Background: an optimization exercise with open tools, aiming at small area. Do not read the settings as production practice. Only simulation tests tie the RTL to the original design; equivalence was not proved. The series may have gaps, and a smaller design here may also do less where the tests do not look. The clock port is modelled as an ideal driver; clocking choices that lean on that would not hold on a real chip.

--- flow/design.v ---
`timescale 1ns / 1ns
module mux2 (
    input  wire d0,   
    input  wire d1,   
    input  wire s,    
    output wire y
);
    wire not_s;
    wire and0_out;
    wire and1_out;
    not g_not (not_s, s);
    and g_and0 (and0_out, d0, not_s);
    and g_and1 (and1_out, d1, s);
    or  g_or   (y, and0_out, and1_out);
endmodule
`timescale 1ns / 1ns
module dff (
    input  wire clk,
    input  wire rst,
    input  wire d,
    output reg  q
);
    always @(posedge clk) begin
        if (rst) q <= 1'b0;
        else     q <= d;
    end
endmodule
`timescale 1ns / 1ns
module full_adder (
    input wire a, b, cin, output wire sum, cout
);
    wire xor_ab, and_ab, and_cin_xor;
    xor g1 (xor_ab, a, b);
    xor g2 (sum, xor_ab, cin);
    and g3 (and_ab, a, b);
    and g4 (and_cin_xor, cin, xor_ab);
    or  g5 (cout, and_ab, and_cin_xor);
endmodule
module adder_20b (
    input  wire [19:0] a,
    input  wire [19:0] b,
    output wire [19:0] sum
);
    wire [20:0] carry;
    assign carry[0] = 1'b0;
    genvar i;
    generate
        for (i = 0; i < 20; i = i + 1) begin : fa_loop
            full_adder fa_inst (.a(a[i]), .b(b[i]), .cin(carry[i]), .sum(sum[i]), .cout(carry[i+1]));
        end
    endgenerate
endmodule
`timescale 1ns / 1ns
module adder_n #(parameter WIDTH = 8)(input [WIDTH-1:0] a, b, input cin, output [WIDTH-1:0] sum, output cout);
    wire [WIDTH:0] carry; assign carry[0] = cin;
    genvar i;
    generate for (i=0; i<WIDTH; i=i+1) begin : fa_loop
        full_adder fa_inst (.a(a[i]), .b(b[i]), .cin(carry[i]), .sum(sum[i]), .cout(carry[i+1]));
    end endgenerate
    assign cout = carry[WIDTH];
endmodule
module twos_complement #(parameter WIDTH = 8)(input [WIDTH-1:0] in, output [WIDTH-1:0] out);
    wire [WIDTH-1:0] not_in; wire [WIDTH-1:0] ground = {WIDTH{1'b0}}; wire unused;
    genvar i; generate for (i=0; i<WIDTH; i=i+1) begin : inv_loop not g_not (not_in[i], in[i]); end endgenerate
    adder_n #(.WIDTH(WIDTH)) add_1_inst (.a(not_in), .b(ground), .cin(1'b1), .sum(out), .cout(unused));
endmodule
module mux2_n #(parameter WIDTH = 8)(input [WIDTH-1:0] d0, d1, input s, output [WIDTH-1:0] y);
    genvar i; generate for (i=0; i<WIDTH; i=i+1) begin : mux_loop
        mux2 m_inst (.d0(d0[i]), .d1(d1[i]), .s(s), .y(y[i]));
    end endgenerate
endmodule
module mult_8x8 (input [7:0] a, b, output [15:0] p);
    wire [15:0] pp [0:7];
    genvar i, j; generate for (i=0; i<8; i=i+1) begin : pp_row
        for (j=0; j<16; j=j+1) begin : pp_col
            if (j>=i && j<i+8) and g_and (pp[i][j], a[j-i], b[i]);
            else assign pp[i][j] = 1'b0;
        end
    end endgenerate
    wire [15:0] s01, s23, s45, s67, s03, s47; wire [6:0] un;
    adder_n #(.WIDTH(16)) a01(.a(pp[0]), .b(pp[1]), .cin(1'b0), .sum(s01), .cout(un[0]));
    adder_n #(.WIDTH(16)) a23(.a(pp[2]), .b(pp[3]), .cin(1'b0), .sum(s23), .cout(un[1]));
    adder_n #(.WIDTH(16)) a45(.a(pp[4]), .b(pp[5]), .cin(1'b0), .sum(s45), .cout(un[2]));
    adder_n #(.WIDTH(16)) a67(.a(pp[6]), .b(pp[7]), .cin(1'b0), .sum(s67), .cout(un[3]));
    adder_n #(.WIDTH(16)) a03(.a(s01), .b(s23), .cin(1'b0), .sum(s03), .cout(un[4]));
    adder_n #(.WIDTH(16)) a47(.a(s45), .b(s67), .cin(1'b0), .sum(s47), .cout(un[5]));
    adder_n #(.WIDTH(16)) aF(.a(s03), .b(s47), .cin(1'b0), .sum(p), .cout(un[6]));
endmodule
module mult_pixel_weight (
    input  wire [7:0]  pixel,      
    input  wire [8:0]  weight,     
    output wire [19:0] result      
);
    wire is_negative = weight[8];
    wire [7:0] neg_weight, weight_mag;
    twos_complement #(.WIDTH(8)) tc_w (.in(weight[7:0]), .out(neg_weight));
    mux2_n #(.WIDTH(8)) mux_w (.d0(weight[7:0]), .d1(neg_weight), .s(is_negative), .y(weight_mag));
    wire [15:0] mult_mag;
    mult_8x8 mult_inst (.a(pixel), .b(weight_mag), .p(mult_mag));
    wire [19:0] padded_mag = {1'b0, 1'b0, 1'b0, 1'b0, mult_mag};
    wire [19:0] negative_result;
    twos_complement #(.WIDTH(20)) tc_res (.in(padded_mag), .out(negative_result));
    mux2_n #(.WIDTH(20)) mux_final (.d0(padded_mag), .d1(negative_result), .s(is_negative), .y(result));
endmodule
`timescale 1ns / 1ns
module dot_product_4 (
    input  wire [7:0]  p0, p1, p2, p3,        
    input  wire [8:0]  w0, w1, w2, w3,        
    output wire [19:0] result                 
);
    wire [19:0] m0, m1, m2, m3;
    mult_pixel_weight mul0 (.pixel(p0), .weight(w0), .result(m0));
    mult_pixel_weight mul1 (.pixel(p1), .weight(w1), .result(m1));
    mult_pixel_weight mul2 (.pixel(p2), .weight(w2), .result(m2));
    mult_pixel_weight mul3 (.pixel(p3), .weight(w3), .result(m3));
    wire [19:0] add0_1, add2_3;
    adder_20b adder_stg1_0 (.a(m0), .b(m1), .sum(add0_1));
    adder_20b adder_stg1_1 (.a(m2), .b(m3), .sum(add2_3));
    adder_20b adder_stg2 (.a(add0_1), .b(add2_3), .sum(result));
endmodule
`timescale 1ns / 1ns
module pixel_clipper (
    input  wire [19:0] in_val,     
    output wire [7:0]  out_pixel   
);
    wire is_negative = in_val[19];
    wire [19:0] add_out;
    wire unused_cout;
    adder_n #(.WIDTH(20)) add_64 (
        .a(in_val), .b(20'd64), .cin(1'b0), .sum(add_out), .cout(unused_cout)
    );
    wire [19:0] shifted;
    assign shifted = {7'b0, add_out[19:7]};
    wire over_255 = |shifted[19:8];
    wire [7:0] mux1_out;
    mux2_n #(.WIDTH(8)) mux_over (
        .d0(shifted[7:0]), .d1(8'd255), .s(over_255), .y(mux1_out)
    );
    mux2_n #(.WIDTH(8)) mux_neg (
        .d0(mux1_out), .d1(8'd0), .s(is_negative), .y(out_pixel)
    );
endmodule
`timescale 1ns / 1ns
module mod3_counter (
    input  wire clk,
    input  wire rst,
    input  wire en,
    output wire [1:0] count
);
    wire q0, q1, not_q0, not_q1, d0_cnt, d1_cnt, d0_next, d1_next;
    not inv_q0 (not_q0, q0);
    not inv_q1 (not_q1, q1);
    and and_d0 (d0_cnt, not_q1, not_q0);
    and and_d1 (d1_cnt, not_q1, q0);
    mux2 mux0 (.d0(q0), .d1(d0_cnt), .s(en), .y(d0_next));
    mux2 mux1 (.d0(q1), .d1(d1_cnt), .s(en), .y(d1_next));
    dff ff0 (.clk(clk), .rst(rst), .d(d0_next), .q(q0));
    dff ff1 (.clk(clk), .rst(rst), .d(d1_next), .q(q1));
    assign count = {q1, q0};
endmodule
`timescale 1ns / 1ns
module reg_en #(parameter WIDTH = 8)(input clk, rst, en, input [WIDTH-1:0] d, output [WIDTH-1:0] q);
    genvar i;
    generate
        for (i = 0; i < WIDTH; i = i + 1) begin : bit_loop
            wire d_next;
            mux2 m (.d0(q[i]), .d1(d[i]), .s(en), .y(d_next));
            dff  f (.clk(clk), .rst(rst), .d(d_next), .q(q[i]));
        end
    endgenerate
endmodule
module row_shift_register #(parameter DATA_WIDTH = 24, parameter IMG_WIDTH = 384)(
    input clk, rst, ce, input [DATA_WIDTH-1:0] din, output [DATA_WIDTH-1:0] dout
);
    wire [DATA_WIDTH-1:0] tap [0:IMG_WIDTH];
    assign tap[0] = din;
    genvar i;
    generate
        for (i = 0; i < IMG_WIDTH; i = i + 1) begin : shift_loop
            reg_en #(.WIDTH(DATA_WIDTH)) r_inst (.clk(clk), .rst(rst), .en(ce), .d(tap[i]), .q(tap[i+1]));
        end
    endgenerate
    assign dout = tap[IMG_WIDTH];
endmodule
module line_buffer #(
    parameter DATA_WIDTH = 8,
    parameter IMG_WIDTH  = 128
)(
    input  wire                   clk, rst, ce,
    input  wire [DATA_WIDTH-1:0]  din,
    output wire [DATA_WIDTH-1:0]  dout_0, dout_1, dout_2, dout_3
);
    assign dout_0 = din;
    row_shift_register #(.DATA_WIDTH(DATA_WIDTH), .IMG_WIDTH(IMG_WIDTH)) row1 (.clk(clk), .rst(rst), .ce(ce), .din(dout_0), .dout(dout_1));
    row_shift_register #(.DATA_WIDTH(DATA_WIDTH), .IMG_WIDTH(IMG_WIDTH)) row2 (.clk(clk), .rst(rst), .ce(ce), .din(dout_1), .dout(dout_2));
    assign dout_3 = {DATA_WIDTH{1'b0}};
endmodule
`timescale 1ns / 1ns
module reg8 (input clk, rst, input [7:0] d, output [7:0] q);
    genvar i; generate for (i=0; i<8; i=i+1) begin : dff_loop
        dff f (.clk(clk), .rst(rst), .d(d[i]), .q(q[i]));
    end endgenerate
endmodule
module reg8_en (input clk, rst, en, input [7:0] d, output [7:0] q);
    genvar i; generate for (i=0; i<8; i=i+1) begin : reg_loop
        wire d_next; mux2 m (.d0(q[i]), .d1(d[i]), .s(en), .y(d_next));
        dff f (.clk(clk), .rst(rst), .d(d_next), .q(q[i]));
    end endgenerate
endmodule
module bicubic_core #(
    parameter DATA_WIDTH = 8
)(
    input  wire                   clk, rst, shift_window, 
    input  wire [DATA_WIDTH-1:0]  row0_in, row1_in, row2_in, row3_in,
    input  wire [8:0]             h_w0, h_w1, h_w2, h_w3, v_w0, v_w1, v_w2, v_w3,
    output wire [DATA_WIDTH-1:0]  pixel_out
);
    wire [7:0] r0_c0, r0_c1, r0_c2, r0_c3;
    wire [7:0] r1_c0, r1_c1, r1_c2, r1_c3;
    wire [7:0] r2_c0, r2_c1, r2_c2, r2_c3;
    wire [7:0] r3_c0, r3_c1, r3_c2, r3_c3;
    reg8_en R20 (.clk(clk), .rst(rst), .en(shift_window), .d(row2_in), .q(r2_c0));
    reg8_en R21 (.clk(clk), .rst(rst), .en(shift_window), .d(r2_c0),   .q(r2_c1));
    reg8_en R22 (.clk(clk), .rst(rst), .en(shift_window), .d(r2_c1),   .q(r2_c2));
    reg8_en R23 (.clk(clk), .rst(rst), .en(shift_window), .d(r2_c2),   .q(r2_c3));
    wire [19:0] h_raw_0, h_raw_1, h_raw_2, h_raw_3;
    wire [7:0]  h_norm_0, h_norm_1, h_norm_2, h_norm_3;
    dot_product_4 dp_h2 (.p0(r2_c3), .p1(r2_c2), .p2(r2_c1), .p3(r2_c0), .w0(h_w0), .w1(h_w1), .w2(h_w2), .w3(h_w3), .result(h_raw_2));
    pixel_clipper clip_h2 (.in_val(h_raw_2), .out_pixel(h_norm_2));
    wire [7:0] v_in_0, v_in_1, v_in_2, v_in_3;
    reg8 V2 (.clk(clk), .rst(rst), .d(h_norm_2), .q(v_in_2));
    wire [19:0] v_raw_final;
    assign pixel_out = v_in_2;
endmodule
`timescale 1ns / 1ns
module top_upscaler #(
    parameter IMG_W = 64,      
    parameter IMG_H = 216        
)(
    input  wire        clk, rst,
    input  wire [23:0] pixel_in,   
    input  wire        input_valid,
    output wire [23:0] pixel_out,  
    output wire        output_valid   
);
    wire [23:0] r0, r1, r2, r3;
    reg signed [8:0] h_w0, h_w1, h_w2, h_w3, v_w0, v_w1, v_w2, v_w3;
    wire [1:0] h_phase;
    wire [1:0] v_phase = 2'b00;
    mod3_counter h_counter (.clk(clk), .rst(rst), .en(input_valid), .count(h_phase));
    wire shift_enable = input_valid && (h_phase == 2'b10);
    wire valid_pipe_0;
    dff ff_vpipe0 (.clk(clk), .rst(rst), .d(input_valid), .q(valid_pipe_0));
    dff ff_vpipe1 (.clk(clk), .rst(rst), .d(valid_pipe_0), .q(output_valid));
    line_buffer #(.DATA_WIDTH(24), .IMG_WIDTH(IMG_W)) lb_inst (
        .clk(clk), .rst(rst), .ce(shift_enable),
        .din(pixel_in), .dout_0(r0), .dout_1(r1), .dout_2(r2), .dout_3(r3)
    );
    always @(*) begin
        case (h_phase)
            2'd0:    begin h_w0 = 9'h000; h_w1 = 9'h080; h_w2 = 9'h000; h_w3 = 9'h000; end
            2'd1:    begin h_w0 = 9'h1FC; h_w1 = 9'h072; h_w2 = 9'h017; h_w3 = 9'h1FB; end
            2'd2:    begin h_w0 = 9'h1FB; h_w1 = 9'h017; h_w2 = 9'h072; h_w3 = 9'h1FC; end
            default: begin h_w0 = 9'h000; h_w1 = 9'h000; h_w2 = 9'h000; h_w3 = 9'h000; end
        endcase
        case (v_phase)
            2'd0:    begin v_w0 = 9'h000; v_w1 = 9'h080; v_w2 = 9'h000; v_w3 = 9'h000; end
            2'd1:    begin v_w0 = 9'h1FC; v_w1 = 9'h072; v_w2 = 9'h017; v_w3 = 9'h1FB; end
            2'd2:    begin v_w0 = 9'h1FB; v_w1 = 9'h017; v_w2 = 9'h072; v_w3 = 9'h1FC; end
            default: begin v_w0 = 9'h000; v_w1 = 9'h000; v_w2 = 9'h000; v_w3 = 9'h000; end
        endcase
    end
    wire [7:0] out_r, out_g, out_b;
    bicubic_core core_R (.clk(clk), .rst(rst), .shift_window(shift_enable), .row0_in(r0[23:16]), .row1_in(r1[23:16]), .row2_in(r2[23:16]), .row3_in(r3[23:16]), .h_w0(h_w0), .h_w1(h_w1), .h_w2(h_w2), .h_w3(h_w3), .v_w0(v_w0), .v_w1(v_w1), .v_w2(v_w2), .v_w3(v_w3), .pixel_out(out_r));
    bicubic_core core_G (.clk(clk), .rst(rst), .shift_window(shift_enable), .row0_in(r0[15:8]), .row1_in(r1[15:8]), .row2_in(r2[15:8]), .row3_in(r3[15:8]), .h_w0(h_w0), .h_w1(h_w1), .h_w2(h_w2), .h_w3(h_w3), .v_w0(v_w0), .v_w1(v_w1), .v_w2(v_w2), .v_w3(v_w3), .pixel_out(out_g));
    bicubic_core core_B (.clk(clk), .rst(rst), .shift_window(shift_enable), .row0_in(r0[7:0]), .row1_in(r1[7:0]), .row2_in(r2[7:0]), .row3_in(r3[7:0]), .h_w0(h_w0), .h_w1(h_w1), .h_w2(h_w2), .h_w3(h_w3), .v_w0(v_w0), .v_w1(v_w1), .v_w2(v_w2), .v_w3(v_w3), .pixel_out(out_b));
    assign pixel_out = {out_r, out_g, out_b};
endmodule
--- flow/run.sh ---
#!/bin/bash
# synth_recipe.tcl (not shown) runs the flow's synth.tcl, then flattens the netlist and writes it again
# the make line also repeats each setting of config.mk as NAME=value (left out here)
make -C /OpenROAD-flow-scripts/flow DESIGN_CONFIG=/design/flow/config.mk WORK_HOME=/design/flow/orfs CLKGATE_MAP_FILE= SYNTH_SCRIPT=/design/flow/synth_recipe.tcl finish
--- flow/config.mk ---
export PLATFORM = sky130hd
export DESIGN_NAME = top_upscaler
export DESIGN_NICKNAME = top_upscaler
export VERILOG_FILES = /design/flow/design.v
export SDC_FILE = /design/flow/constraint.sdc
export NUM_CORES = 4
export LEC_CHECK = 0
export CAP_MARGIN = 20
export CORE_MARGIN = 2
export CORE_UTILIZATION = 40
export SLEW_MARGIN = 20
--- flow/constraint.sdc ---
create_clock -name core_clock -period 13.0 [get_ports {clk}]
set_input_delay 2.6000 -clock core_clock [delete_from_list [all_inputs] [get_ports {clk}]]
set_output_delay 2.6000 -clock core_clock [all_outputs]
set_load 0.01 [all_outputs]
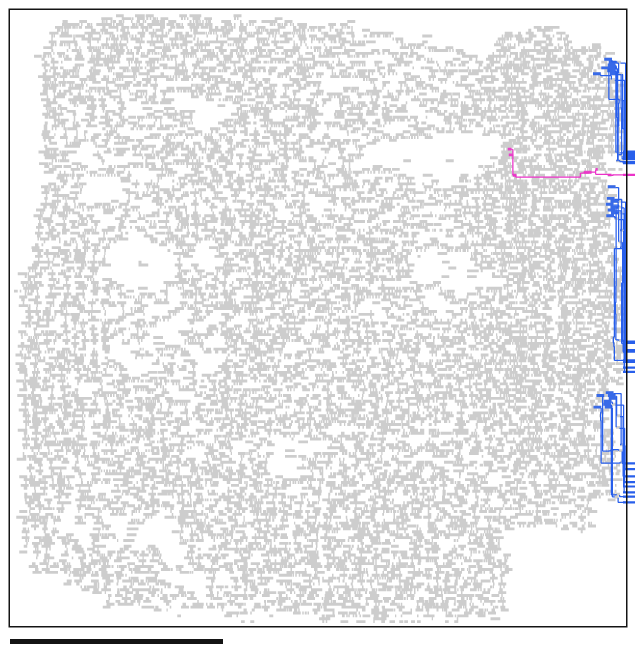
Fig. 1. Nets reached from selected ports (run 1).
The bar under the picture is 200 µm long.
[magenta] input_valid | direction: input | edge: right | end cells: 5 | buffers: 1 | wire: 145 µm
[blue] pixel_out | direction: output | edge: right | end cells: 24 | buffers: 24 | wire: 2650 µm

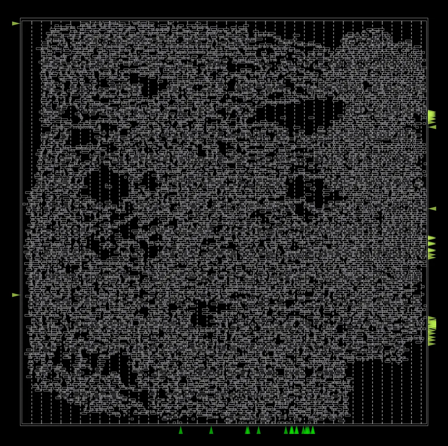
Fig. 2. Cell placement (run 1).
standard-cell row count: 210
non-filler cells in the finished layout: 20200
area of the core region: 328000 µm²
final-layout fill cell count: 32800
Final Core Density: 44.4%

==> run_results.csv, run 1 <==
group,metric,value,unit
timing,timing_max_transition_violations_final,0,
synth,ys_top_cells_by_count,"nand2_1 (6569), dfxtp_1 (3196), a21oi_1 (3176)",
timing,finalSetupViolations,0,
setup_path,worst_path_dominant_cell_family,"adder cells",
setup_path,critPathMostFrequentCell,"fa_1",
synth,synth_flop_cell,"dfxtp_1",
run_status,run_status,"timing/DRC/antenna clean",
timing,post-route-period-util,93.2,%
floorplan,die_area,334000,µm²
synth,fraction_of_post_synthesis_cell_area_in_the_top_cell_type_by_area,48.6,%
synth,largest_area_contributor_in_the_netlist,"dfxtp_1",
synth,syn-cell-area,132000,µm²
cells_and_area,final_cell_mix,"nand2_1 (6569), dfxtp_1 (3196), a21oi_1 (3176)",
cells_and_area,layout.comb_gates.multi_input,11200,
cts,cts_inserted_buffers,350,
synth,synth_enable_flop_cells,0,
setup_path,rr_worst_depth,41,
timing,unrepaired_setup_endpoints_after_global_routing,"false",
synth,synth_async_sr_flop_share,0,%
detailed_routing,drt_pre_antenna_iters,7,
placement,post-dp-hpwl,132,mm
setup_path,slowest_delay,0.71,ns
floorplan,floorplan.tapcells,4346,
cells_and_area,num_antenna_cells,2,
placement,post-place-ws,0.919,ns
placement,place_area,134000,µm²
synth,synth_seq_cells,3196,
cells_and_area,nonclk_buf_count,142,
synth,synth.yosys.seq_area_share,48.6,%
global_route,grt_antenna_before_repair,3,
synth,synth_cell_type_count,27,
synth,synthXorXnorAreaFrac,0.111,%
min_path,hold_depth,2,
cells_and_area,layout-drive-gt1-share,4.03,%
cells_and_area,final.clkbuf_count,511,
timing,postLayoutSetupSlackWorst,0.879,ns
timing,final.min_clock_period,12.12,ns
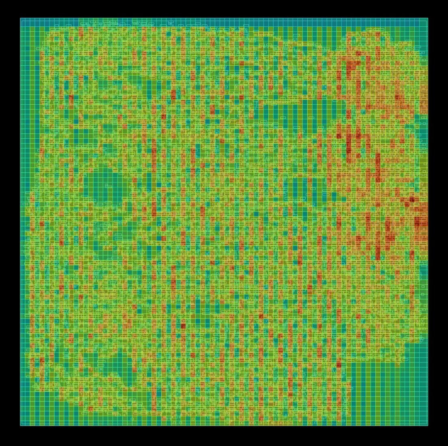
Fig. 3. Routing congestion (run 1).
met2 usage: 23.1%
most heavily used metal layer in global routing: met2

Fig. 4: run 1, clock network drawn from the DEF
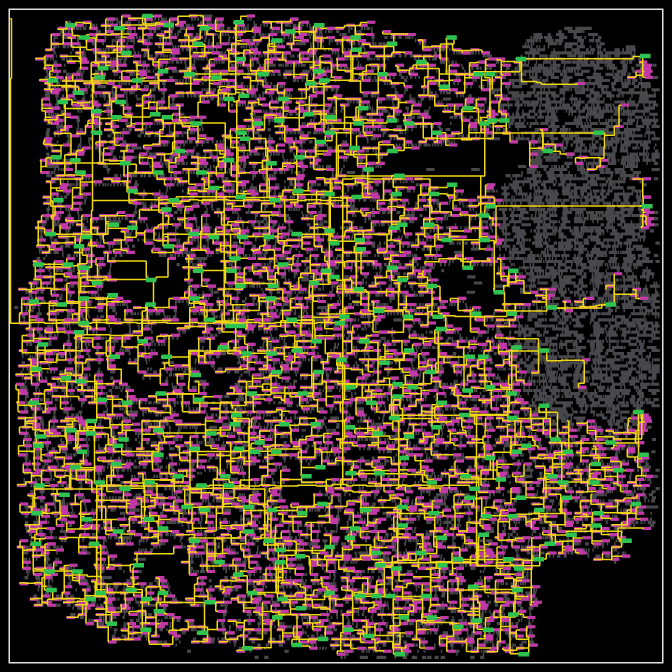

==> run 1 -> run 2 <==
==> flow/design.v (replaced) <==
`timescale 1ns / 1ns
module top_upscaler #(
    parameter IMG_W = 64,
    parameter IMG_H = 216
)(
    input  wire        clk, rst,
    input  wire [23:0] pixel_in,
    input  wire        input_valid,
    output wire [23:0] pixel_out,
    output wire        output_valid
);
    localparam integer DEPTH = 2 * IMG_W;
    reg [1:0] ph;
    always @(posedge clk) begin
        if (rst) ph <= 2'd0;
        else if (input_valid) ph <= {ph[0], ~(ph[0] | ph[1])};
    end
    wire se = input_valid & ph[1];
    reg [1:0] vpipe;
    always @(posedge clk) begin
        if (rst) vpipe <= 2'b00;
        else     vpipe <= {vpipe[0], input_valid};
    end
    assign output_valid = vpipe[1];
    reg [DEPTH*24-1:0] lb;
    always @(posedge clk) begin
        if (se) lb <= {lb[(DEPTH-1)*24-1:0], pixel_in};
    end
    wire [23:0] lb_out = lb[DEPTH*24-1 -: 24];
    reg [6:0] cnt;   
    reg full;
    always @(posedge clk) begin
        if (rst) begin
            cnt <= 0; full <= 1'b0;
        end else if (se) begin
            cnt <= cnt + 1'b1;
            if (&cnt) full <= 1'b1;
        end
    end
    reg [23:0] c0, c1, c2, c3;
    always @(posedge clk) begin
        if (rst) begin
            c0 <= 24'd0; c1 <= 24'd0; c2 <= 24'd0; c3 <= 24'd0;
        end else if (se) begin
            c0 <= full ? lb_out : 24'd0;
            c1 <= c0; c2 <= c1; c3 <= c2;
        end
    end
    wire sel = ph[0];
    wire [23:0] out;
    genvar k;
    generate
        for (k = 0; k < 3; k = k + 1) begin : ch
            wire [7:0] p0 = c3[8*k +: 8];
            wire [7:0] p1 = c2[8*k +: 8];
            wire [7:0] p2 = c1[8*k +: 8];
            wire [7:0] p3 = c0[8*k +: 8];
            wire [7:0] a = sel ? p0 : p3;
            wire [7:0] b = sel ? p1 : p2;
            wire [7:0] c = sel ? p2 : p1;
            wire [7:0] d = sel ? p3 : p0;
            wire [17:0] t = {10'd0, b} * 18'd114 + {10'd0, c} * 18'd23
                          - {10'd0, a} * 18'd4 - {10'd0, d} * 18'd5 + 18'd64;
            wire [7:0] f = t[17] ? 8'd0 : (|t[16:15]) ? 8'd255 : t[14:7];
            assign out[8*k +: 8] = (ph == 2'd0) ? p1 : f;
        end
    endgenerate
    reg [23:0] v;
    always @(posedge clk) v <= out;
    assign pixel_out = v;
endmodule
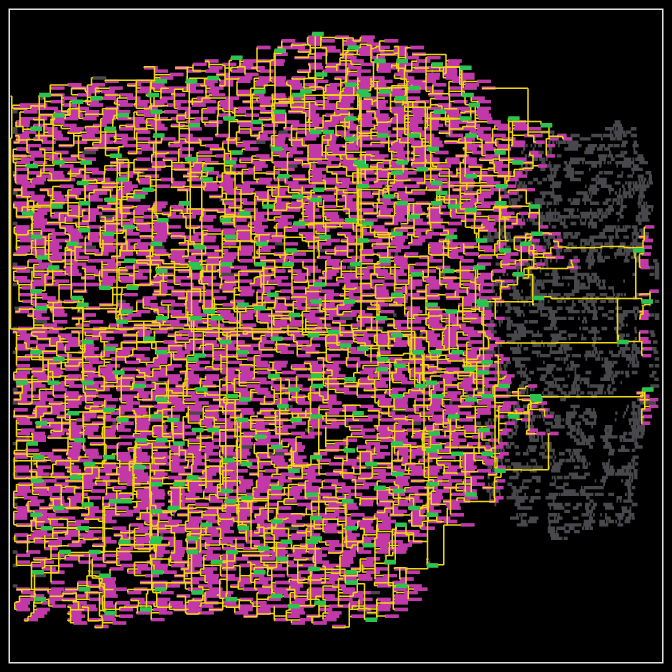
Fig. 5. Clock network drawn from the DEF (run 2).
[yellow] clock wires | length: 36.8 mm
[green] cells driving clock nets | count: 319
[magenta] flip-flops | count: 3204
flops lie: all over the die

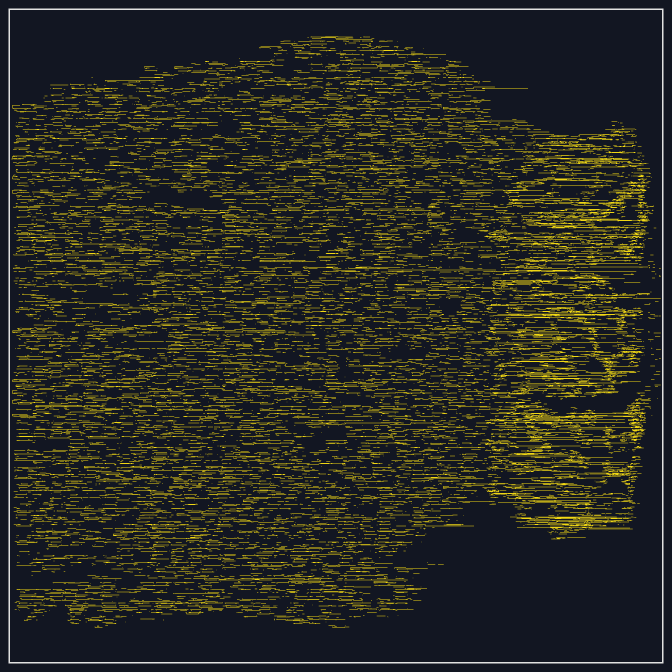
Fig. 6. Metal 1 (run 2).
share of all routed wire: 51%
nets with wire on the layer: 5564
longest straight run: 95.2 µm
main direction: horizontal
wire length on this layer: 69.2 mm

==> run 2 against run 1 <==
Net effect:
- clock skew increased by 0.041 ns
- synthesized cell count decreased by 69%
- cell count decreased by 55%
- largest cell class unchanged
- highest routed layer is now met5
==> run_results.csv, run 2 <==
group,metric,value,unit
run_status,run_status,"timing/DRC/antenna clean",
global_route,global_route.usage.met1,15.0,%
synth,fraction_of_post_synthesis_cell_area_in_the_top_cell_type_by_area,85.4,%
global_route,global_route.peak_usage_layer,"met1",
floorplan,core.rowCount,190,
setup_path,slowest_delay,0.93,ns
synth,largest_area_contributor_in_the_netlist,"edfxtp_1",
floorplan,area_of_the_core_region,268000,µm²
timing,postLayoutSetupSlackWorst,3.75,ns
placement,post-dp-hpwl,68.4,mm
min_path,hold_depth,0,
timing,unrepaired_setup_endpoints_after_global_routing,"false",
cts,cts_inserted_buffers,319,
cells_and_area,num_antenna_cells,1,
synth,synth.yosys.seq_area_share,87.8,%
synth,synth_seq_cells,3204,
cells_and_area,layout-drive-gt1-share,9.71,%
synth,synthXorXnorAreaFrac,0.754,%
detailed_routing,drt_pre_antenna_iters,7,
cells_and_area,final_core_util,45.9,%
floorplan,die_area,274000,µm²
synth,synth_cell_type_count,71,
timing,timing_max_transition_violations_final,0,
cells_and_area,num-fill-cells,22100,
synth,biggest_area_contributors_in_the_synthesized_netlist,"edfxtp_1 (85%), ha_1 (3.3%), dfxtp_1 (2.4%), fa_1 (2.3%), inv_1 (0.97%)",
timing,post-route-period-util,71.2,%
cells_and_area,layout.comb_gates.multi_input,1359,
placement,place_area,113000,µm²
synth,synth_flop_cell,"edfxtp_1",
detailed_routing,drc,0,
floorplan,floorplan.tapcells,3552,
global_route,grt_antenna_before_repair,2,
cells_and_area,largest_cell_class,"flip-flops and latches",
timing,finalSetupViolations,0,
global_route,grt_first_pass_wirelength,221,mm
synth,synth_enable_flop_cells,3072,
setup_path,worst_path_dominant_cell_family,"adder cells",
setup_path,critPathMostFrequentCell,"inv_1",
synth,synth_async_sr_flop_share,0,%
timing,fin_tns_setup,0,ns
synth,ys_top_cells_by_count,"edfxtp_1 (3072), ha_1 (284), inv_1 (280)",
cells_and_area,final_cell_mix,"edfxtp_1 (3072), clkbuf_16 (327), ha_1 (284)",
placement,post-place-ws,3.90,ns
setup_path,rr_worst_depth,30,
cells_and_area,finalNonFillerCells,9051,
detailed_routing,wl_met1,69.2,mm
cells_and_area,nonclk_buf_count,86,
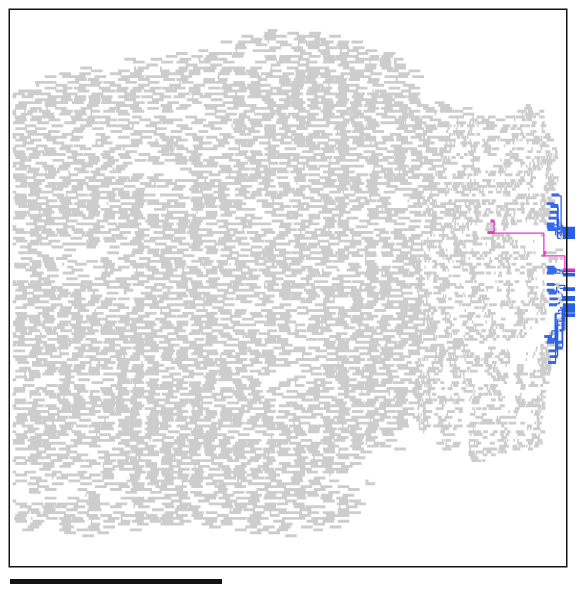
Fig. 7. Nets reached from selected ports (run 2).
The bar under the picture is 200 µm long.
[blue] pixel_out | direction: output | edge: right | end cells: 24 | buffers: 24 | wire: 583 µm
[magenta] input_valid | direction: input | edge: right | end cells: 4 | buffers: 1 | wire: 120 µm

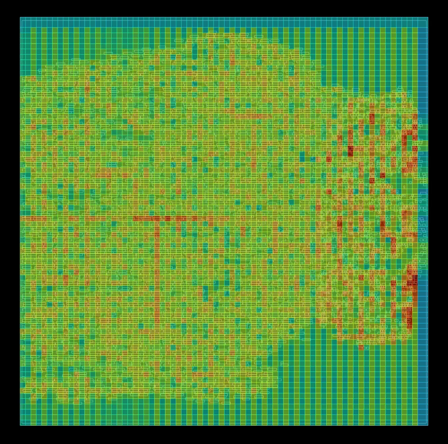
Fig. 8. Routing congestion (run 2).
met3 usage: 2.02%
post-DR wirelength/cell: 15.0 µm
aggregate global-route resource usage: 9.72%
met2 usage: 13.4%

Fig. 9: run 2, placed cells, one color a class
The bar under the picture is 200 µm long. Fill, decap, tap and diode cells in gray.
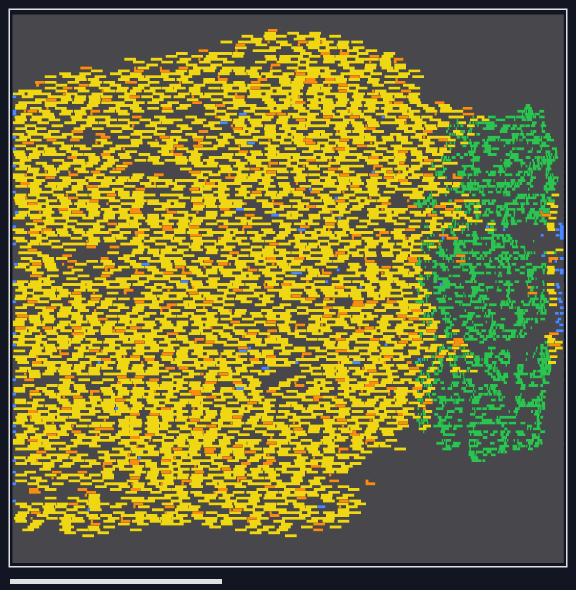

==> run 2 -> run 3 <==
--- a/flow/design.v
+++ b/flow/design.v
@@ -12,9 +12,15 @@
     localparam integer DEPTH = 2 * IMG_W;
     reg [1:0] ph;
+    reg nph1;
     always @(posedge clk) begin
-        if (rst) ph <= 2'd0;
-        else if (input_valid) ph <= {ph[0], ~(ph[0] | ph[1])};
+        if (rst) begin
+            ph <= 2'd0; nph1 <= 1'b1;
+        end else if (input_valid) begin
+            ph <= {ph[0], ~(ph[0] | ph[1])};
+            nph1 <= ~ph[0];
+        end
     end
-    wire se = input_valid & ph[1];
+    wire se   = input_valid & ph[1];
+    wire hold = ~input_valid | nph1;
     reg [1:0] vpipe;
     always @(posedge clk) begin
@@ -24,7 +30,6 @@
     assign output_valid = vpipe[1];
     reg [DEPTH*24-1:0] lb;
-    always @(posedge clk) begin
-        if (se) lb <= {lb[(DEPTH-1)*24-1:0], pixel_in};
-    end
+    always @(posedge clk)
+        lb <= ({DEPTH*24{se}} & {lb[(DEPTH-1)*24-1:0], pixel_in}) | ({DEPTH*24{hold}} & lb);
     wire [23:0] lb_out = lb[DEPTH*24-1 -: 24];
     reg [6:0] cnt;   
@@ -38,12 +43,13 @@
         end
     end
+    wire se_w   = se & ~rst;
+    wire se_c0  = se & full & ~rst;
+    wire hold_w = hold & ~rst;
     reg [23:0] c0, c1, c2, c3;
     always @(posedge clk) begin
-        if (rst) begin
-            c0 <= 24'd0; c1 <= 24'd0; c2 <= 24'd0; c3 <= 24'd0;
-        end else if (se) begin
-            c0 <= full ? lb_out : 24'd0;
-            c1 <= c0; c2 <= c1; c3 <= c2;
-        end
+        c0 <= ({24{se_c0}} & lb_out) | ({24{hold_w}} & c0);
+        c1 <= ({24{se_w}}  & c0)     | ({24{hold_w}} & c1);
+        c2 <= ({24{se_w}}  & c1)     | ({24{hold_w}} & c2);
+        c3 <= ({24{se_w}}  & c2)     | ({24{hold_w}} & c3);
     end
     wire sel = ph[0];
@@ -60,6 +66,6 @@
             wire [7:0] c = sel ? p2 : p1;
             wire [7:0] d = sel ? p3 : p0;
-            wire [17:0] t = {10'd0, b} * 18'd114 + {10'd0, c} * 18'd23
-                          - {10'd0, a} * 18'd4 - {10'd0, d} * 18'd5 + 18'd64;
+            wire [17:0] t = {3'd0, b, 7'd0} + {9'd0, b, 1'd0} + {6'd0, c, 4'd0} + {7'd0, c, 3'd0} + 18'd64
+                          - {6'd0, b, 4'd0} - {10'd0, c} - {8'd0, a, 2'd0} - {8'd0, d, 2'd0} - {10'd0, d};
             wire [7:0] f = t[17] ? 8'd0 : (|t[16:15]) ? 8'd255 : t[14:7];
             assign out[8*k +: 8] = (ph == 2'd0) ? p1 : f;
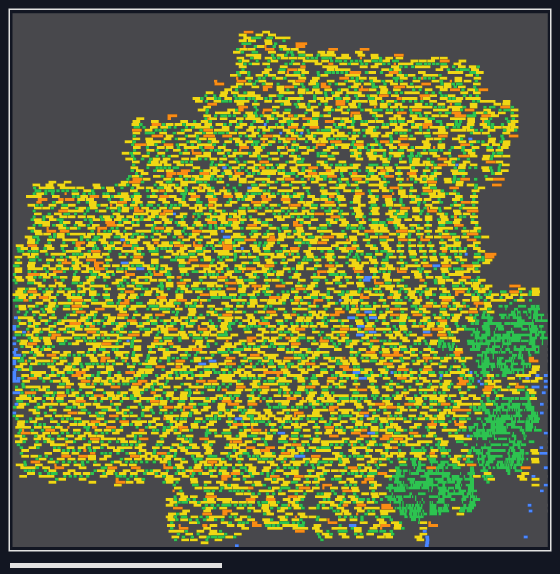
Fig. 10. Placed cells, one color a class (run 3).
The bar under the picture is 200 µm long. Fill, decap, tap and diode cells in gray.
[yellow] flip-flops | cells: 3205 | share of their area: 58%
[green] all other logic | cells: 4009 | share of their area: 32%
[orange] clock drivers and dummy loads | cells: 577 | share of their area: 9.8%
[blue] other buffers and delay cells | cells: 93 | share of their area: 1.0%

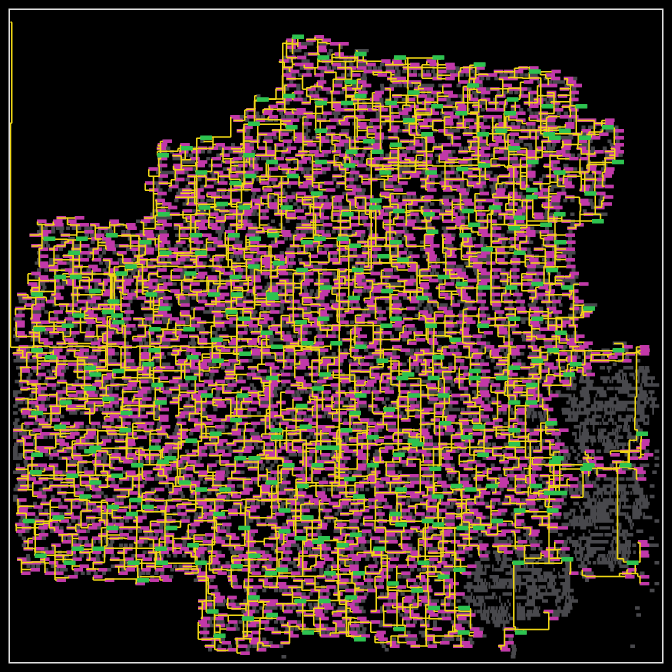
Fig. 11. Clock network drawn from the DEF (run 3).
[green] cells driving clock nets | count: 333
[yellow] clock wires | length: 35.1 mm
[magenta] flip-flops | count: 3205
flops lie: all over the die
routed clock nets: 334

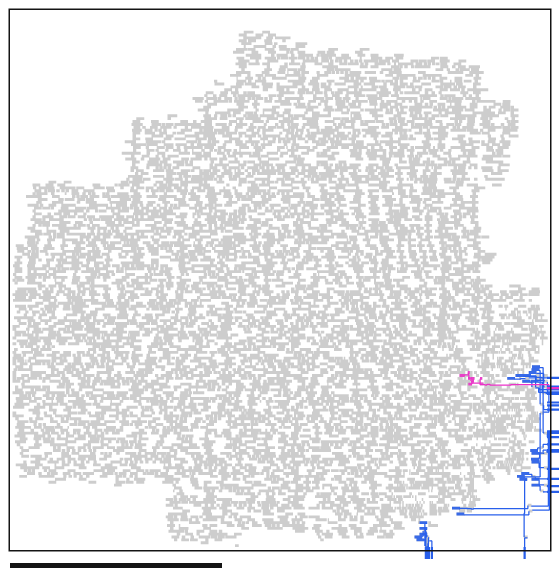
Fig. 12. Nets reached from selected ports (run 3).
The bar under the picture is 200 µm long.
[blue] pixel_out | direction: output | edge: 18 right, 6 bottom | end cells: 24 | buffers: 24 | wire: 926 µm
[magenta] input_valid | direction: input | edge: right | end cells: 7 | buffers: 1 | wire: 105 µm

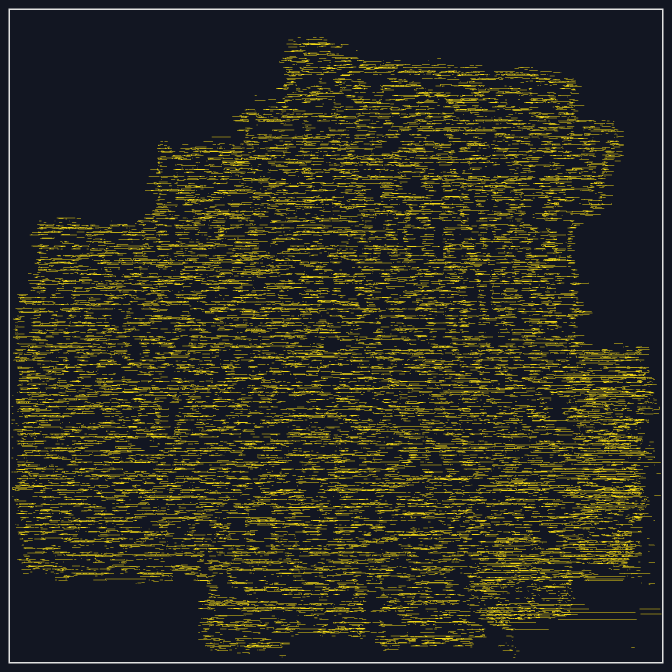
Fig. 13. Metal 1 (run 3).
share of all routed wire: 51%
wire length on this layer: 81.1 mm
longest straight run: 61.2 µm

==> run 3 against run 2 <==
Net effect:
- clock skew is 0.0080 ns lower
- cell count is 24% higher
- area after synthesis is 5.6% lower
- largest cell class unchanged
- fmax is 52% higher
- die area is 5.5% lower
- register-to-register slack better by 3.2 ns
- final area is 6.2% lower
- non-clock buffer count is 7 higher
==> run_results.csv, run 3 <==
group,metric,value,unit
synth,synth_cell_type_count,60,
cells_and_area,num-fill-cells,22600,
cells_and_area,final_core_util,45.5,%
synth,synth_async_sr_flop_share,0,%
synth,synthXorXnorAreaFrac,0.215,%
run_status,run_status,"timing/DRC/antenna clean",
detailed_routing,drc,0,
synth,syn-cell-area,102000,µm²
cells_and_area,layout.comb_gates.multi_input,3757,
synth,fraction_of_post_synthesis_cell_area_in_the_top_cell_type_by_area,62.9,%
cells_and_area,finalNonFillerCells,11300,
setup_path,worst_path_dominant_cell_family,"adder cells",
setup_path,rr_worst_depth,17,
floorplan,core.rowCount,185,
timing,unrepaired_setup_endpoints_after_global_routing,"false",
cells_and_area,num_antenna_cells,1,
floorplan,area_of_the_core_region,254000,µm²
global_route,gr-usage-all-layers,11.9,%
synth,synth_seq_cells,3205,
cts,cts_inserted_buffers,333,
cells_and_area,layout-drive-gt1-share,7.85,%
timing,final.min_clock_period,6.08,ns
global_route,grt_first_pass_wirelength,277,mm
detailed_routing,drt_pre_antenna_iters,5,
cells_and_area,final_cell_mix,"dfxtp_1 (3204), a22o_1 (3168), clkbuf_16 (339)",
floorplan,die_area,259000,µm²
timing,post-route-period-util,46.8,%
global_route,grt_use_met2,18.4,%
synth,synth_flop_cell,"dfxtp_1",
cells_and_area,nonclk_buf_count,93,
Fig. 14: run 3, routing congestion
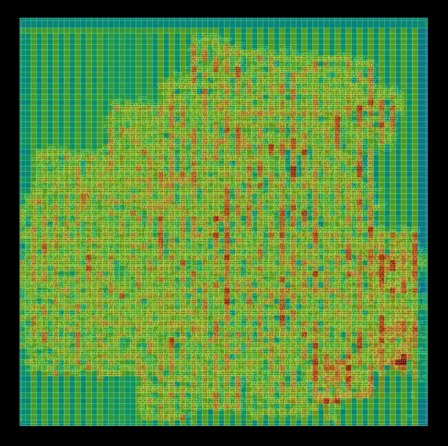

==> run 3 -> run 4 <==
--- a/flow/config.mk
+++ b/flow/config.mk
@@ -8,4 +8,8 @@
 export CAP_MARGIN = 20
 export CORE_MARGIN = 2
-export CORE_UTILIZATION = 40
+export CORE_UTILIZATION = 70
+export CTS_BUF_LIST = sky130_fd_sc_hd__clkbuf_16
+export CTS_CLUSTER_DIAMETER = 100
+export CTS_CLUSTER_SIZE = 30
+export PLACE_DENSITY = 0.78
 export SLEW_MARGIN = 20
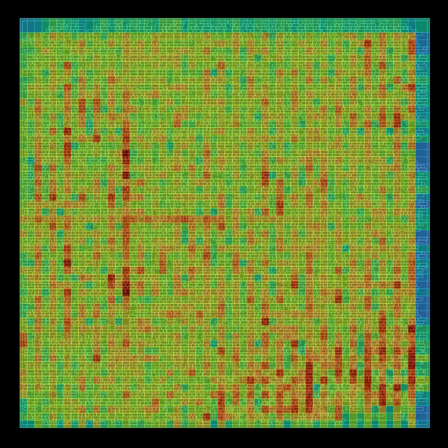
Fig. 15. Routing congestion (run 4).
Final Core Density: 73.0%
post-DR wirelength/cell: 16.5 µm

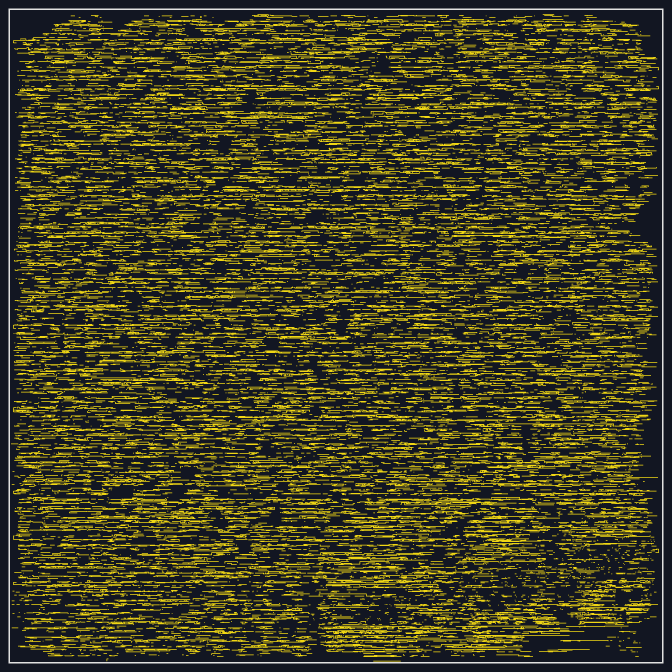
Fig. 16. Metal 1 (run 4).
main direction: horizontal
nets with wire on the layer: 7620

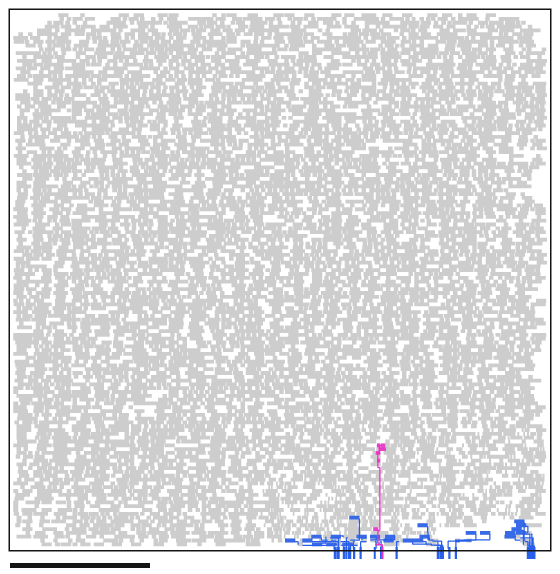
Fig. 17. Nets reached from selected ports (run 4).
The bar under the picture is 100 µm long.
[magenta] input_valid | direction: input | edge: bottom | end cells: 7 | buffers: 1 | wire: 92.9 µm
[blue] pixel_out | direction: output | edge: bottom | end cells: 24 | buffers: 24 | wire: 458 µm

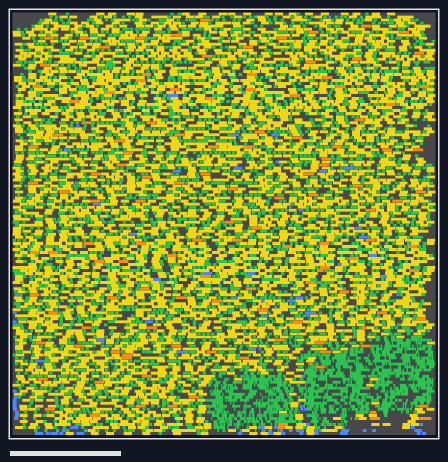
Fig. 18. Placed cells, one color a class (run 4).
The bar under the picture is 100 µm long. Fill, decap, tap and diode cells in gray.
[orange] clock drivers and dummy loads | cells: 128 | share of their area: 3.0%
[blue] other buffers and delay cells | cells: 95 | share of their area: 1.1%
[green] all other logic | cells: 4009 | share of their area: 34%
[yellow] flip-flops | cells: 3205 | share of their area: 62%

==> run 4 against run 3 <==
Net effect:
- still clean on timing, DRC and antenna
- fmax shrank 8.9%
- die area fell by 43%
- clock-buffer cell count is 358 lower
- setup slack got worse by 0.59 ns
- first-iteration DRC count up 7.9%
- critical path depth is 1 higher
- final area decreased by 8.3%
- synthesized cell count is the same
- core utilization grew 27 points
- global-route usage rose by 8.3 points
- cell count fell by 17%
- sequential cell count did not move
- critical endpoint is now v[10]
==> run_results.csv, run 4 <==
group,metric,value,unit
timing,postLayoutSetupSlackWorst,6.33,ns
timing,unrepaired_setup_endpoints_after_global_routing,"false",
global_route,grt_first_pass_wirelength,265,mm
timing,final.min_clock_period,6.67,ns
cells_and_area,largest_cell_class,"flip-flops and latches",
min_path,hold_depth,1,
cells_and_area,num_antenna_cells,0,
synth,synth_enable_flop_cells,0,
synth,synth_cell_type_count,60,
detailed_routing,drt_pre_antenna_iters,5,
run_status,run_status,"timing/DRC/antenna clean",
synth,synth_flop_cell,"dfxtp_1",
detailed_routing,drc,0,
synth,biggest_area_contributors_in_the_synthesized_netlist,"dfxtp_1 (63%), a22o_1 (27%), fa_1 (2.6%), clkbuf_1 (2.5%), ha_1 (1.1%)",
setup_path,endpoint_kind,"flop",
cells_and_area,num-fill-cells,9830,
placement,post-place-ws,6.22,ns
setup_path,worst_path_dominant_cell_family,"adder cells",
global_route,grt_use_met2,31.7,%
cells_and_area,finalNonFillerCells,9354,
floorplan,area_of_the_core_region,145000,µm²
cells_and_area,multi_input_area_share,32.3,%
timing,finalSetupViolations,0,
synth,largest_area_contributor_in_the_netlist,"dfxtp_1",
cells_and_area,nonclk_buf_count,95,
synth,fraction_of_post_synthesis_cell_area_in_the_top_cell_type_by_area,62.9,%
setup_path,rr_worst_depth,18,
global_route,grt_overflow,0,
cells_and_area,final.clkbuf_count,121,
timing,fin_tns_setup,0,ns
synth,synth.yosys.seq_area_share,62.9,%
floorplan,core.rowCount,140,
detailed_routing,wl_met1,77.9,mm
cts,clkLatencyLatePin,0.77,ns
setup_path,critPathSlowestCell,"buf_4",
timing,timing_max_transition_violations_final,0,
cells_and_area,final_cell_mix,"dfxtp_1 (3204), a22o_1 (3168), inv_1 (252)",
detailed_routing,antenna_violating_nets_left,0,
floorplan,die_area,149000,µm²
cells_and_area,layout-drive-gt1-share,3.29,%
global_route,met3_usage,2.13,%
timing,post-route-period-util,51.3,%
synth,syn-cell-area,102000,µm²
cells_and_area,layout.comb_gates.multi_input,3757,
synth,ys_top_cells_by_count,"dfxtp_1 (3205), a22o_1 (3168), clkbuf_1 (677)",
cts,cts_inserted_buffers,118,
Fig. 19: run 4, clock network drawn from the DEF
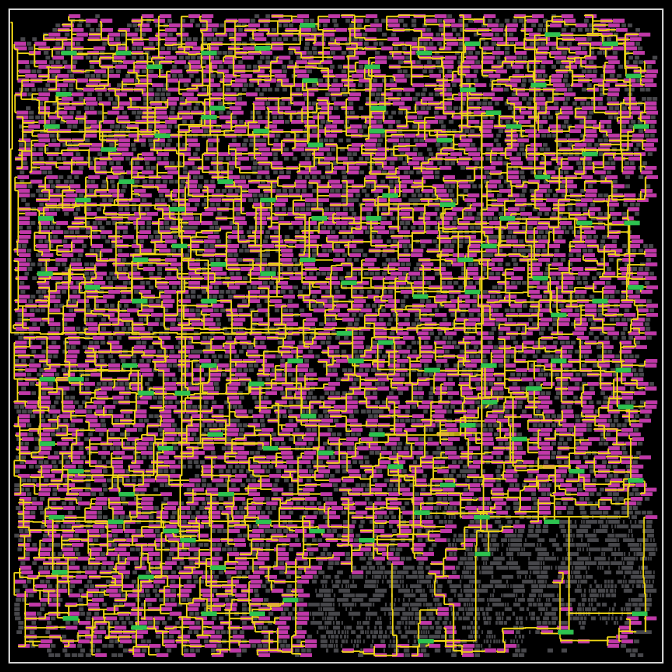

--- run 5 (changed files replaced; the others as in run 4) ---
==> flow/design.v <==
module filter_tap (
    input  wire [7:0] p0, p1, p2, p3,
    input  wire       sel,
    output wire [7:0] f
);
    wire [7:0] a = sel ? p0 : p3;
    wire [7:0] b = sel ? p1 : p2;
    wire [7:0] c = sel ? p2 : p1;
    wire [7:0] d = sel ? p3 : p0;
    wire n1, n2, n3, n4, n5, n6, n7, n8, n9, n10, n11, n12, n13, n14, n15, n16, n17, n18, n19, n20, n21, n22, n23, n24, n25, n26, n27, n28, n29, n30, n31, n32, n33, n34, n35, n36, n37, n38, n39, n40, n41, n42, n43, n44, n45, n46, n47, n48, n49, n50, n51, n52, n53, n54, n55, n56, n57, n58, n59, n60, n61, n62, n63, n64, n65, n66, n67, n68, n69, n70, n71, n72, n73, n74, n75, n76, n77, n78, n79, n80, n81, n82, n83, n84, n85, n86, n87, n88, n89, n90, n91, n92, n93, n94, n95, n96, n97, n98, n99, n100, n101, n102, n103, n104, n105, n106, n107, n108, n109, n110, n111, n112, n113, n114, n115, n116, n117, n118, n119, n120, n121, n122, n123, n124, n125, n126, n127, n128, n129, n130, n131, n132, n133, n134, n135, n136, n137, n138, n139, n140, n141, n142, n143, n144, n145, n146;
    assign n1 = ~d[3] ^ ~c[3];
    assign n2 = ~d[3] & ~c[3];
    assign n3 = d[4] ^ b[0] ^ c[4];
    assign n4 = (d[4] & b[0]) | (d[4] & c[4]) | (b[0] & c[4]);
    assign n5 = b[3] ^ c[0] ^ c[1];
    assign n6 = (b[3] & c[0]) | (b[3] & c[1]) | (c[0] & c[1]);
    assign n7 = a[3] ^ b[1] ^ d[5];
    assign n8 = (a[3] & b[1]) | (a[3] & d[5]) | (b[1] & d[5]);
    assign n9 = b[4] ^ c[1] ^ c[2];
    assign n10 = (b[4] & c[1]) | (b[4] & c[2]) | (c[1] & c[2]);
    assign n11 = d[6] ^ b[2] ^ c[6];
    assign n12 = (d[6] & b[2]) | (d[6] & c[6]) | (b[2] & c[6]);
    assign n13 = b[5] ^ c[3] ^ c[2];
    assign n14 = (b[5] & c[3]) | (b[5] & c[2]) | (c[3] & c[2]);
    assign n15 = ~d[4] ^ ~a[4];
    assign n16 = ~d[4] & ~a[4];
    assign n17 = a[5] ^ b[3] ^ c[7];
    assign n18 = (a[5] & b[3]) | (a[5] & c[7]) | (b[3] & c[7]);
    assign n19 = b[6] ^ b[0] ^ c[4];
    assign n20 = (b[6] & b[0]) | (b[6] & c[4]) | (b[0] & c[4]);
    assign n21 = d[7] ^ d[5] ^ n17;
    assign n22 = (d[7] & d[5]) | (d[7] & n17) | (d[5] & n17);
    assign n23 = b[1] ^ c[5] ^ b[7];
    assign n24 = (b[1] & c[5]) | (b[1] & b[7]) | (c[5] & b[7]);
    assign n25 = d[6] ^ a[6] ^ b[4];
    assign n26 = (d[6] & a[6]) | (d[6] & b[4]) | (a[6] & b[4]);
    assign n27 = c[5] ^ b[2] ^ c[6];
    assign n28 = (c[5] & b[2]) | (c[5] & c[6]) | (b[2] & c[6]);
    assign n29 = ~d[7] ^ ~b[5];
    assign n30 = ~d[7] & ~b[5];
    assign n31 = c[6] ^ b[3];
    assign n32 = c[6] & b[3];
    assign n33 = ~a[0] ^ ~d[2];
    assign n34 = ~a[0] & ~d[2];
    assign n35 = c[0] ^ n1 ^ b[2];
    assign n36 = (c[0] & n1) | (c[0] & b[2]) | (n1 & b[2]);
    assign n37 = ~a[1] ^ ~d[1];
    assign n38 = ~a[1] & ~d[1];
    assign n39 = d[2] ^ n3 ^ a[2];
    assign n40 = (d[2] & n3) | (d[2] & a[2]) | (n3 & a[2]);
    assign n41 = n5 ^ n2 ^ ~n39;
    assign n42 = (n5 & n2) | (n5 & ~n39) | (n2 & ~n39);
    assign n43 = n4 ^ n7 ^ c[5];
    assign n44 = (n4 & n7) | (n4 & c[5]) | (n7 & c[5]);
    assign n45 = n6 ^ n9 ^ ~d[3];
    assign n46 = (n6 & n9) | (n6 & ~d[3]) | (n9 & ~d[3]);
    assign n47 = n10 ^ n15 ^ n13;
    assign n48 = (n10 & n15) | (n10 & n13) | (n15 & n13);
    assign n49 = n8 ^ n11 ^ ~n47;
    assign n50 = (n8 & n11) | (n8 & ~n47) | (n11 & ~n47);
    assign n51 = n19 ^ n14 ^ n16;
    assign n52 = (n19 & n14) | (n19 & n16) | (n14 & n16);
    assign n53 = c[3] ^ n51 ^ ~n12;
    assign n54 = (c[3] & n51) | (c[3] & ~n12) | (n51 & ~n12);
    assign n55 = n20 ^ n23 ^ c[4];
    assign n56 = (n20 & n23) | (n20 & c[4]) | (n23 & c[4]);
    assign n57 = n18 ^ n22 ^ n25;
    assign n58 = (n18 & n22) | (n18 & n25) | (n22 & n25);
    assign n59 = n24 ^ n29 ^ n27;
    assign n60 = (n24 & n29) | (n24 & n27) | (n29 & n27);
    assign n61 = a[7] ^ n26 ^ ~n59;
    assign n62 = (a[7] & n26) | (a[7] & ~n59) | (n26 & ~n59);
    assign n63 = c[7] ^ n30 ^ n31;
    assign n64 = (c[7] & n30) | (c[7] & n31) | (n30 & n31);
    assign n65 = n28 ^ n63 ^ ~b[6];
    assign n66 = (n28 & n63) | (n28 & ~b[6]) | (n63 & ~b[6]);
    assign n67 = c[7] ^ n32 ^ b[4];
    assign n68 = (c[7] & n32) | (c[7] & b[4]) | (n32 & b[4]);
    assign n69 = ~d[1] ^ ~c[1];
    assign n70 = ~d[1] & ~c[1];
    assign n71 = b[1] ^ n33 ^ ~c[2];
    assign n72 = (b[1] & n33) | (b[1] & ~c[2]) | (n33 & ~c[2]);
    assign n73 = n35 ^ n34 ^ n37;
    assign n74 = (n35 & n34) | (n35 & n37) | (n34 & n37);
    assign n75 = n36 ^ n41 ^ n38;
    assign n76 = (n36 & n41) | (n36 & n38) | (n41 & n38);
    assign n77 = n42 ^ n45 ^ ~n40;
    assign n78 = (n42 & n45) | (n42 & ~n40) | (n45 & ~n40);
    assign n79 = n49 ^ n44 ^ ~n46;
    assign n80 = (n49 & n44) | (n49 & ~n46) | (n44 & ~n46);
    assign n81 = n48 ^ n53 ^ ~n50;
    assign n82 = (n48 & n53) | (n48 & ~n50) | (n53 & ~n50);
    assign n83 = n55 ^ n52 ^ n54;
    assign n84 = (n55 & n52) | (n55 & n54) | (n52 & n54);
    assign n85 = n61 ^ n58 ^ ~n56;
    assign n86 = (n61 & n58) | (n61 & ~n56) | (n58 & ~n56);
    assign n87 = n65 ^ n60 ^ ~n62;
    assign n88 = (n65 & n60) | (n65 & ~n62) | (n60 & ~n62);
    assign n89 = n67 ^ n64 ^ n66;
    assign n90 = (n67 & n64) | (n67 & n66) | (n64 & n66);
    assign n91 = n69 ^ b[0];
    assign n92 = n69 & b[0];
    assign n93 = n70 ^ n71 ^ ~d[0];
    assign n94 = (n70 & n71) | (n70 & ~d[0]) | (n71 & ~d[0]);
    assign n95 = ~(n73 ^ n72);
    assign n96 = n73 | n72;
    assign n97 = ~(n74 ^ n75);
    assign n98 = n74 | n75;
    assign n99 = n77 ^ n76 ^ ~n43;
    assign n100 = (n77 & n76) | (n77 & ~n43) | (n76 & ~n43);
    assign n101 = ~(n78 ^ ~n79);
    assign n102 = n78 | ~n79;
    assign n103 = n80 ^ n21 ^ ~n81;
    assign n104 = (n80 & n21) | (n80 & ~n81) | (n21 & ~n81);
    assign n105 = n83 ^ n82 ^ ~n57;
    assign n106 = (n83 & n82) | (n83 & ~n57) | (n82 & ~n57);
    assign n107 = ~(n84 ^ ~n85);
    assign n108 = n84 | ~n85;
    assign n109 = ~(n87 ^ ~n86);
    assign n110 = n87 | ~n86;
    assign n111 = n88 ^ n89 ^ ~b[7];
    assign n112 = (n88 & n89) | (n88 & ~b[7]) | (n89 & ~b[7]);
    assign n113 = n90 ^ b[5] ^ n68;
    assign n114 = (n90 & b[5]) | (n90 & n68) | (b[5] & n68);
    assign n115 = ~d[0] ^ ~c[0];
    assign n116 = ~d[0] & ~c[0];
    assign n117 = ~(n91 ^ n116);
    assign n118 = n91 | n116;
    assign n120 = (n93 & n92) | (n93 & n118) | (n92 & n118);
    assign n122 = (n95 & n94) | (n95 & n120) | (n94 & n120);
    assign n124 = (n97 & n96) | (n97 & n122) | (n96 & n122);
    assign n126 = (n99 & n98) | (n99 & n124) | (n98 & n124);
    assign n128 = (n101 & n100) | (n101 & n126) | (n100 & n126);
    assign n129 = ~n103 ^ n102 ^ n128;
    assign n130 = (~n103 & n102) | (~n103 & n128) | (n102 & n128);
    assign n131 = n105 ^ ~n104 ^ n130;
    assign n132 = (n105 & ~n104) | (n105 & n130) | (~n104 & n130);
    assign n133 = n107 ^ n106 ^ n132;
    assign n134 = (n107 & n106) | (n107 & n132) | (n106 & n132);
    assign n135 = n109 ^ n108 ^ n134;
    assign n136 = (n109 & n108) | (n109 & n134) | (n108 & n134);
    assign n137 = n111 ^ n110 ^ n136;
    assign n138 = (n111 & n110) | (n111 & n136) | (n110 & n136);
    assign n139 = n113 ^ n112 ^ n138;
    assign n140 = (n113 & n112) | (n113 & n138) | (n112 & n138);
    assign n141 = ~b[6] ^ n114 ^ n140;
    assign n142 = (~b[6] & n114) | (~b[6] & n140) | (n114 & n140);
    assign n143 = ~b[7] ^ b[6] ^ n142;
    assign n144 = (~b[7] & b[6]) | (~b[7] & n142) | (b[6] & n142);
    assign n145 = ~(b[7] ^ n144);
    assign n146 = b[7] | n144;
    wire [16:0] t = {~n146, n145, n143, n141, n139, n137, n135, n133, n131, n129, n127, n125, n123, n121, n119, n117, n115};
    wire neg = t[16];
    assign f = neg ? 8'd0 : t[15] ? 8'd255 : t[14:7];
endmodule
`timescale 1ns / 1ns
module top_upscaler #(
    parameter IMG_W = 64,
    parameter IMG_H = 216
)(
    input  wire        clk, rst,
    input  wire [23:0] pixel_in,
    input  wire        input_valid,
    output wire [23:0] pixel_out,
    output wire        output_valid
);
    localparam integer DEPTH = 2 * IMG_W;
    reg [1:0] ph;
    reg nph1;
    always @(posedge clk) begin
        if (rst) begin
            ph <= 2'd0; nph1 <= 1'b1;
        end else if (input_valid) begin
            ph <= {ph[0], ~(ph[0] | ph[1])};
            nph1 <= ~ph[0];
        end
    end
    wire se   = input_valid & ph[1];
    wire hold = ~input_valid | nph1;
    reg [1:0] vpipe;
    always @(posedge clk) begin
        if (rst) vpipe <= 2'b00;
        else     vpipe <= {vpipe[0], input_valid};
    end
    assign output_valid = vpipe[1];
    reg [DEPTH*24-1:0] lb;
    always @(posedge clk)
        lb <= ({DEPTH*24{se}} & {lb[(DEPTH-1)*24-1:0], pixel_in}) | ({DEPTH*24{hold}} & lb);
    wire [23:0] lb_out = lb[DEPTH*24-1 -: 24];
    reg [6:0] cnt;   
    reg full;
    always @(posedge clk) begin
        if (rst) begin
            cnt <= 0; full <= 1'b0;
        end else if (se) begin
            cnt <= cnt + 1'b1;
            if (&cnt) full <= 1'b1;
        end
    end
    wire se_w   = se & ~rst;
    wire se_c0  = se & full & ~rst;
    wire hold_w = hold & ~rst;
    reg [23:0] c0, c1, c2, c3;
    always @(posedge clk) begin
        c0 <= ({24{se_c0}} & lb_out) | ({24{hold_w}} & c0);
        c1 <= ({24{se_w}}  & c0)     | ({24{hold_w}} & c1);
        c2 <= ({24{se_w}}  & c1)     | ({24{hold_w}} & c2);
        c3 <= ({24{se_w}}  & c2)     | ({24{hold_w}} & c3);
    end
    wire sel = ph[0];
    wire [23:0] out;
    genvar k;
    generate
        for (k = 0; k < 3; k = k + 1) begin : ch
            wire [7:0] p0 = c3[8*k +: 8];
            wire [7:0] p1 = c2[8*k +: 8];
            wire [7:0] p2 = c1[8*k +: 8];
            wire [7:0] p3 = c0[8*k +: 8];
            wire [7:0] f;
            filter_tap ft (.p0(p0), .p1(p1), .p2(p2), .p3(p3), .sel(sel), .f(f));
            assign out[8*k +: 8] = (ph == 2'd0) ? p1 : f;
        end
    endgenerate
    reg [23:0] v;
    always @(posedge clk) v <= out;
    assign pixel_out = v;
endmodule
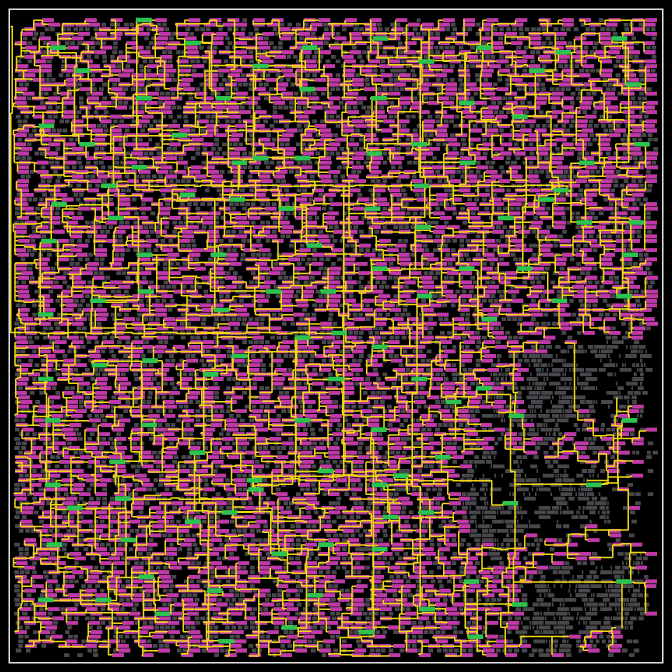
Fig. 20. Clock network drawn from the DEF (run 5).
[magenta] flip-flops | count: 3205
[yellow] clock wires | length: 26.7 mm
[green] cells driving clock nets | count: 117
routed clock nets: 118
flops lie: all over the die

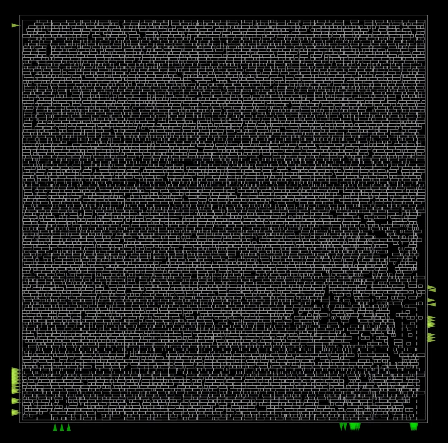
Fig. 21. Cell placement (run 5).
tapcells inserted: 1903
non-filler cells in the finished layout: 9142
standard-cell row count: 139
final-layout fill cell count: 9774
Final Core Density: 72.9%

==> run 5 against run 4 <==
Net effect:
- final area fell by 0.98%
- setup slack got worse by 2.3 ns
- wire length fell by 4.1%
- first-iteration DRC count is 2.2% lower
- largest cell class unchanged
- highest routed layer unchanged
==> run_results.csv, run 5 <==
group,metric,value,unit
run_status,run_status,"timing/DRC/antenna clean",
timing,timing_max_transition_violations_final,0,
synth,largest_area_contributor_in_the_netlist,"dfxtp_1",
synth,synth_async_sr_flop_share,0,%
cells_and_area,final_cell_mix,"dfxtp_1 (3204), a22o_1 (3168), inv_1 (201)",
synth,synthXorXnorAreaFrac,0.0602,%
cts,clkLatencyLatePin,0.78,ns
placement,place_area,102000,µm²
global_route,global_route.usage.met1,29.8,%
global_route,grt_overflow,0,
global_route,grt_antenna_before_repair,3,
cells_and_area,num_antenna_cells,3,
synth,biggest_area_contributors_in_the_synthesized_netlist,"dfxtp_1 (63%), a22o_1 (27%), buf_2 (3.2%), fa_1 (3.1%), inv_1 (0.73%)",
setup_path,rr_worst_depth,26,
detailed_routing,drt_pre_antenna_iters,5,
cells_and_area,multi_input_area_share,31.8,%
synth,synth_enable_flop_cells,0,
synth,synth.yosys.seq_area_share,63.0,%
timing,fin_tns_setup,0,ns
cells_and_area,layout.comb_gates.multi_input,3601,
timing,post-route-period-util,69.1,%
synth,syn-cell-area,102000,µm²
timing,postLayoutSetupSlackWorst,4.01,ns
timing,finalSetupViolations,0,
detailed_routing,antenna_violating_nets_left,0,
floorplan,area_of_the_core_region,144000,µm²
detailed_routing,wl_met1,76.1,mm
global_route,grt_first_pass_wirelength,256,mm
global_route,global_route.peak_usage_layer,"met2",
setup_path,endpoint_kind,"flop",
detailed_routing,drc,0,
placement,post-dp-hpwl,83.2,mm
setup_path,worst_path_dominant_cell_family,"adder cells",
synth,synth_seq_cells,3205,
setup_path,startpoint_type,"flop",
global_route,gr-usage-all-layers,19.5,%
synth,synth_flop_cell,"dfxtp_1",
synth,ys_top_cells_by_count,"dfxtp_1 (3205), a22o_1 (3168), buf_2 (647)",
timing,final.min_clock_period,8.99,ns
cells_and_area,largest_cell_class,"flip-flops and latches",
cells_and_area,final.clkbuf_count,119,
setup_path,critPathMostFrequentCell,"fa_1",
placement,post-place-ws,3.95,ns
floorplan,die_area,149000,µm²
min_path,hold_depth,1,
setup_path,slowest_delay,0.92,ns
timing,unrepaired_setup_endpoints_after_global_routing,"false",
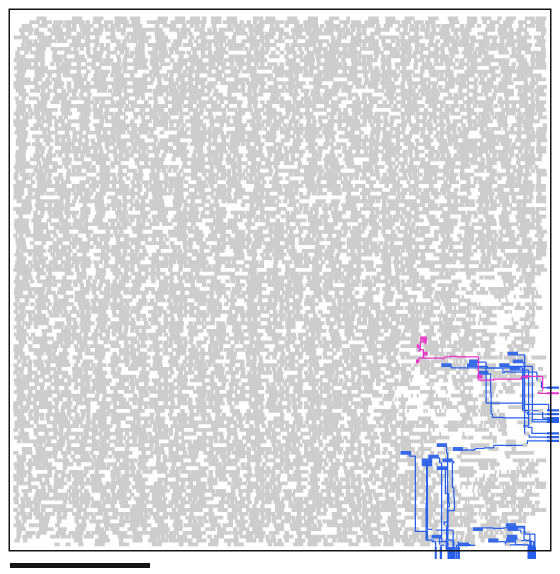
Fig. 22. Nets reached from selected ports (run 5).
The bar under the picture is 100 µm long.
[blue] pixel_out | direction: output | edge: 15 bottom, 9 right | end cells: 24 | buffers: 24 | wire: 1350 µm
[magenta] input_valid | direction: input | edge: right | end cells: 8 | buffers: 1 | wire: 160 µm

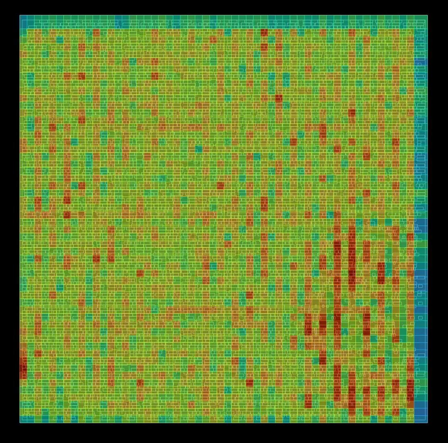
Fig. 23. Routing congestion (run 5).
met3 usage: 2.25%
post-DR wirelength/cell: 16.2 µm
met2 usage: 29.8%

Fig. 24: run 5, placed cells, one color a class
The bar under the picture is 100 µm long. Fill, decap, tap and diode cells in gray.
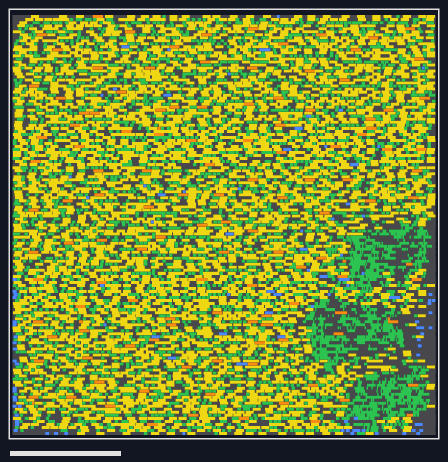

## Run 6: files that changed since run 5, shown whole
==> flow/design.v <==
module filter_tap (
    input  wire [7:0] p0, p1, p2, p3,
    input  wire       sel,
    output wire [7:0] f
);
    wire [7:0] b = sel ? p1 : p2;
    wire [7:0] c = sel ? p2 : p1;
    wire [7:0] d = sel ? p3 : p0;
    wire n1, n2, n3, n4, n5, n6, n7, n8, n9, n10, n11, n12, n13, n14, n15, n16, n17, n18, n19, n20, n21, n22, n23, n24, n25, n26, n27, n28, n29, n30, n31, n32, n33, n34, n35, n36, n37, n38, n39, n40, n41, n42, n43, n44, n45, n46, n47, n48, n49, n50, n51, n52, n53, n54, n55, n56, n57, n58, n59, n60, n61, n62, n63, n64, n65, n66, n67, n68, n69, n70, n71, n72, n73, n74, n75, n76, n77, n78, n79, n80, n81, n82, n83, n84, n85, n86, n87, n88, n89, n90, n91, n92, n93, n94, n95, n96, n97, n98, n99, n100, n101, n102, n103, n104, n105, n106, n107, n108, n109, n110, n111, n112, n113, n114, n115, n116, n117, n118, n119, n120, n121, n122, n123, n124, n125, n126, n127, n128, n129, n130, n131, n132, n133, n134, n135, n136, n137, n138, n139, n140, n141, n142, n143, n144, n145, n146;
    assign n1 = ~c[3] ^ ~p0[1];
    assign n2 = ~c[3] & ~p0[1];
    assign n3 = b[0] ^ c[4] ^ p0[2];
    assign n4 = (b[0] & c[4]) | (b[0] & p0[2]) | (c[4] & p0[2]);
    assign n5 = b[3] ^ c[0] ^ c[1];
    assign n6 = (b[3] & c[0]) | (b[3] & c[1]) | (c[0] & c[1]);
    assign n7 = b[1] ^ c[5] ^ p0[3];
    assign n8 = (b[1] & c[5]) | (b[1] & p0[3]) | (c[5] & p0[3]);
    assign n9 = b[4] ^ c[1] ^ c[2];
    assign n10 = (b[4] & c[1]) | (b[4] & c[2]) | (c[1] & c[2]);
    assign n11 = b[2] ^ c[6] ^ p0[4];
    assign n12 = (b[2] & c[6]) | (b[2] & p0[4]) | (c[6] & p0[4]);
    assign n13 = b[5] ^ c[2] ^ c[3];
    assign n14 = (b[5] & c[2]) | (b[5] & c[3]) | (c[2] & c[3]);
    assign n15 = ~p3[4] ^ ~d[6];
    assign n16 = ~p3[4] & ~d[6];
    assign n17 = b[3] ^ c[7] ^ p0[5];
    assign n18 = (b[3] & c[7]) | (b[3] & p0[5]) | (c[7] & p0[5]);
    assign n19 = b[0] ^ b[6] ^ c[3];
    assign n20 = (b[0] & b[6]) | (b[0] & c[3]) | (b[6] & c[3]);
    assign n21 = p3[5] ^ d[7] ^ n17;
    assign n22 = (p3[5] & d[7]) | (p3[5] & n17) | (d[7] & n17);
    assign n23 = b[1] ^ b[7] ^ c[4];
    assign n24 = (b[1] & b[7]) | (b[1] & c[4]) | (b[7] & c[4]);
    assign n25 = b[4] ^ p0[6] ^ p3[6];
    assign n26 = (b[4] & p0[6]) | (b[4] & p3[6]) | (p0[6] & p3[6]);
    assign n27 = b[2] ^ c[5] ^ c[6];
    assign n28 = (b[2] & c[5]) | (b[2] & c[6]) | (c[5] & c[6]);
    assign n29 = ~b[5] ^ ~p0[7];
    assign n30 = ~b[5] & ~p0[7];
    assign n31 = b[3] ^ c[6];
    assign n32 = b[3] & c[6];
    assign n33 = ~c[2] ^ ~p0[0];
    assign n34 = ~c[2] & ~p0[0];
    assign n35 = b[2] ^ c[0] ^ n1;
    assign n36 = (b[2] & c[0]) | (b[2] & n1) | (c[0] & n1);
    assign n37 = ~p3[1] ^ ~d[3];
    assign n38 = ~p3[1] & ~d[3];
    assign n39 = p3[2] ^ d[4] ^ n3;
    assign n40 = (p3[2] & d[4]) | (p3[2] & n3) | (d[4] & n3);
    assign n41 = n5 ^ n2 ^ ~n39;
    assign n42 = (n5 & n2) | (n5 & ~n39) | (n2 & ~n39);
    assign n43 = p3[3] ^ d[5] ^ n7;
    assign n44 = (p3[3] & d[5]) | (p3[3] & n7) | (d[5] & n7);
    assign n45 = n9 ^ n6 ^ ~n4;
    assign n46 = (n9 & n6) | (n9 & ~n4) | (n6 & ~n4);
    assign n47 = n13 ^ n15 ^ n10;
    assign n48 = (n13 & n15) | (n13 & n10) | (n15 & n10);
    assign n49 = n11 ^ n8 ^ ~n47;
    assign n50 = (n11 & n8) | (n11 & ~n47) | (n8 & ~n47);
    assign n51 = c[4] ^ n19 ^ n14;
    assign n52 = (c[4] & n19) | (c[4] & n14) | (n19 & n14);
    assign n53 = n16 ^ n51 ^ ~n21;
    assign n54 = (n16 & n51) | (n16 & ~n21) | (n51 & ~n21);
    assign n55 = c[5] ^ n23 ^ n20;
    assign n56 = (c[5] & n23) | (c[5] & n20) | (n23 & n20);
    assign n57 = n25 ^ n18 ^ n22;
    assign n58 = (n25 & n18) | (n25 & n22) | (n18 & n22);
    assign n59 = n27 ^ n29 ^ n24;
    assign n60 = (n27 & n29) | (n27 & n24) | (n29 & n24);
    assign n61 = p3[7] ^ n26 ^ ~n59;
    assign n62 = (p3[7] & n26) | (p3[7] & ~n59) | (n26 & ~n59);
    assign n63 = c[7] ^ n31 ^ n28;
    assign n64 = (c[7] & n31) | (c[7] & n28) | (n31 & n28);
    assign n65 = n30 ^ n63 ^ ~b[6];
    assign n66 = (n30 & n63) | (n30 & ~b[6]) | (n63 & ~b[6]);
    assign n67 = b[4] ^ c[7] ^ n32;
    assign n68 = (b[4] & c[7]) | (b[4] & n32) | (c[7] & n32);
    assign n69 = ~c[1] ^ ~d[1];
    assign n70 = ~c[1] & ~d[1];
    assign n71 = b[1] ^ n33 ^ ~p3[0];
    assign n72 = (b[1] & n33) | (b[1] & ~p3[0]) | (n33 & ~p3[0]);
    assign n73 = n35 ^ n37 ^ n34;
    assign n74 = (n35 & n37) | (n35 & n34) | (n37 & n34);
    assign n75 = n41 ^ n36 ^ n38;
    assign n76 = (n41 & n36) | (n41 & n38) | (n36 & n38);
    assign n77 = n45 ^ n42 ^ ~n43;
    assign n78 = (n45 & n42) | (n45 & ~n43) | (n42 & ~n43);
    assign n79 = n49 ^ n44 ^ ~n46;
    assign n80 = (n49 & n44) | (n49 & ~n46) | (n44 & ~n46);
    assign n81 = n53 ^ n48 ^ ~n12;
    assign n82 = (n53 & n48) | (n53 & ~n12) | (n48 & ~n12);
    assign n83 = n55 ^ n52 ^ n54;
    assign n84 = (n55 & n52) | (n55 & n54) | (n52 & n54);
    assign n85 = n61 ^ n58 ^ ~n56;
    assign n86 = (n61 & n58) | (n61 & ~n56) | (n58 & ~n56);
    assign n87 = n65 ^ n60 ^ ~n62;
    assign n88 = (n65 & n60) | (n65 & ~n62) | (n60 & ~n62);
    assign n89 = n67 ^ n64 ^ n66;
    assign n90 = (n67 & n64) | (n67 & n66) | (n64 & n66);
    assign n91 = b[0] ^ n69;
    assign n92 = b[0] & n69;
    assign n93 = n71 ^ n70 ^ ~d[2];
    assign n94 = (n71 & n70) | (n71 & ~d[2]) | (n70 & ~d[2]);
    assign n95 = ~(n73 ^ n72);
    assign n96 = n73 | n72;
    assign n97 = ~(n75 ^ n74);
    assign n98 = n75 | n74;
    assign n99 = n77 ^ n76 ^ ~n40;
    assign n100 = (n77 & n76) | (n77 & ~n40) | (n76 & ~n40);
    assign n101 = ~(n78 ^ ~n79);
    assign n102 = n78 | ~n79;
    assign n103 = n50 ^ n80 ^ ~n81;
    assign n104 = (n50 & n80) | (n50 & ~n81) | (n80 & ~n81);
    assign n105 = n83 ^ n82 ^ ~n57;
    assign n106 = (n83 & n82) | (n83 & ~n57) | (n82 & ~n57);
    assign n107 = ~(n84 ^ ~n85);
    assign n108 = n84 | ~n85;
    assign n109 = ~(n87 ^ ~n86);
    assign n110 = n87 | ~n86;
    assign n111 = n89 ^ n88 ^ ~b[7];
    assign n112 = (n89 & n88) | (n89 & ~b[7]) | (n88 & ~b[7]);
    assign n113 = b[5] ^ n68 ^ n90;
    assign n114 = (b[5] & n68) | (b[5] & n90) | (n68 & n90);
    assign n115 = ~c[0] ^ ~d[0];
    assign n116 = ~c[0] & ~d[0];
    assign n117 = ~(n91 ^ n116);
    assign n118 = n91 | n116;
    assign n120 = (n93 & n92) | (n93 & n118) | (n92 & n118);
    assign n122 = (n95 & n94) | (n95 & n120) | (n94 & n120);
    assign n124 = (n97 & n96) | (n97 & n122) | (n96 & n122);
    assign n126 = (n99 & n98) | (n99 & n124) | (n98 & n124);
    assign n128 = (n101 & n100) | (n101 & n126) | (n100 & n126);
    assign n129 = ~n103 ^ n102 ^ n128;
    assign n130 = (~n103 & n102) | (~n103 & n128) | (n102 & n128);
    assign n131 = n105 ^ ~n104 ^ n130;
    assign n132 = (n105 & ~n104) | (n105 & n130) | (~n104 & n130);
    assign n133 = n107 ^ n106 ^ n132;
    assign n134 = (n107 & n106) | (n107 & n132) | (n106 & n132);
    assign n135 = n109 ^ n108 ^ n134;
    assign n136 = (n109 & n108) | (n109 & n134) | (n108 & n134);
    assign n137 = n111 ^ n110 ^ n136;
    assign n138 = (n111 & n110) | (n111 & n136) | (n110 & n136);
    assign n139 = n113 ^ n112 ^ n138;
    assign n140 = (n113 & n112) | (n113 & n138) | (n112 & n138);
    assign n141 = ~b[6] ^ n114 ^ n140;
    assign n142 = (~b[6] & n114) | (~b[6] & n140) | (n114 & n140);
    assign n143 = ~b[7] ^ b[6] ^ n142;
    assign n144 = (~b[7] & b[6]) | (~b[7] & n142) | (b[6] & n142);
    assign n145 = ~(b[7] ^ n144);
    assign n146 = b[7] | n144;
    wire [16:0] t = {~n146, n145, n143, n141, n139, n137, n135, n133, n131, n129, n127, n125, n123, n121, n119, n117, n115};
    wire neg = t[16];
    assign f = neg ? 8'd0 : t[15] ? 8'd255 : t[14:7];
endmodule
`timescale 1ns / 1ns
module top_upscaler #(
    parameter IMG_W = 64,
    parameter IMG_H = 216
)(
    input  wire        clk, rst,
    input  wire [23:0] pixel_in,
    input  wire        input_valid,
    output wire [23:0] pixel_out,
    output wire        output_valid
);
    localparam integer DEPTH = 2 * IMG_W;
    reg [1:0] ph;
    reg nph1;
    always @(posedge clk) begin
        if (rst) begin
            ph <= 2'd0; nph1 <= 1'b1;
        end else if (input_valid) begin
            ph <= {ph[0], ~(ph[0] | ph[1])};
            nph1 <= ~ph[0];
        end
    end
    wire se   = input_valid & ph[1];
    wire hold = ~input_valid | nph1;
    reg [1:0] vpipe;
    always @(posedge clk) begin
        if (rst) vpipe <= 2'b00;
        else     vpipe <= {vpipe[0], input_valid};
    end
    assign output_valid = vpipe[1];
    reg [DEPTH*24-1:0] lb;
    always @(posedge clk)
        lb <= ({DEPTH*24{se}} & {lb[(DEPTH-1)*24-1:0], pixel_in}) | ({DEPTH*24{hold}} & lb);
    wire [23:0] lb_out = lb[DEPTH*24-1 -: 24];
    reg [6:0] cnt;   
    reg full;
    always @(posedge clk) begin
        if (rst) begin
            cnt <= 0; full <= 1'b0;
        end else if (se) begin
            cnt <= cnt + 1'b1;
            if (&cnt) full <= 1'b1;
        end
    end
    wire se_w   = se & ~rst;
    wire se_c0  = se & full & ~rst;
    wire hold_w = hold & ~rst;
    reg [23:0] c0, c1, c2, c3;
    always @(posedge clk) begin
        c0 <= ({24{se_c0}} & lb_out) | ({24{hold_w}} & c0);
        c1 <= ({24{se_w}}  & c0)     | ({24{hold_w}} & c1);
        c2 <= ({24{se_w}}  & c1)     | ({24{hold_w}} & c2);
        c3 <= ({24{se_w}}  & c2)     | ({24{hold_w}} & c3);
    end
    wire sel = ph[0];
    wire [23:0] out;
    genvar k;
    generate
        for (k = 0; k < 3; k = k + 1) begin : ch
            wire [7:0] p0 = c3[8*k +: 8];
            wire [7:0] p1 = c2[8*k +: 8];
            wire [7:0] p2 = c1[8*k +: 8];
            wire [7:0] p3 = c0[8*k +: 8];
            wire [7:0] f;
            filter_tap ft (.p0(p0), .p1(p1), .p2(p2), .p3(p3), .sel(sel), .f(f));
            assign out[8*k +: 8] = (ph == 2'd0) ? p1 : f;
        end
    endgenerate
    reg [23:0] v;
    always @(posedge clk) v <= out;
    assign pixel_out = v;
endmodule
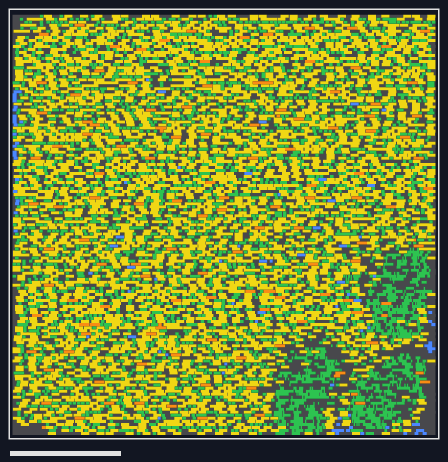
Fig. 25. Placed cells, one color a class (run 6).
The bar under the picture is 100 µm long. Fill, decap, tap and diode cells in gray.
[yellow] flip-flops | cells: 3205 | share of their area: 63%
[blue] other buffers and delay cells | cells: 95 | share of their area: 1.1%
[green] all other logic | cells: 3786 | share of their area: 33%
[orange] clock drivers and dummy loads | cells: 132 | share of their area: 3.1%

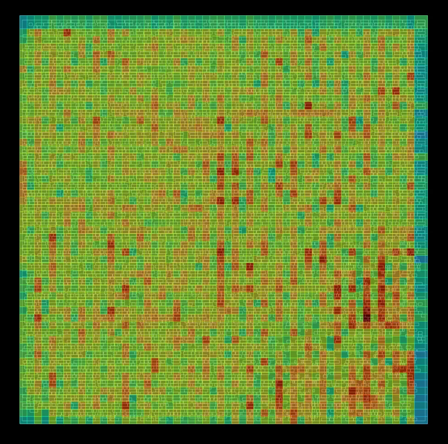
Fig. 26. Routing congestion (run 6).
aggregate global-route resource usage: 19.4%
post-DR wirelength/cell: 16.3 µm
met2 usage: 29.9%
grt met1 use: 29.5%

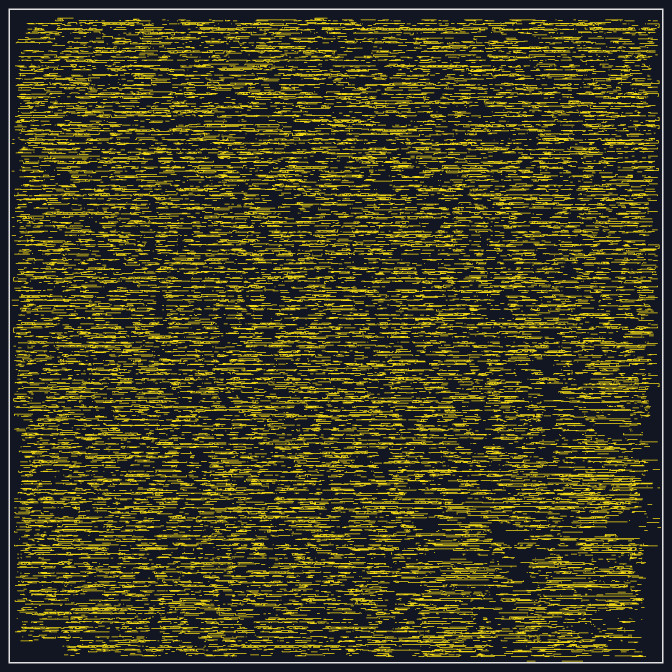
Fig. 27. Metal 1 (run 6).
longest straight run: 46.0 µm
nets with wire on the layer: 7368

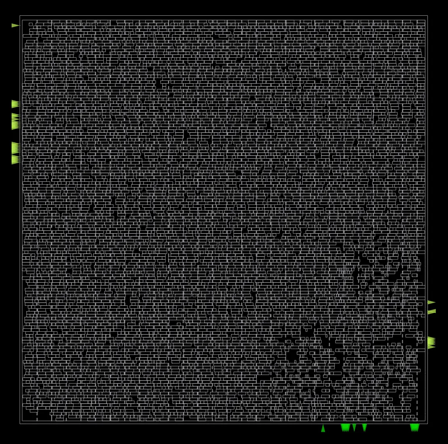
Fig. 28. Cell placement (run 6).
Seq area share: 61.3%
Final Core Density: 72.7%
area of the core region: 144000 µm²
non-filler cells in the finished layout: 9121
final-layout fill cell count: 9748

==> run 6 against run 5 <==
Net effect:
- via count about the same
- final area is 0.34% lower
- first-iteration DRC count shrank 7.7%
- non-clock buffer count decreased by 7
- die area is 0.17% lower
- wire length up 0.23%
- register-to-register slack gained 0.40 ns
- clock skew shrank 0.013 ns
- core utilization down 0.16 points
- clock-buffer cell count rose by 1
==> run_results.csv, run 6 <==
group,metric,value,unit
run_status,run_status,"timing/DRC/antenna clean",
min_path,hold_depth,1,
global_route,grt_overflow,0,
synth,synth_cell_type_count,40,
global_route,global_route.peak_usage_layer,"met2",
floorplan,core.rowCount,139,
cells_and_area,layout.comb_gates.multi_input,3579,
setup_path,critPathSlowestCell,"dfxtp_4",
detailed_routing,drt_pre_antenna_iters,5,
synth,largest_area_contributor_in_the_netlist,"dfxtp_1",
timing,finalSetupViolations,0,
setup_path,critPathMostFrequentCell,"fa_1",
synth,syn-cell-area,102000,µm²
cells_and_area,num_antenna_cells,0,
cells_and_area,final_cell_mix,"dfxtp_1 (3204), a22o_1 (3168), inv_1 (208)",
timing,timing_max_transition_violations_final,0,
setup_path,rr_worst_depth,24,
placement,post-dp-hpwl,82.8,mm
cells_and_area,multi_input_area_share,31.6,%
synth,synth_flop_cell,"dfxtp_1",
setup_path,slowest_delay,0.64,ns
timing,fin_tns_setup,0,ns
synth,synth_seq_cells,3205,
global_route,grt_first_pass_wirelength,256,mm
Fig. 29: run 6, nets reached from selected ports
The bar under the picture is 100 µm long.
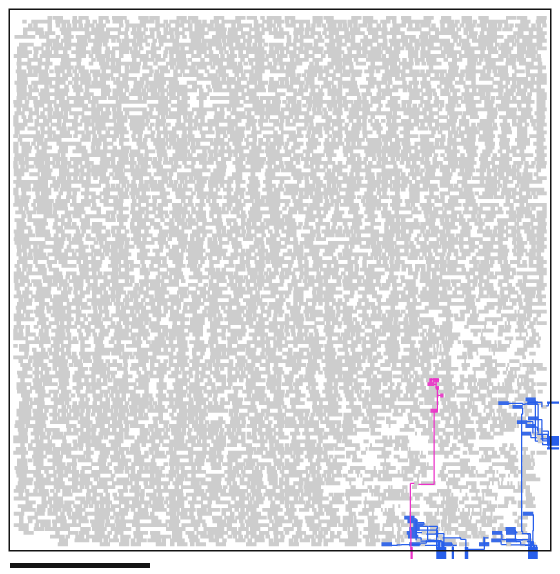

==> run 6 -> run 7 <==
--- a/flow/design.v
+++ b/flow/design.v
@@ -183,8 +183,11 @@
     end
     assign output_valid = vpipe[1];
+    reg pol;
+    always @(posedge clk) pol <= ~pol & ~rst;
+    wire [23:0] din = pixel_in ^ {24{pol}};
     reg [DEPTH*24-1:0] lb;
     always @(posedge clk)
-        lb <= ({DEPTH*24{se}} & {lb[(DEPTH-1)*24-1:0], pixel_in}) | ({DEPTH*24{hold}} & lb);
-    wire [23:0] lb_out = lb[DEPTH*24-1 -: 24];
+        lb <= ~(({DEPTH*24{hold}} | {lb[(DEPTH-1)*24-1:0], din}) & ({DEPTH*24{se}} | lb));
+    wire [23:0] lb_out = lb[DEPTH*24-1 -: 24] ^ {24{pol}};
     reg [6:0] cnt;   
     reg full;
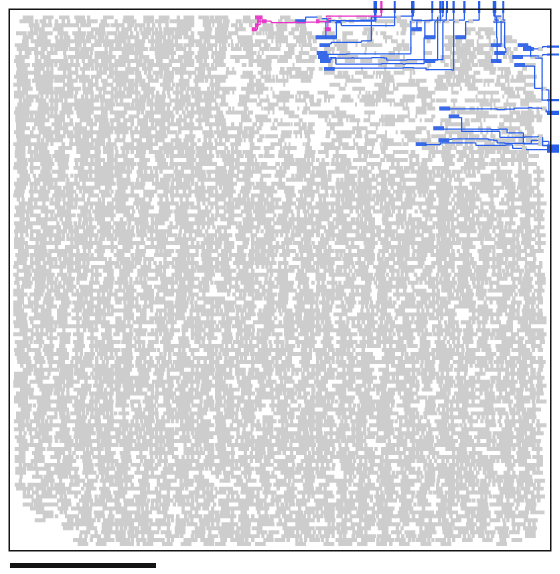
Fig. 30. Nets reached from selected ports (run 7).
The bar under the picture is 100 µm long.
[blue] pixel_out | direction: output | edge: 15 top, 9 right | end cells: 24 | buffers: 24 | wire: 1430 µm
[magenta] input_valid | direction: input | edge: top | end cells: 8 | buffers: 1 | wire: 120 µm

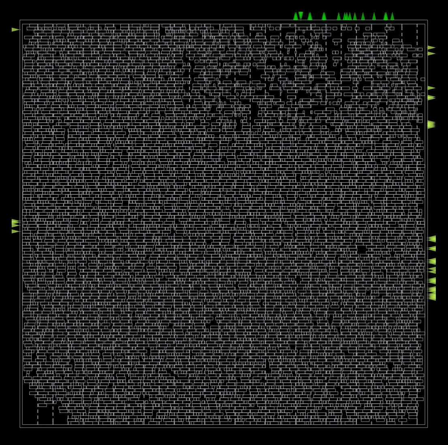
Fig. 31. Cell placement (run 7).
standard-cell row count: 134
area of the core region: 133000 µm²
final-layout fill cell count: 9132

==> run 7 against run 6 <==
Net effect:
- critical path type unchanged
- largest cell class unchanged
- wire length is 2.3% lower
- setup slack lost 0.25 ns
- global-route usage increased by 1.1 points
- critical endpoint unchanged
- final area shrank 7.1%
- first-iteration DRC count is 0.81% higher
- core utilization rose by 0.12 points
- area after synthesis decreased by 7.3%
- sequential share of layout area up 4.7 points
- clock skew decreased by 0.0085 ns
==> run_results.csv, run 7 <==
group,metric,value,unit
cells_and_area,final.clkbuf_count,120,
timing,timing_max_transition_violations_final,0,
setup_path,critPathMostFrequentCell,"fa_1",
detailed_routing,antenna_violating_nets_left,0,
timing,unrepaired_setup_endpoints_after_global_routing,"false",
timing,postLayoutSetupSlackWorst,4.16,ns
synth,synth_seq_cells,3206,
global_route,grt_overflow,0,
synth,synthXorXnorAreaFrac,0.502,%
floorplan,die_area,138000,µm²
cells_and_area,largest_cell_class,"flip-flops and latches",
synth,synth.yosys.seq_area_share,68.1,%
timing,finalSetupViolations,0,
cells_and_area,num_antenna_cells,0,
cells_and_area,final_cell_mix,"dfxtp_1 (3204), o22ai_1 (3072), inv_1 (208)",
setup_path,startpoint_type,"flop",
cts,clkLatencyLatePin,0.77,ns
synth,largest_area_contributor_in_the_netlist,"dfxtp_1",
placement,place_area,94000,µm²
placement,post-place-ws,4.10,ns
timing,fin_tns_setup,0,ns
cts,cts_inserted_buffers,118,
timing,final.min_clock_period,8.84,ns
cells_and_area,layout-drive-gt1-share,2.66,%
synth,ys_top_cells_by_count,"dfxtp_1 (3206), o22ai_1 (3072), buf_2 (313)",
detailed_routing,post_drt_wl_per_cell,16.0,µm
cells_and_area,sh_seq_area,66.0,%
detailed_routing,drt_pre_antenna_iters,7,
cells_and_area,layout.comb_gates.multi_input,3652,
global_route,grt_use_met2,31.6,%
run_status,run_status,"timing/DRC/antenna clean",
cells_and_area,nonclk_buf_count,94,
min_path,hold_depth,1,
synth,syn-cell-area,94200,µm²
placement,post-dp-hpwl,82.4,mm
synth,synth_cell_type_count,42,
synth,fraction_of_post_synthesis_cell_area_in_the_top_cell_type_by_area,68.1,%
detailed_routing,drc,0,
setup_path,critPathSlowestCell,"dfxtp_4",
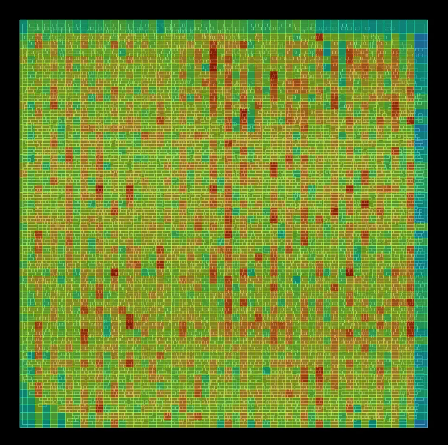
Fig. 32. Routing congestion (run 7).
aggregate global-route resource usage: 20.5%
met3 usage: 2.45%
Final Core Density: 72.9%

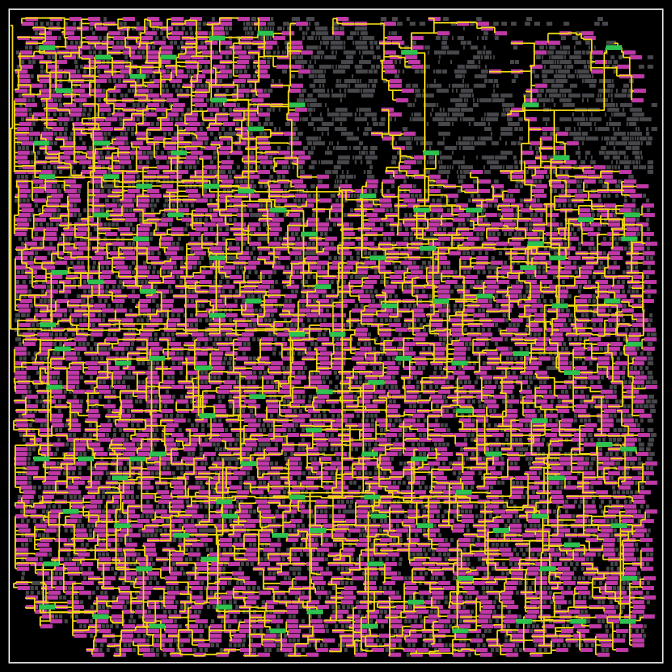
Fig. 33. Clock network drawn from the DEF (run 7).
[magenta] flip-flops | count: 3206
[yellow] clock wires | length: 25.5 mm
[green] cells driving clock nets | count: 118
routed clock nets: 119
flops lie: all over the die

Fig. 34: run 7, metal 1
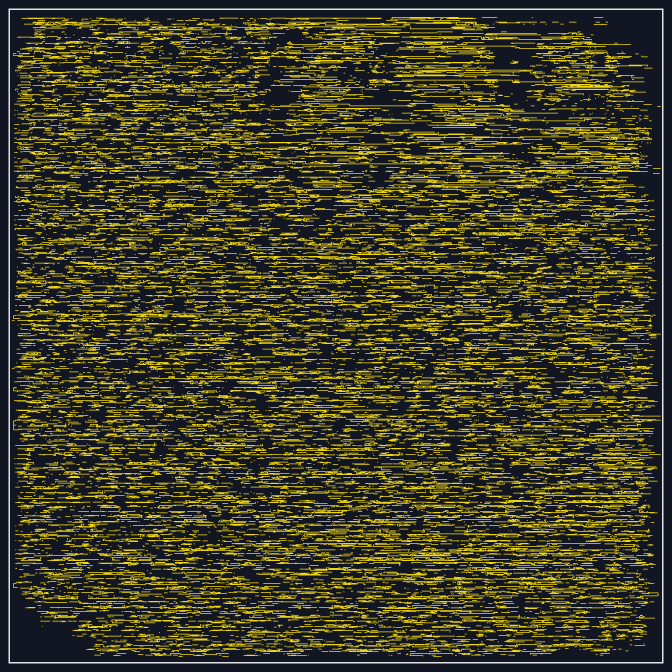

==> run 7 -> run 8 <==
==> flow/flow/run.sh (new file) <==
#!/bin/bash
# The standard layout (standard.sh) with two changes, both through ORFS's own
# variables:
#  - port buffers are buf_1 (the standard flow's pick is clkdlybuf4s50_1);
#  - CTS uses clkbuf_16 only, clusters of up to 30 sinks within 100 um, and
#    no dummy loads.
set -euo pipefail
export BUFFER_PORTS_ARGS="-buffer_cell sky130_fd_sc_hd__buf_1"
export CTS_ARGS="-sink_clustering_enable -repair_clock_nets -dont_use_dummy_load -sink_clustering_size 30 -sink_clustering_max_diameter 100 -buf_list sky130_fd_sc_hd__clkbuf_16"
bash standard.sh > standard.log 2>&1
==> flow/standard.sh (new file) <==
#!/bin/bash
# synth_recipe.tcl (not shown) runs the flow's synth.tcl, then flattens the netlist and writes it again
# the make line also repeats each setting of config.mk as NAME=value (left out here)
make -C /OpenROAD-flow-scripts/flow DESIGN_CONFIG=/design/flow/config.mk WORK_HOME=/design/flow/orfs CLKGATE_MAP_FILE= SYNTH_SCRIPT=/design/flow/synth_recipe.tcl "${@:-finish}"
removed: flow/run.sh
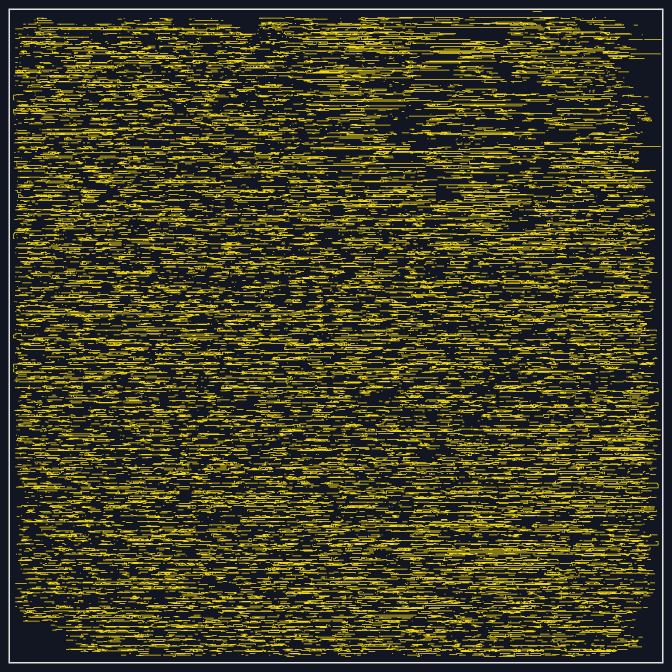
Fig. 35. Metal 1 (run 8).
main direction: horizontal
wire length on this layer: 74.8 mm
share of all routed wire: 50%
longest straight run: 75.4 µm

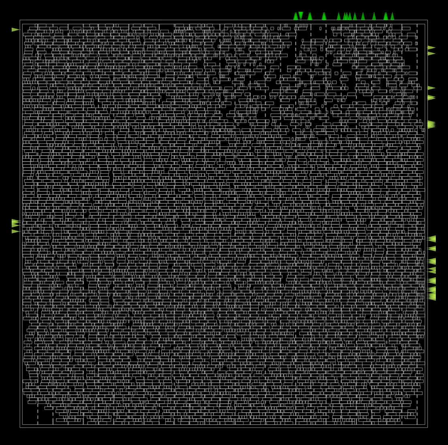
Fig. 36. Cell placement (run 8).
final-layout fill cell count: 9213
tapcells inserted: 1768

==> run 8 against run 7 <==
Net effect:
- register-to-register slack improved by 0.05 ns
- via count barely moved
- largest cell class unchanged
- clock skew is 0.028 ns higher
- wire length grew 1.9%
- area after synthesis did not move
- fmax increased by 0.51%
- critical path depth is the same
- clock-buffer cell count down 2
- global-route usage grew 0.40 points
- core utilization shrank 0.37 points
- critical endpoint unchanged
==> run_results.csv, run 8 <==
group,metric,value,unit
synth,largest_area_contributor_in_the_netlist,"dfxtp_1",
floorplan,area_of_the_core_region,133000,µm²
timing,final.min_clock_period,8.79,ns
placement,post-dp-hpwl,85.2,mm
timing,worst_slew_pin_slew,1.22,ns
setup_path,rr_worst_depth,26,
global_route,global_route.peak_usage_layer,"met2",
setup_path,startpoint_type,"flop",
setup_path,worst_setup_path_endpoint,"v[0]",
detailed_routing,wl_met1,74.8,mm
timing,finalSetupViolations,0,
cells_and_area,finalNonFillerCells,9056,
synth,ys_top_cells_by_count,"dfxtp_1 (3206), o22ai_1 (3072), buf_2 (313)",
global_route,grt_overflow,0,
cells_and_area,sh_seq_area,66.4,%
detailed_routing,drc,0,
timing,fin_tns_setup,0,ns
setup_path,slowest_delay,0.91,ns
cts,clkLatencyLatePin,0.76,ns
detailed_routing,drt_pre_antenna_iters,5,
cells_and_area,final_cell_mix,"dfxtp_1 (3204), o22ai_1 (3072), inv_1 (207)",
synth,fraction_of_post_synthesis_cell_area_in_the_top_cell_type_by_area,68.1,%
global_route,global_route.usage.met1,31.4,%
run_status,run_status,"timing/DRC/antenna clean",
synth,synthXorXnorAreaFrac,0.502,%
cells_and_area,num_antenna_cells,0,
synth,synth_enable_flop_cells,0,
cells_and_area,final_core_util,72.5,%
cells_and_area,nonclk_buf_count,105,
setup_path,critPathSlowestCell,"dfxtp_4",
min_path,hold_path.startpoint,"lb[1364]",
setup_path,critPathMostFrequentCell,"fa_1",
synth,synth_flop_cell,"dfxtp_1",
cells_and_area,multi_input_area_share,26.7,%
timing,postLayoutSetupSlackWorst,4.21,ns
synth,syn-cell-area,94200,µm²
cells_and_area,layout.comb_gates.multi_input,3652,
detailed_routing,post_drt_wl_per_cell,16.4,µm
cells_and_area,final.clkbuf_count,118,
cells_and_area,layout-drive-gt1-share,2.68,%
synth,synth_top_family_by_area,"compound AO/OA/AOI/OAI gates",
timing,unrepaired_setup_endpoints_after_global_routing,"false",
global_route,grt_first_pass_wirelength,252,mm
setup_path,endpoint_kind,"flop",
synth,synth_cell_type_count,42,
timing,timing_max_transition_violations_final,0,
setup_path,worst_path_dominant_cell_family,"adder cells",
synth,synth_seq_cells,3206,
global_route,grt_use_met2,32.7,%
global_route,grt_antenna_before_repair,0,
synth,synth_async_sr_flop_share,0,%
cells_and_area,largest_cell_class,"flip-flops and latches",
synth,biggest_area_contributors_in_the_synthesized_netlist,"dfxtp_1 (68%), o22ai_1 (20%), fa_1 (3.4%), buf_2 (1.7%), clkbuf_1 (0.97%)",
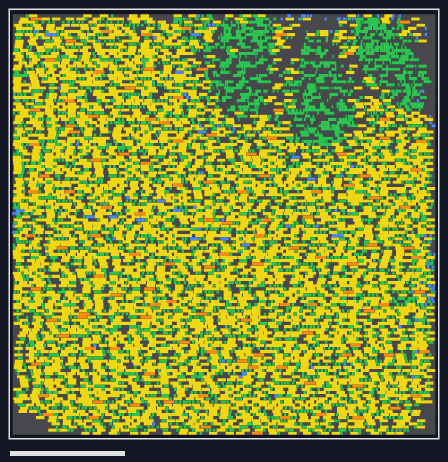
Fig. 37. Placed cells, one color a class (run 8).
The bar under the picture is 100 µm long. Fill, decap, tap and diode cells in gray.
[yellow] flip-flops | cells: 3206 | share of their area: 68%
[blue] other buffers and delay cells | cells: 105 | share of their area: 0.86%
[orange] cells driving clock nets | cells: 118 | share of their area: 3.1%
[green] all other logic | cells: 3859 | share of their area: 28%

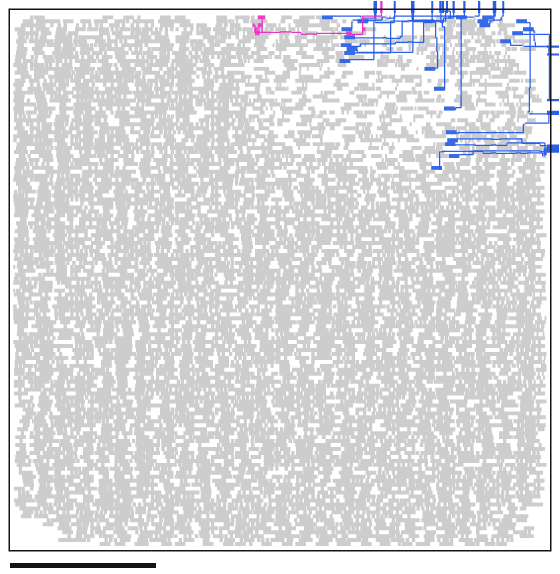
Fig. 38. Nets reached from selected ports (run 8).
The bar under the picture is 100 µm long.
[blue] pixel_out | direction: output | edge: 15 top, 9 right | end cells: 24 | buffers: 24 | wire: 1350 µm
[magenta] input_valid | direction: input | edge: top | end cells: 8 | buffers: 1 | wire: 129 µm

Fig. 39: run 8, routing congestion
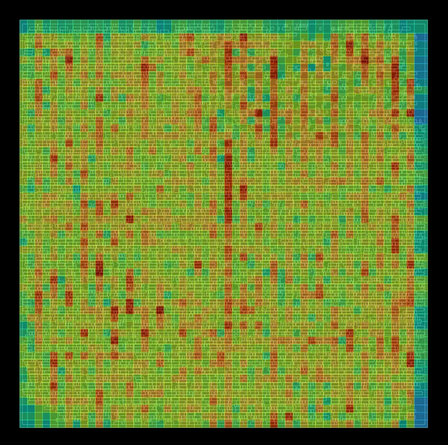

==> run 8 -> run 9 <==
--- a/flow/design.v
+++ b/flow/design.v
@@ -183,11 +183,8 @@
     end
     assign output_valid = vpipe[1];
-    reg pol;
-    always @(posedge clk) pol <= ~pol & ~rst;
-    wire [23:0] din = pixel_in ^ {24{pol}};
     reg [DEPTH*24-1:0] lb;
     always @(posedge clk)
-        lb <= ~(({DEPTH*24{hold}} | {lb[(DEPTH-1)*24-1:0], din}) & ({DEPTH*24{se}} | lb));
-    wire [23:0] lb_out = lb[DEPTH*24-1 -: 24] ^ {24{pol}};
+        lb <= ({DEPTH*24{se}} & {lb[(DEPTH-1)*24-1:0], pixel_in}) | ({DEPTH*24{hold}} & lb);
+    wire [23:0] lb_out = lb[DEPTH*24-1 -: 24];
     reg [6:0] cnt;   
     reg full;
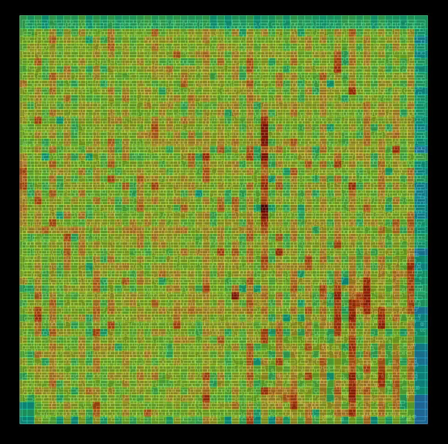
Fig. 40. Routing congestion (run 9).
aggregate global-route resource usage: 19.3%
met3 usage: 2.38%
Final Core Density: 72.3%

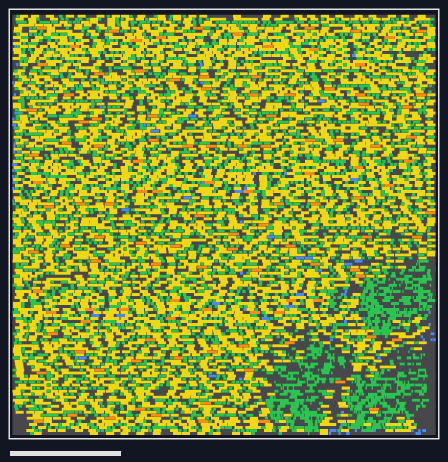
Fig. 41. Placed cells, one color a class (run 9).
The bar under the picture is 100 µm long. Fill, decap, tap and diode cells in gray.
[orange] cells driving clock nets | cells: 117 | share of their area: 2.9%
[yellow] flip-flops | cells: 3205 | share of their area: 63%
[green] all other logic | cells: 3786 | share of their area: 33%
[blue] other buffers and delay cells | cells: 92 | share of their area: 0.74%

==> run 9 against run 8 <==
Net effect:
- still clean on timing, DRC and antenna
- critical path type unchanged
- clock skew up 0.0066 ns
- fmax up 3.4%
- final area up 7.6%
- clock-buffer cell count down 1
- die area up 7.8%
- highest routed layer unchanged
- largest cell class unchanged
==> run_results.csv, run 9 <==
group,metric,value,unit
synth,synth_cell_type_count,40,
synth,fraction_of_post_synthesis_cell_area_in_the_top_cell_type_by_area,63.1,%
cells_and_area,sh_seq_area,61.7,%
detailed_routing,drt_pre_antenna_iters,5,
synth,synth.yosys.seq_area_share,63.1,%
setup_path,critPathMostFrequentCell,"fa_1",
cts,clkLatencyLatePin,0.77,ns
cells_and_area,largest_cell_class,"flip-flops and latches",
run_status,run_status,"timing/DRC/antenna clean",
placement,post-dp-hpwl,82.1,mm
placement,routabilityCongestion,0.777,
setup_path,endpoint_kind,"flop",
synth,synthXorXnorAreaFrac,0.0517,%
floorplan,core.rowCount,139,
setup_path,worst_path_dominant_cell_family,"adder cells",
global_route,grt_overflow,0,
setup_path,rr_worst_depth,24,
cells_and_area,final_cell_mix,"dfxtp_1 (3204), a22o_1 (3168), inv_1 (207)",
cells_and_area,multi_input_area_share,31.8,%
synth,synth_top_family_by_area,"compound AO/OA/AOI/OAI gates",
timing,final.min_clock_period,8.50,ns
cells_and_area,num_antenna_cells,0,
cells_and_area,layout.comb_gates.multi_input,3579,
global_route,grt_first_pass_wirelength,254,mm
cells_and_area,final.clkbuf_count,117,
floorplan,floorplan.tapcells,1903,
detailed_routing,post_drt_wl_per_cell,16.1,µm
timing,postLayoutSetupSlackWorst,4.50,ns
cells_and_area,layout-drive-gt1-share,2.49,%
global_route,global_route.usage.met1,28.8,%
detailed_routing,drc,0,
synth,synth_flop_cell,"dfxtp_1",
cts,cts_inserted_buffers,117,
timing,post-route-period-util,65.4,%
synth,synth_enable_flop_cells,0,
timing,fin_tns_setup,0,ns
synth,synth_async_sr_flop_share,0,%
floorplan,die_area,148000,µm²
synth,largest_area_contributor_in_the_netlist,"dfxtp_1",
setup_path,startpoint_type,"flop",
timing,worst_slew_pin_slew,1.19,ns
timing,finalSetupViolations,0,
synth,syn-cell-area,102000,µm²
synth,biggest_area_contributors_in_the_synthesized_netlist,"dfxtp_1 (63%), a22o_1 (27%), fa_1 (3.1%), buf_2 (2.9%), inv_1 (0.76%)",
detailed_routing,wl_met1,75.1,mm
global_route,grt_use_met2,30.6,%
setup_path,worst_setup_path_endpoint,"v[22]",
global_route,grt_antenna_before_repair,0,
global_route,global_route.peak_usage_layer,"met2",
placement,post-place-ws,4.43,ns
synth,ys_top_cells_by_count,"dfxtp_1 (3205), a22o_1 (3168), buf_2 (598)",
synth,synth_seq_cells,3205,
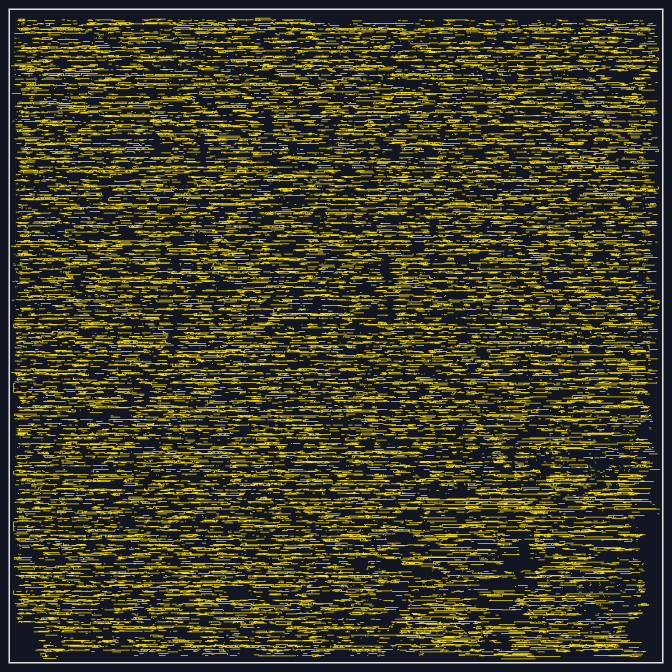
Fig. 42. Metal 1 (run 9).
longest straight run: 41.4 µm
main direction: horizontal
wire length on this layer: 75.1 mm
share of all routed wire: 51%

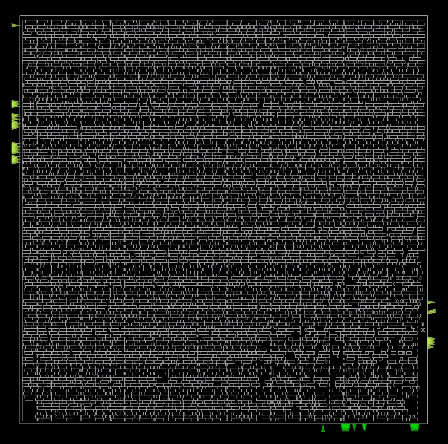
Fig. 43. Cell placement (run 9).
non-filler cells in the finished layout: 9103
area of the core region: 144000 µm²
count of sequential standard cells: 3205

Fig. 44: run 9, nets reached from selected ports
The bar under the picture is 100 µm long.
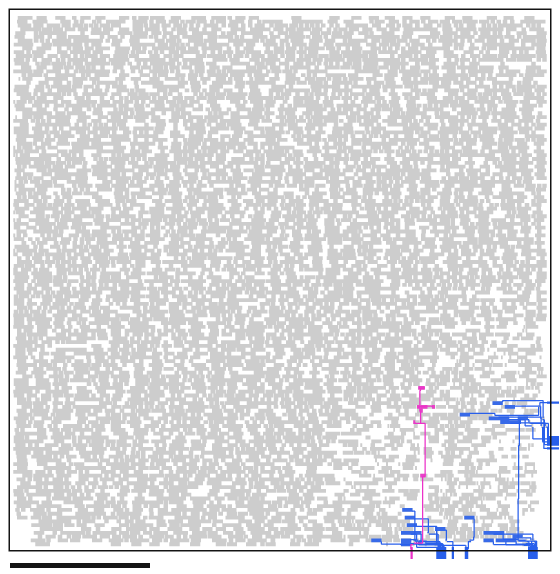

==> run 9 -> run 10 <==
--- a/flow/design.v
+++ b/flow/design.v
@@ -183,8 +183,11 @@
     end
     assign output_valid = vpipe[1];
+    reg pol;
+    always @(posedge clk) pol <= ~pol & ~rst;
+    wire [23:0] din = pixel_in ^ {24{pol}};
     reg [DEPTH*24-1:0] lb;
     always @(posedge clk)
-        lb <= ({DEPTH*24{se}} & {lb[(DEPTH-1)*24-1:0], pixel_in}) | ({DEPTH*24{hold}} & lb);
-    wire [23:0] lb_out = lb[DEPTH*24-1 -: 24];
+        lb <= ~(({DEPTH*24{hold}} | {lb[(DEPTH-1)*24-1:0], din}) & ({DEPTH*24{se}} | lb));
+    wire [23:0] lb_out = lb[DEPTH*24-1 -: 24] ^ {24{pol}};
     reg [6:0] cnt;   
     reg full;
==> flow/flow/run.sh (replaced) <==
#!/bin/bash
# The standard layout (standard.sh) with two changes, both through ORFS's own
# variables:
#  - port buffers are buf_1 (the standard flow's pick is clkdlybuf4s50_1);
#  - CTS puts clkbuf_8 at the leaves (clusters of up to 19 sinks within
#    70 um) under a clkbuf_16 root, with no dummy loads.
set -euo pipefail
export BUFFER_PORTS_ARGS="-buffer_cell sky130_fd_sc_hd__buf_1"
export CTS_ARGS="-sink_clustering_enable -repair_clock_nets -dont_use_dummy_load -sink_clustering_size 19 -sink_clustering_max_diameter 70 -buf_list sky130_fd_sc_hd__clkbuf_8 -root_buf sky130_fd_sc_hd__clkbuf_16"
bash standard.sh > standard.log 2>&1
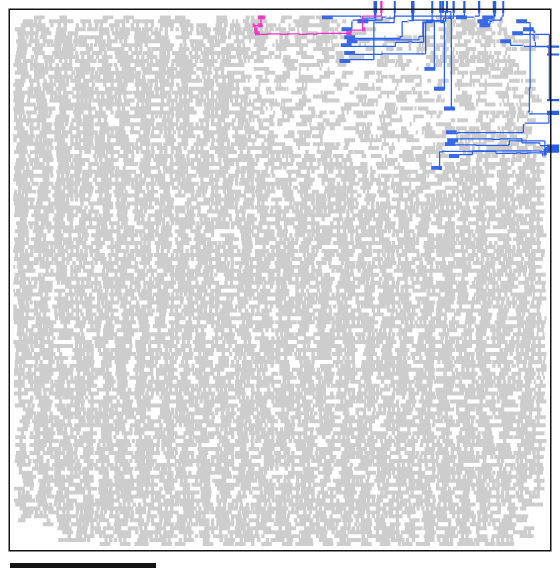
Fig. 45. Nets reached from selected ports (run 10).
The bar under the picture is 100 µm long.
[magenta] input_valid | direction: input | edge: top | end cells: 8 | buffers: 1 | wire: 125 µm
[blue] pixel_out | direction: output | edge: 15 top, 9 right | end cells: 24 | buffers: 24 | wire: 1330 µm

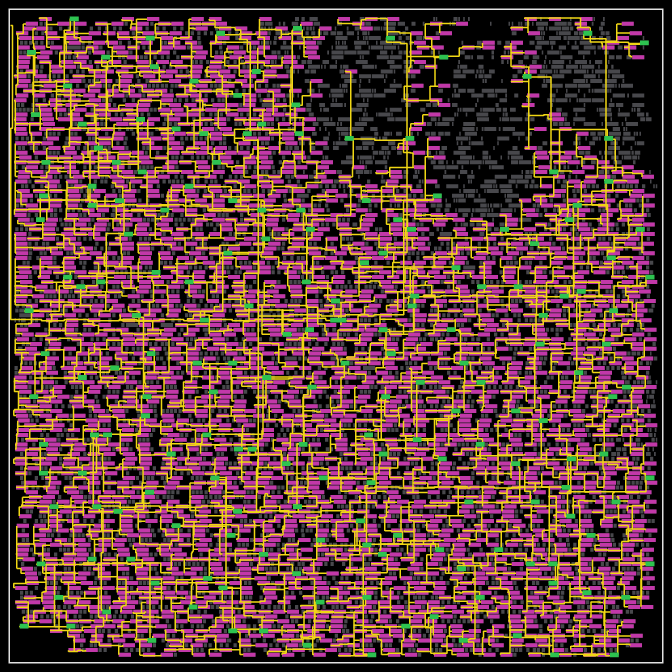
Fig. 46. Clock network drawn from the DEF (run 10).
[yellow] clock wires | length: 27.4 mm
[green] cells driving clock nets | count: 191
[magenta] flip-flops | count: 3206
routed clock nets: 192
flops lie: all over the die

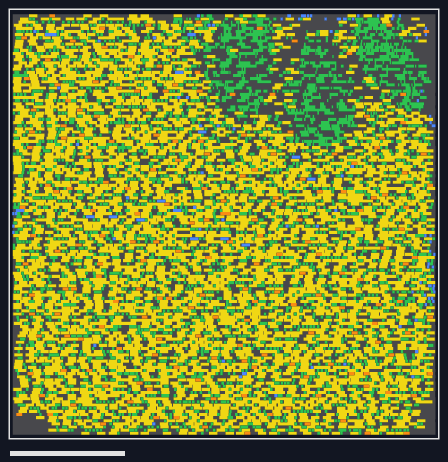
Fig. 47. Placed cells, one color a class (run 10).
The bar under the picture is 100 µm long. Fill, decap, tap and diode cells in gray.
[green] all other logic | cells: 3859 | share of their area: 28%
[blue] other buffers and delay cells | cells: 104 | share of their area: 0.84%
[yellow] flip-flops | cells: 3206 | share of their area: 68%
[orange] cells driving clock nets | cells: 191 | share of their area: 2.8%

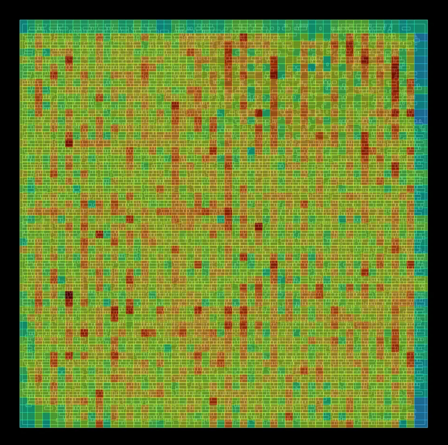
Fig. 48. Routing congestion (run 10).
Final Core Density: 72.2%
met3 usage: 3.33%
grt met1 use: 30.5%
post-DR wirelength/cell: 16.2 µm
aggregate global-route resource usage: 21.0%

==> run 10 against run 9 <==
Net effect:
- largest cell class unchanged
- clock skew up 0.021 ns
- clock-buffer cell count up 74
- critical endpoint is now v[0]
- sequential cell count up 1
==> run_results.csv, run 10 <==
group,metric,value,unit
synth,synthXorXnorAreaFrac,0.502,%
global_route,grt_overflow,0,
synth,biggest_area_contributors_in_the_synthesized_netlist,"dfxtp_1 (68%), o22ai_1 (20%), fa_1 (3.4%), buf_2 (1.7%), clkbuf_1 (0.97%)",
synth,synth_cell_type_count,42,
cells_and_area,largest_cell_class,"flip-flops and latches",
cells_and_area,layout-drive-gt1-share,3.63,%
synth,synth_flop_cell,"dfxtp_1",
floorplan,area_of_the_core_region,133000,µm²
global_route,grt_first_pass_wirelength,252,mm
setup_path,worst_setup_path_endpoint,"v[0]",
cells_and_area,finalNonFillerCells,9128,
synth,ys_top_cells_by_count,"dfxtp_1 (3206), o22ai_1 (3072), buf_2 (313)",
setup_path,slowest_delay,0.91,ns
global_route,grt_use_met2,33.2,%
timing,finalSetupViolations,0,
setup_path,startpoint_type,"flop",
cells_and_area,num-fill-cells,9335,
floorplan,floorplan.tapcells,1768,
timing,unrepaired_setup_endpoints_after_global_routing,"false",
run_status,run_status,"timing/DRC/antenna clean",
global_route,global_route.peak_usage_layer,"met2",
timing,fin_tns_setup,0,ns
setup_path,endpoint_kind,"flop",
synth,synth_top_family_by_area,"compound AO/OA/AOI/OAI gates",
cells_and_area,final.clkbuf_count,191,
detailed_routing,drc,0,
timing,final.min_clock_period,8.73,ns
timing,postLayoutSetupSlackWorst,4.27,ns
synth,largest_area_contributor_in_the_netlist,"dfxtp_1",
cells_and_area,layout.comb_gates.multi_input,3652,
cells_and_area,num_antenna_cells,0,
setup_path,worst_path_dominant_cell_family,"adder cells",
min_path,hold_path.startpoint,"lb[1361]",
global_route,grt_antenna_before_repair,0,
synth,synth_enable_flop_cells,0,
cts,cts_inserted_buffers,191,
cells_and_area,nFlopsAndLatches,3206,
placement,post-dp-hpwl,85.2,mm
synth,syn-cell-area,94200,µm²
placement,routabilityCongestion,0.769,
min_path,hold_depth,1,
timing,timing_max_transition_violations_final,0,
setup_path,rr_worst_depth,26,
floorplan,die_area,138000,µm²
detailed_routing,antenna_violating_nets_left,0,
detailed_routing,wl_met1,74.0,mm
setup_path,critPathMostFrequentCell,"fa_1",
cells_and_area,nonclk_buf_count,104,
floorplan,core.rowCount,134,
detailed_routing,drt_pre_antenna_iters,8,
synth,synth_seq_cells,3206,

==> screenshots <==
Metal 1.
shot_01.png
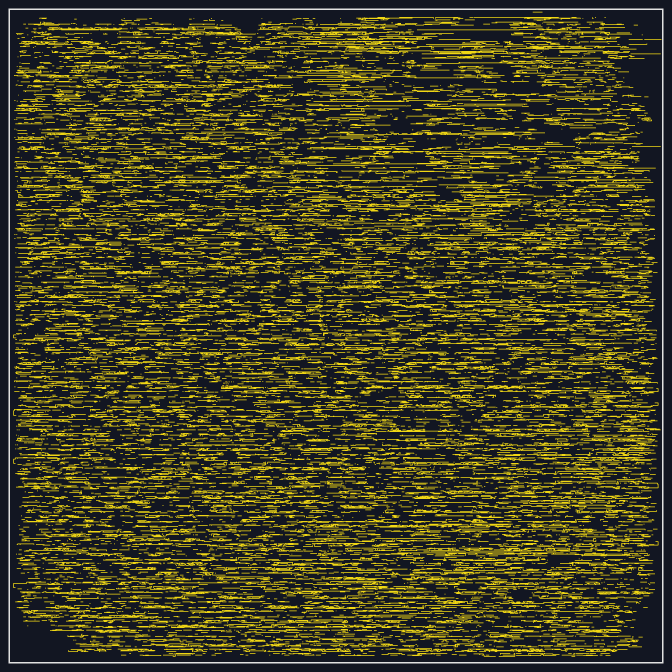
shot_02.png
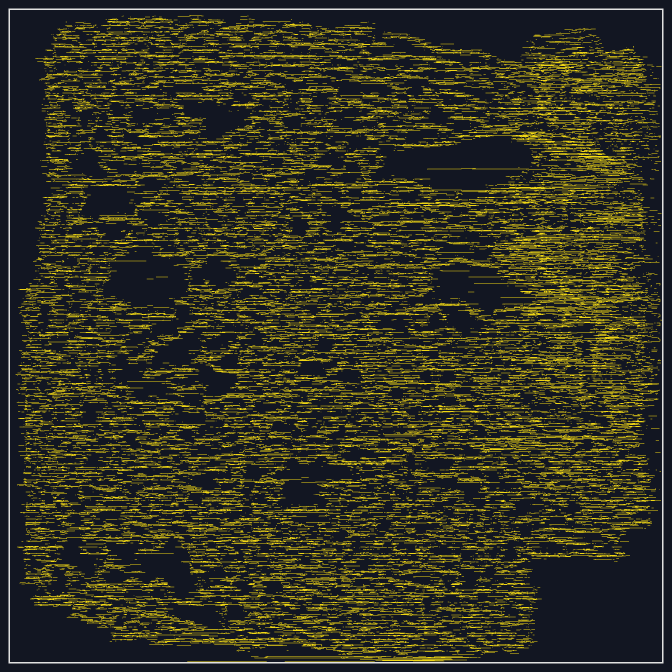
shot_03.png
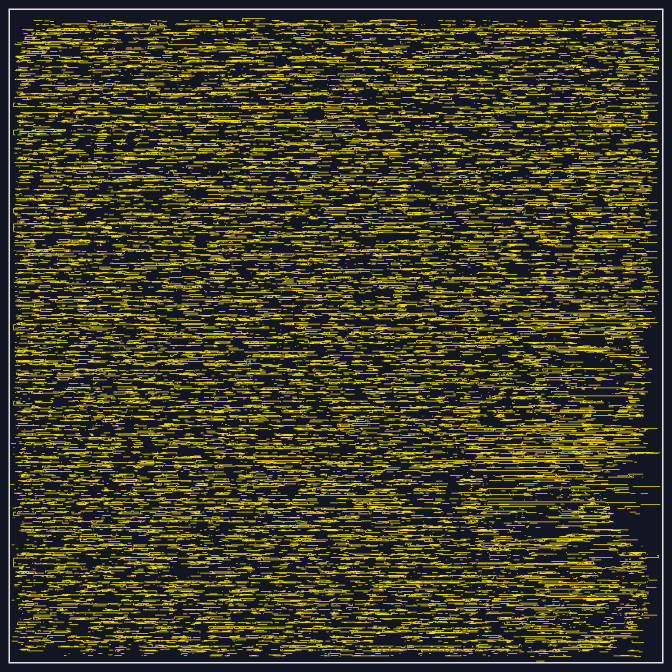
- run 10 = shot_01.png
- run 1 = shot_02.png
- run 5 = shot_03.png

Key to shot_03.png:
longest straight run: 61.2 µm
nets with wire on the layer: 7381


==> gallery <==
Cell placement.
picture 1
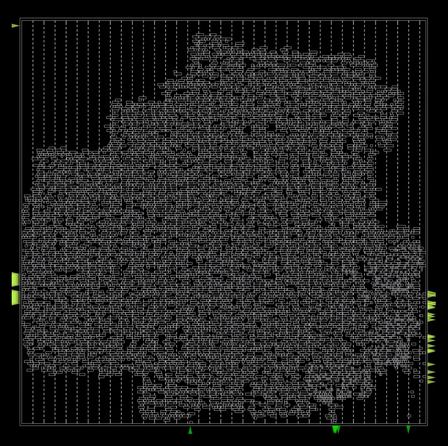
picture 2
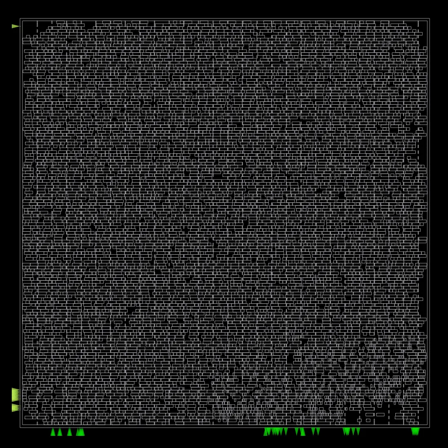
picture 3
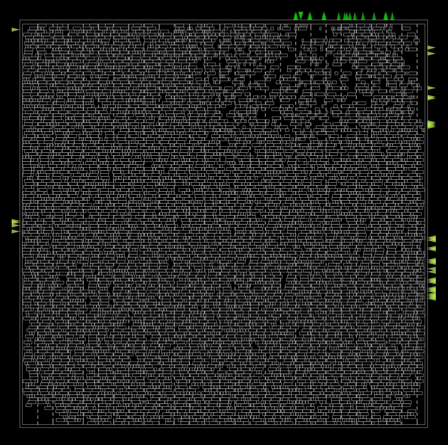
picture 4
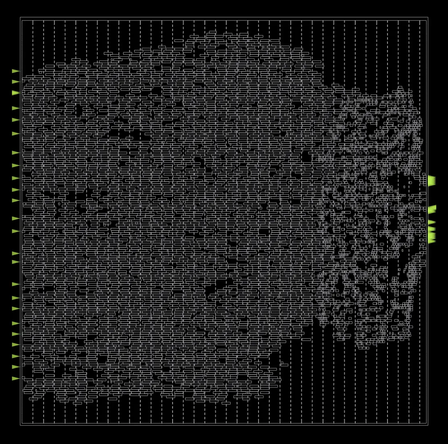
run 3: picture 1
run 2: picture 4
run 4: picture 2
run 10: picture 3
The one with the most cells is picture 1.

-- port drivers added, routing unchanged --
Ports are ideal in the flow. The routed layouts listed here were re-timed in OpenROAD. Step 1 assumes that a clkbuf_16 drives the clock port and a buf_2 every other input. Step 2 also shifts input and output timing later by t, the mid clock arrival at the registers, as if the neighbouring blocks saw the same clock. a / b / c = ideal / step 1 / step 2; a / b = the first two.
run	t (ns)	slack for setup (ns)	cell pins on the clock port's net
run 1	0.973	0.879 / 0.879 / 0.879	1
run 2	0.889	3.749 / 3.749 / 3.749	1
run 3	0.987	6.918 / 6.918 / 6.559	1
run 4	0.829	6.325 / 6.325 / 6.037	1
run 5	0.835	4.012 / 4.012 / 4.012	1
run 6	0.829	4.414 / 4.414 / 4.414	1
run 7	0.826	4.165 / 4.165 / 4.165	1
run 8	0.814	4.210 / 4.210 / 4.210	1
run 9	0.818	4.496 / 4.496 / 4.496	1
run 10	0.827	4.269 / 4.269 / 4.269	1
After both steps every run listed still meets setup and hold. For run 3, which loses most, drivers alone change the setup slack by 0.000 ns; drivers and shift together by -0.359 ns.
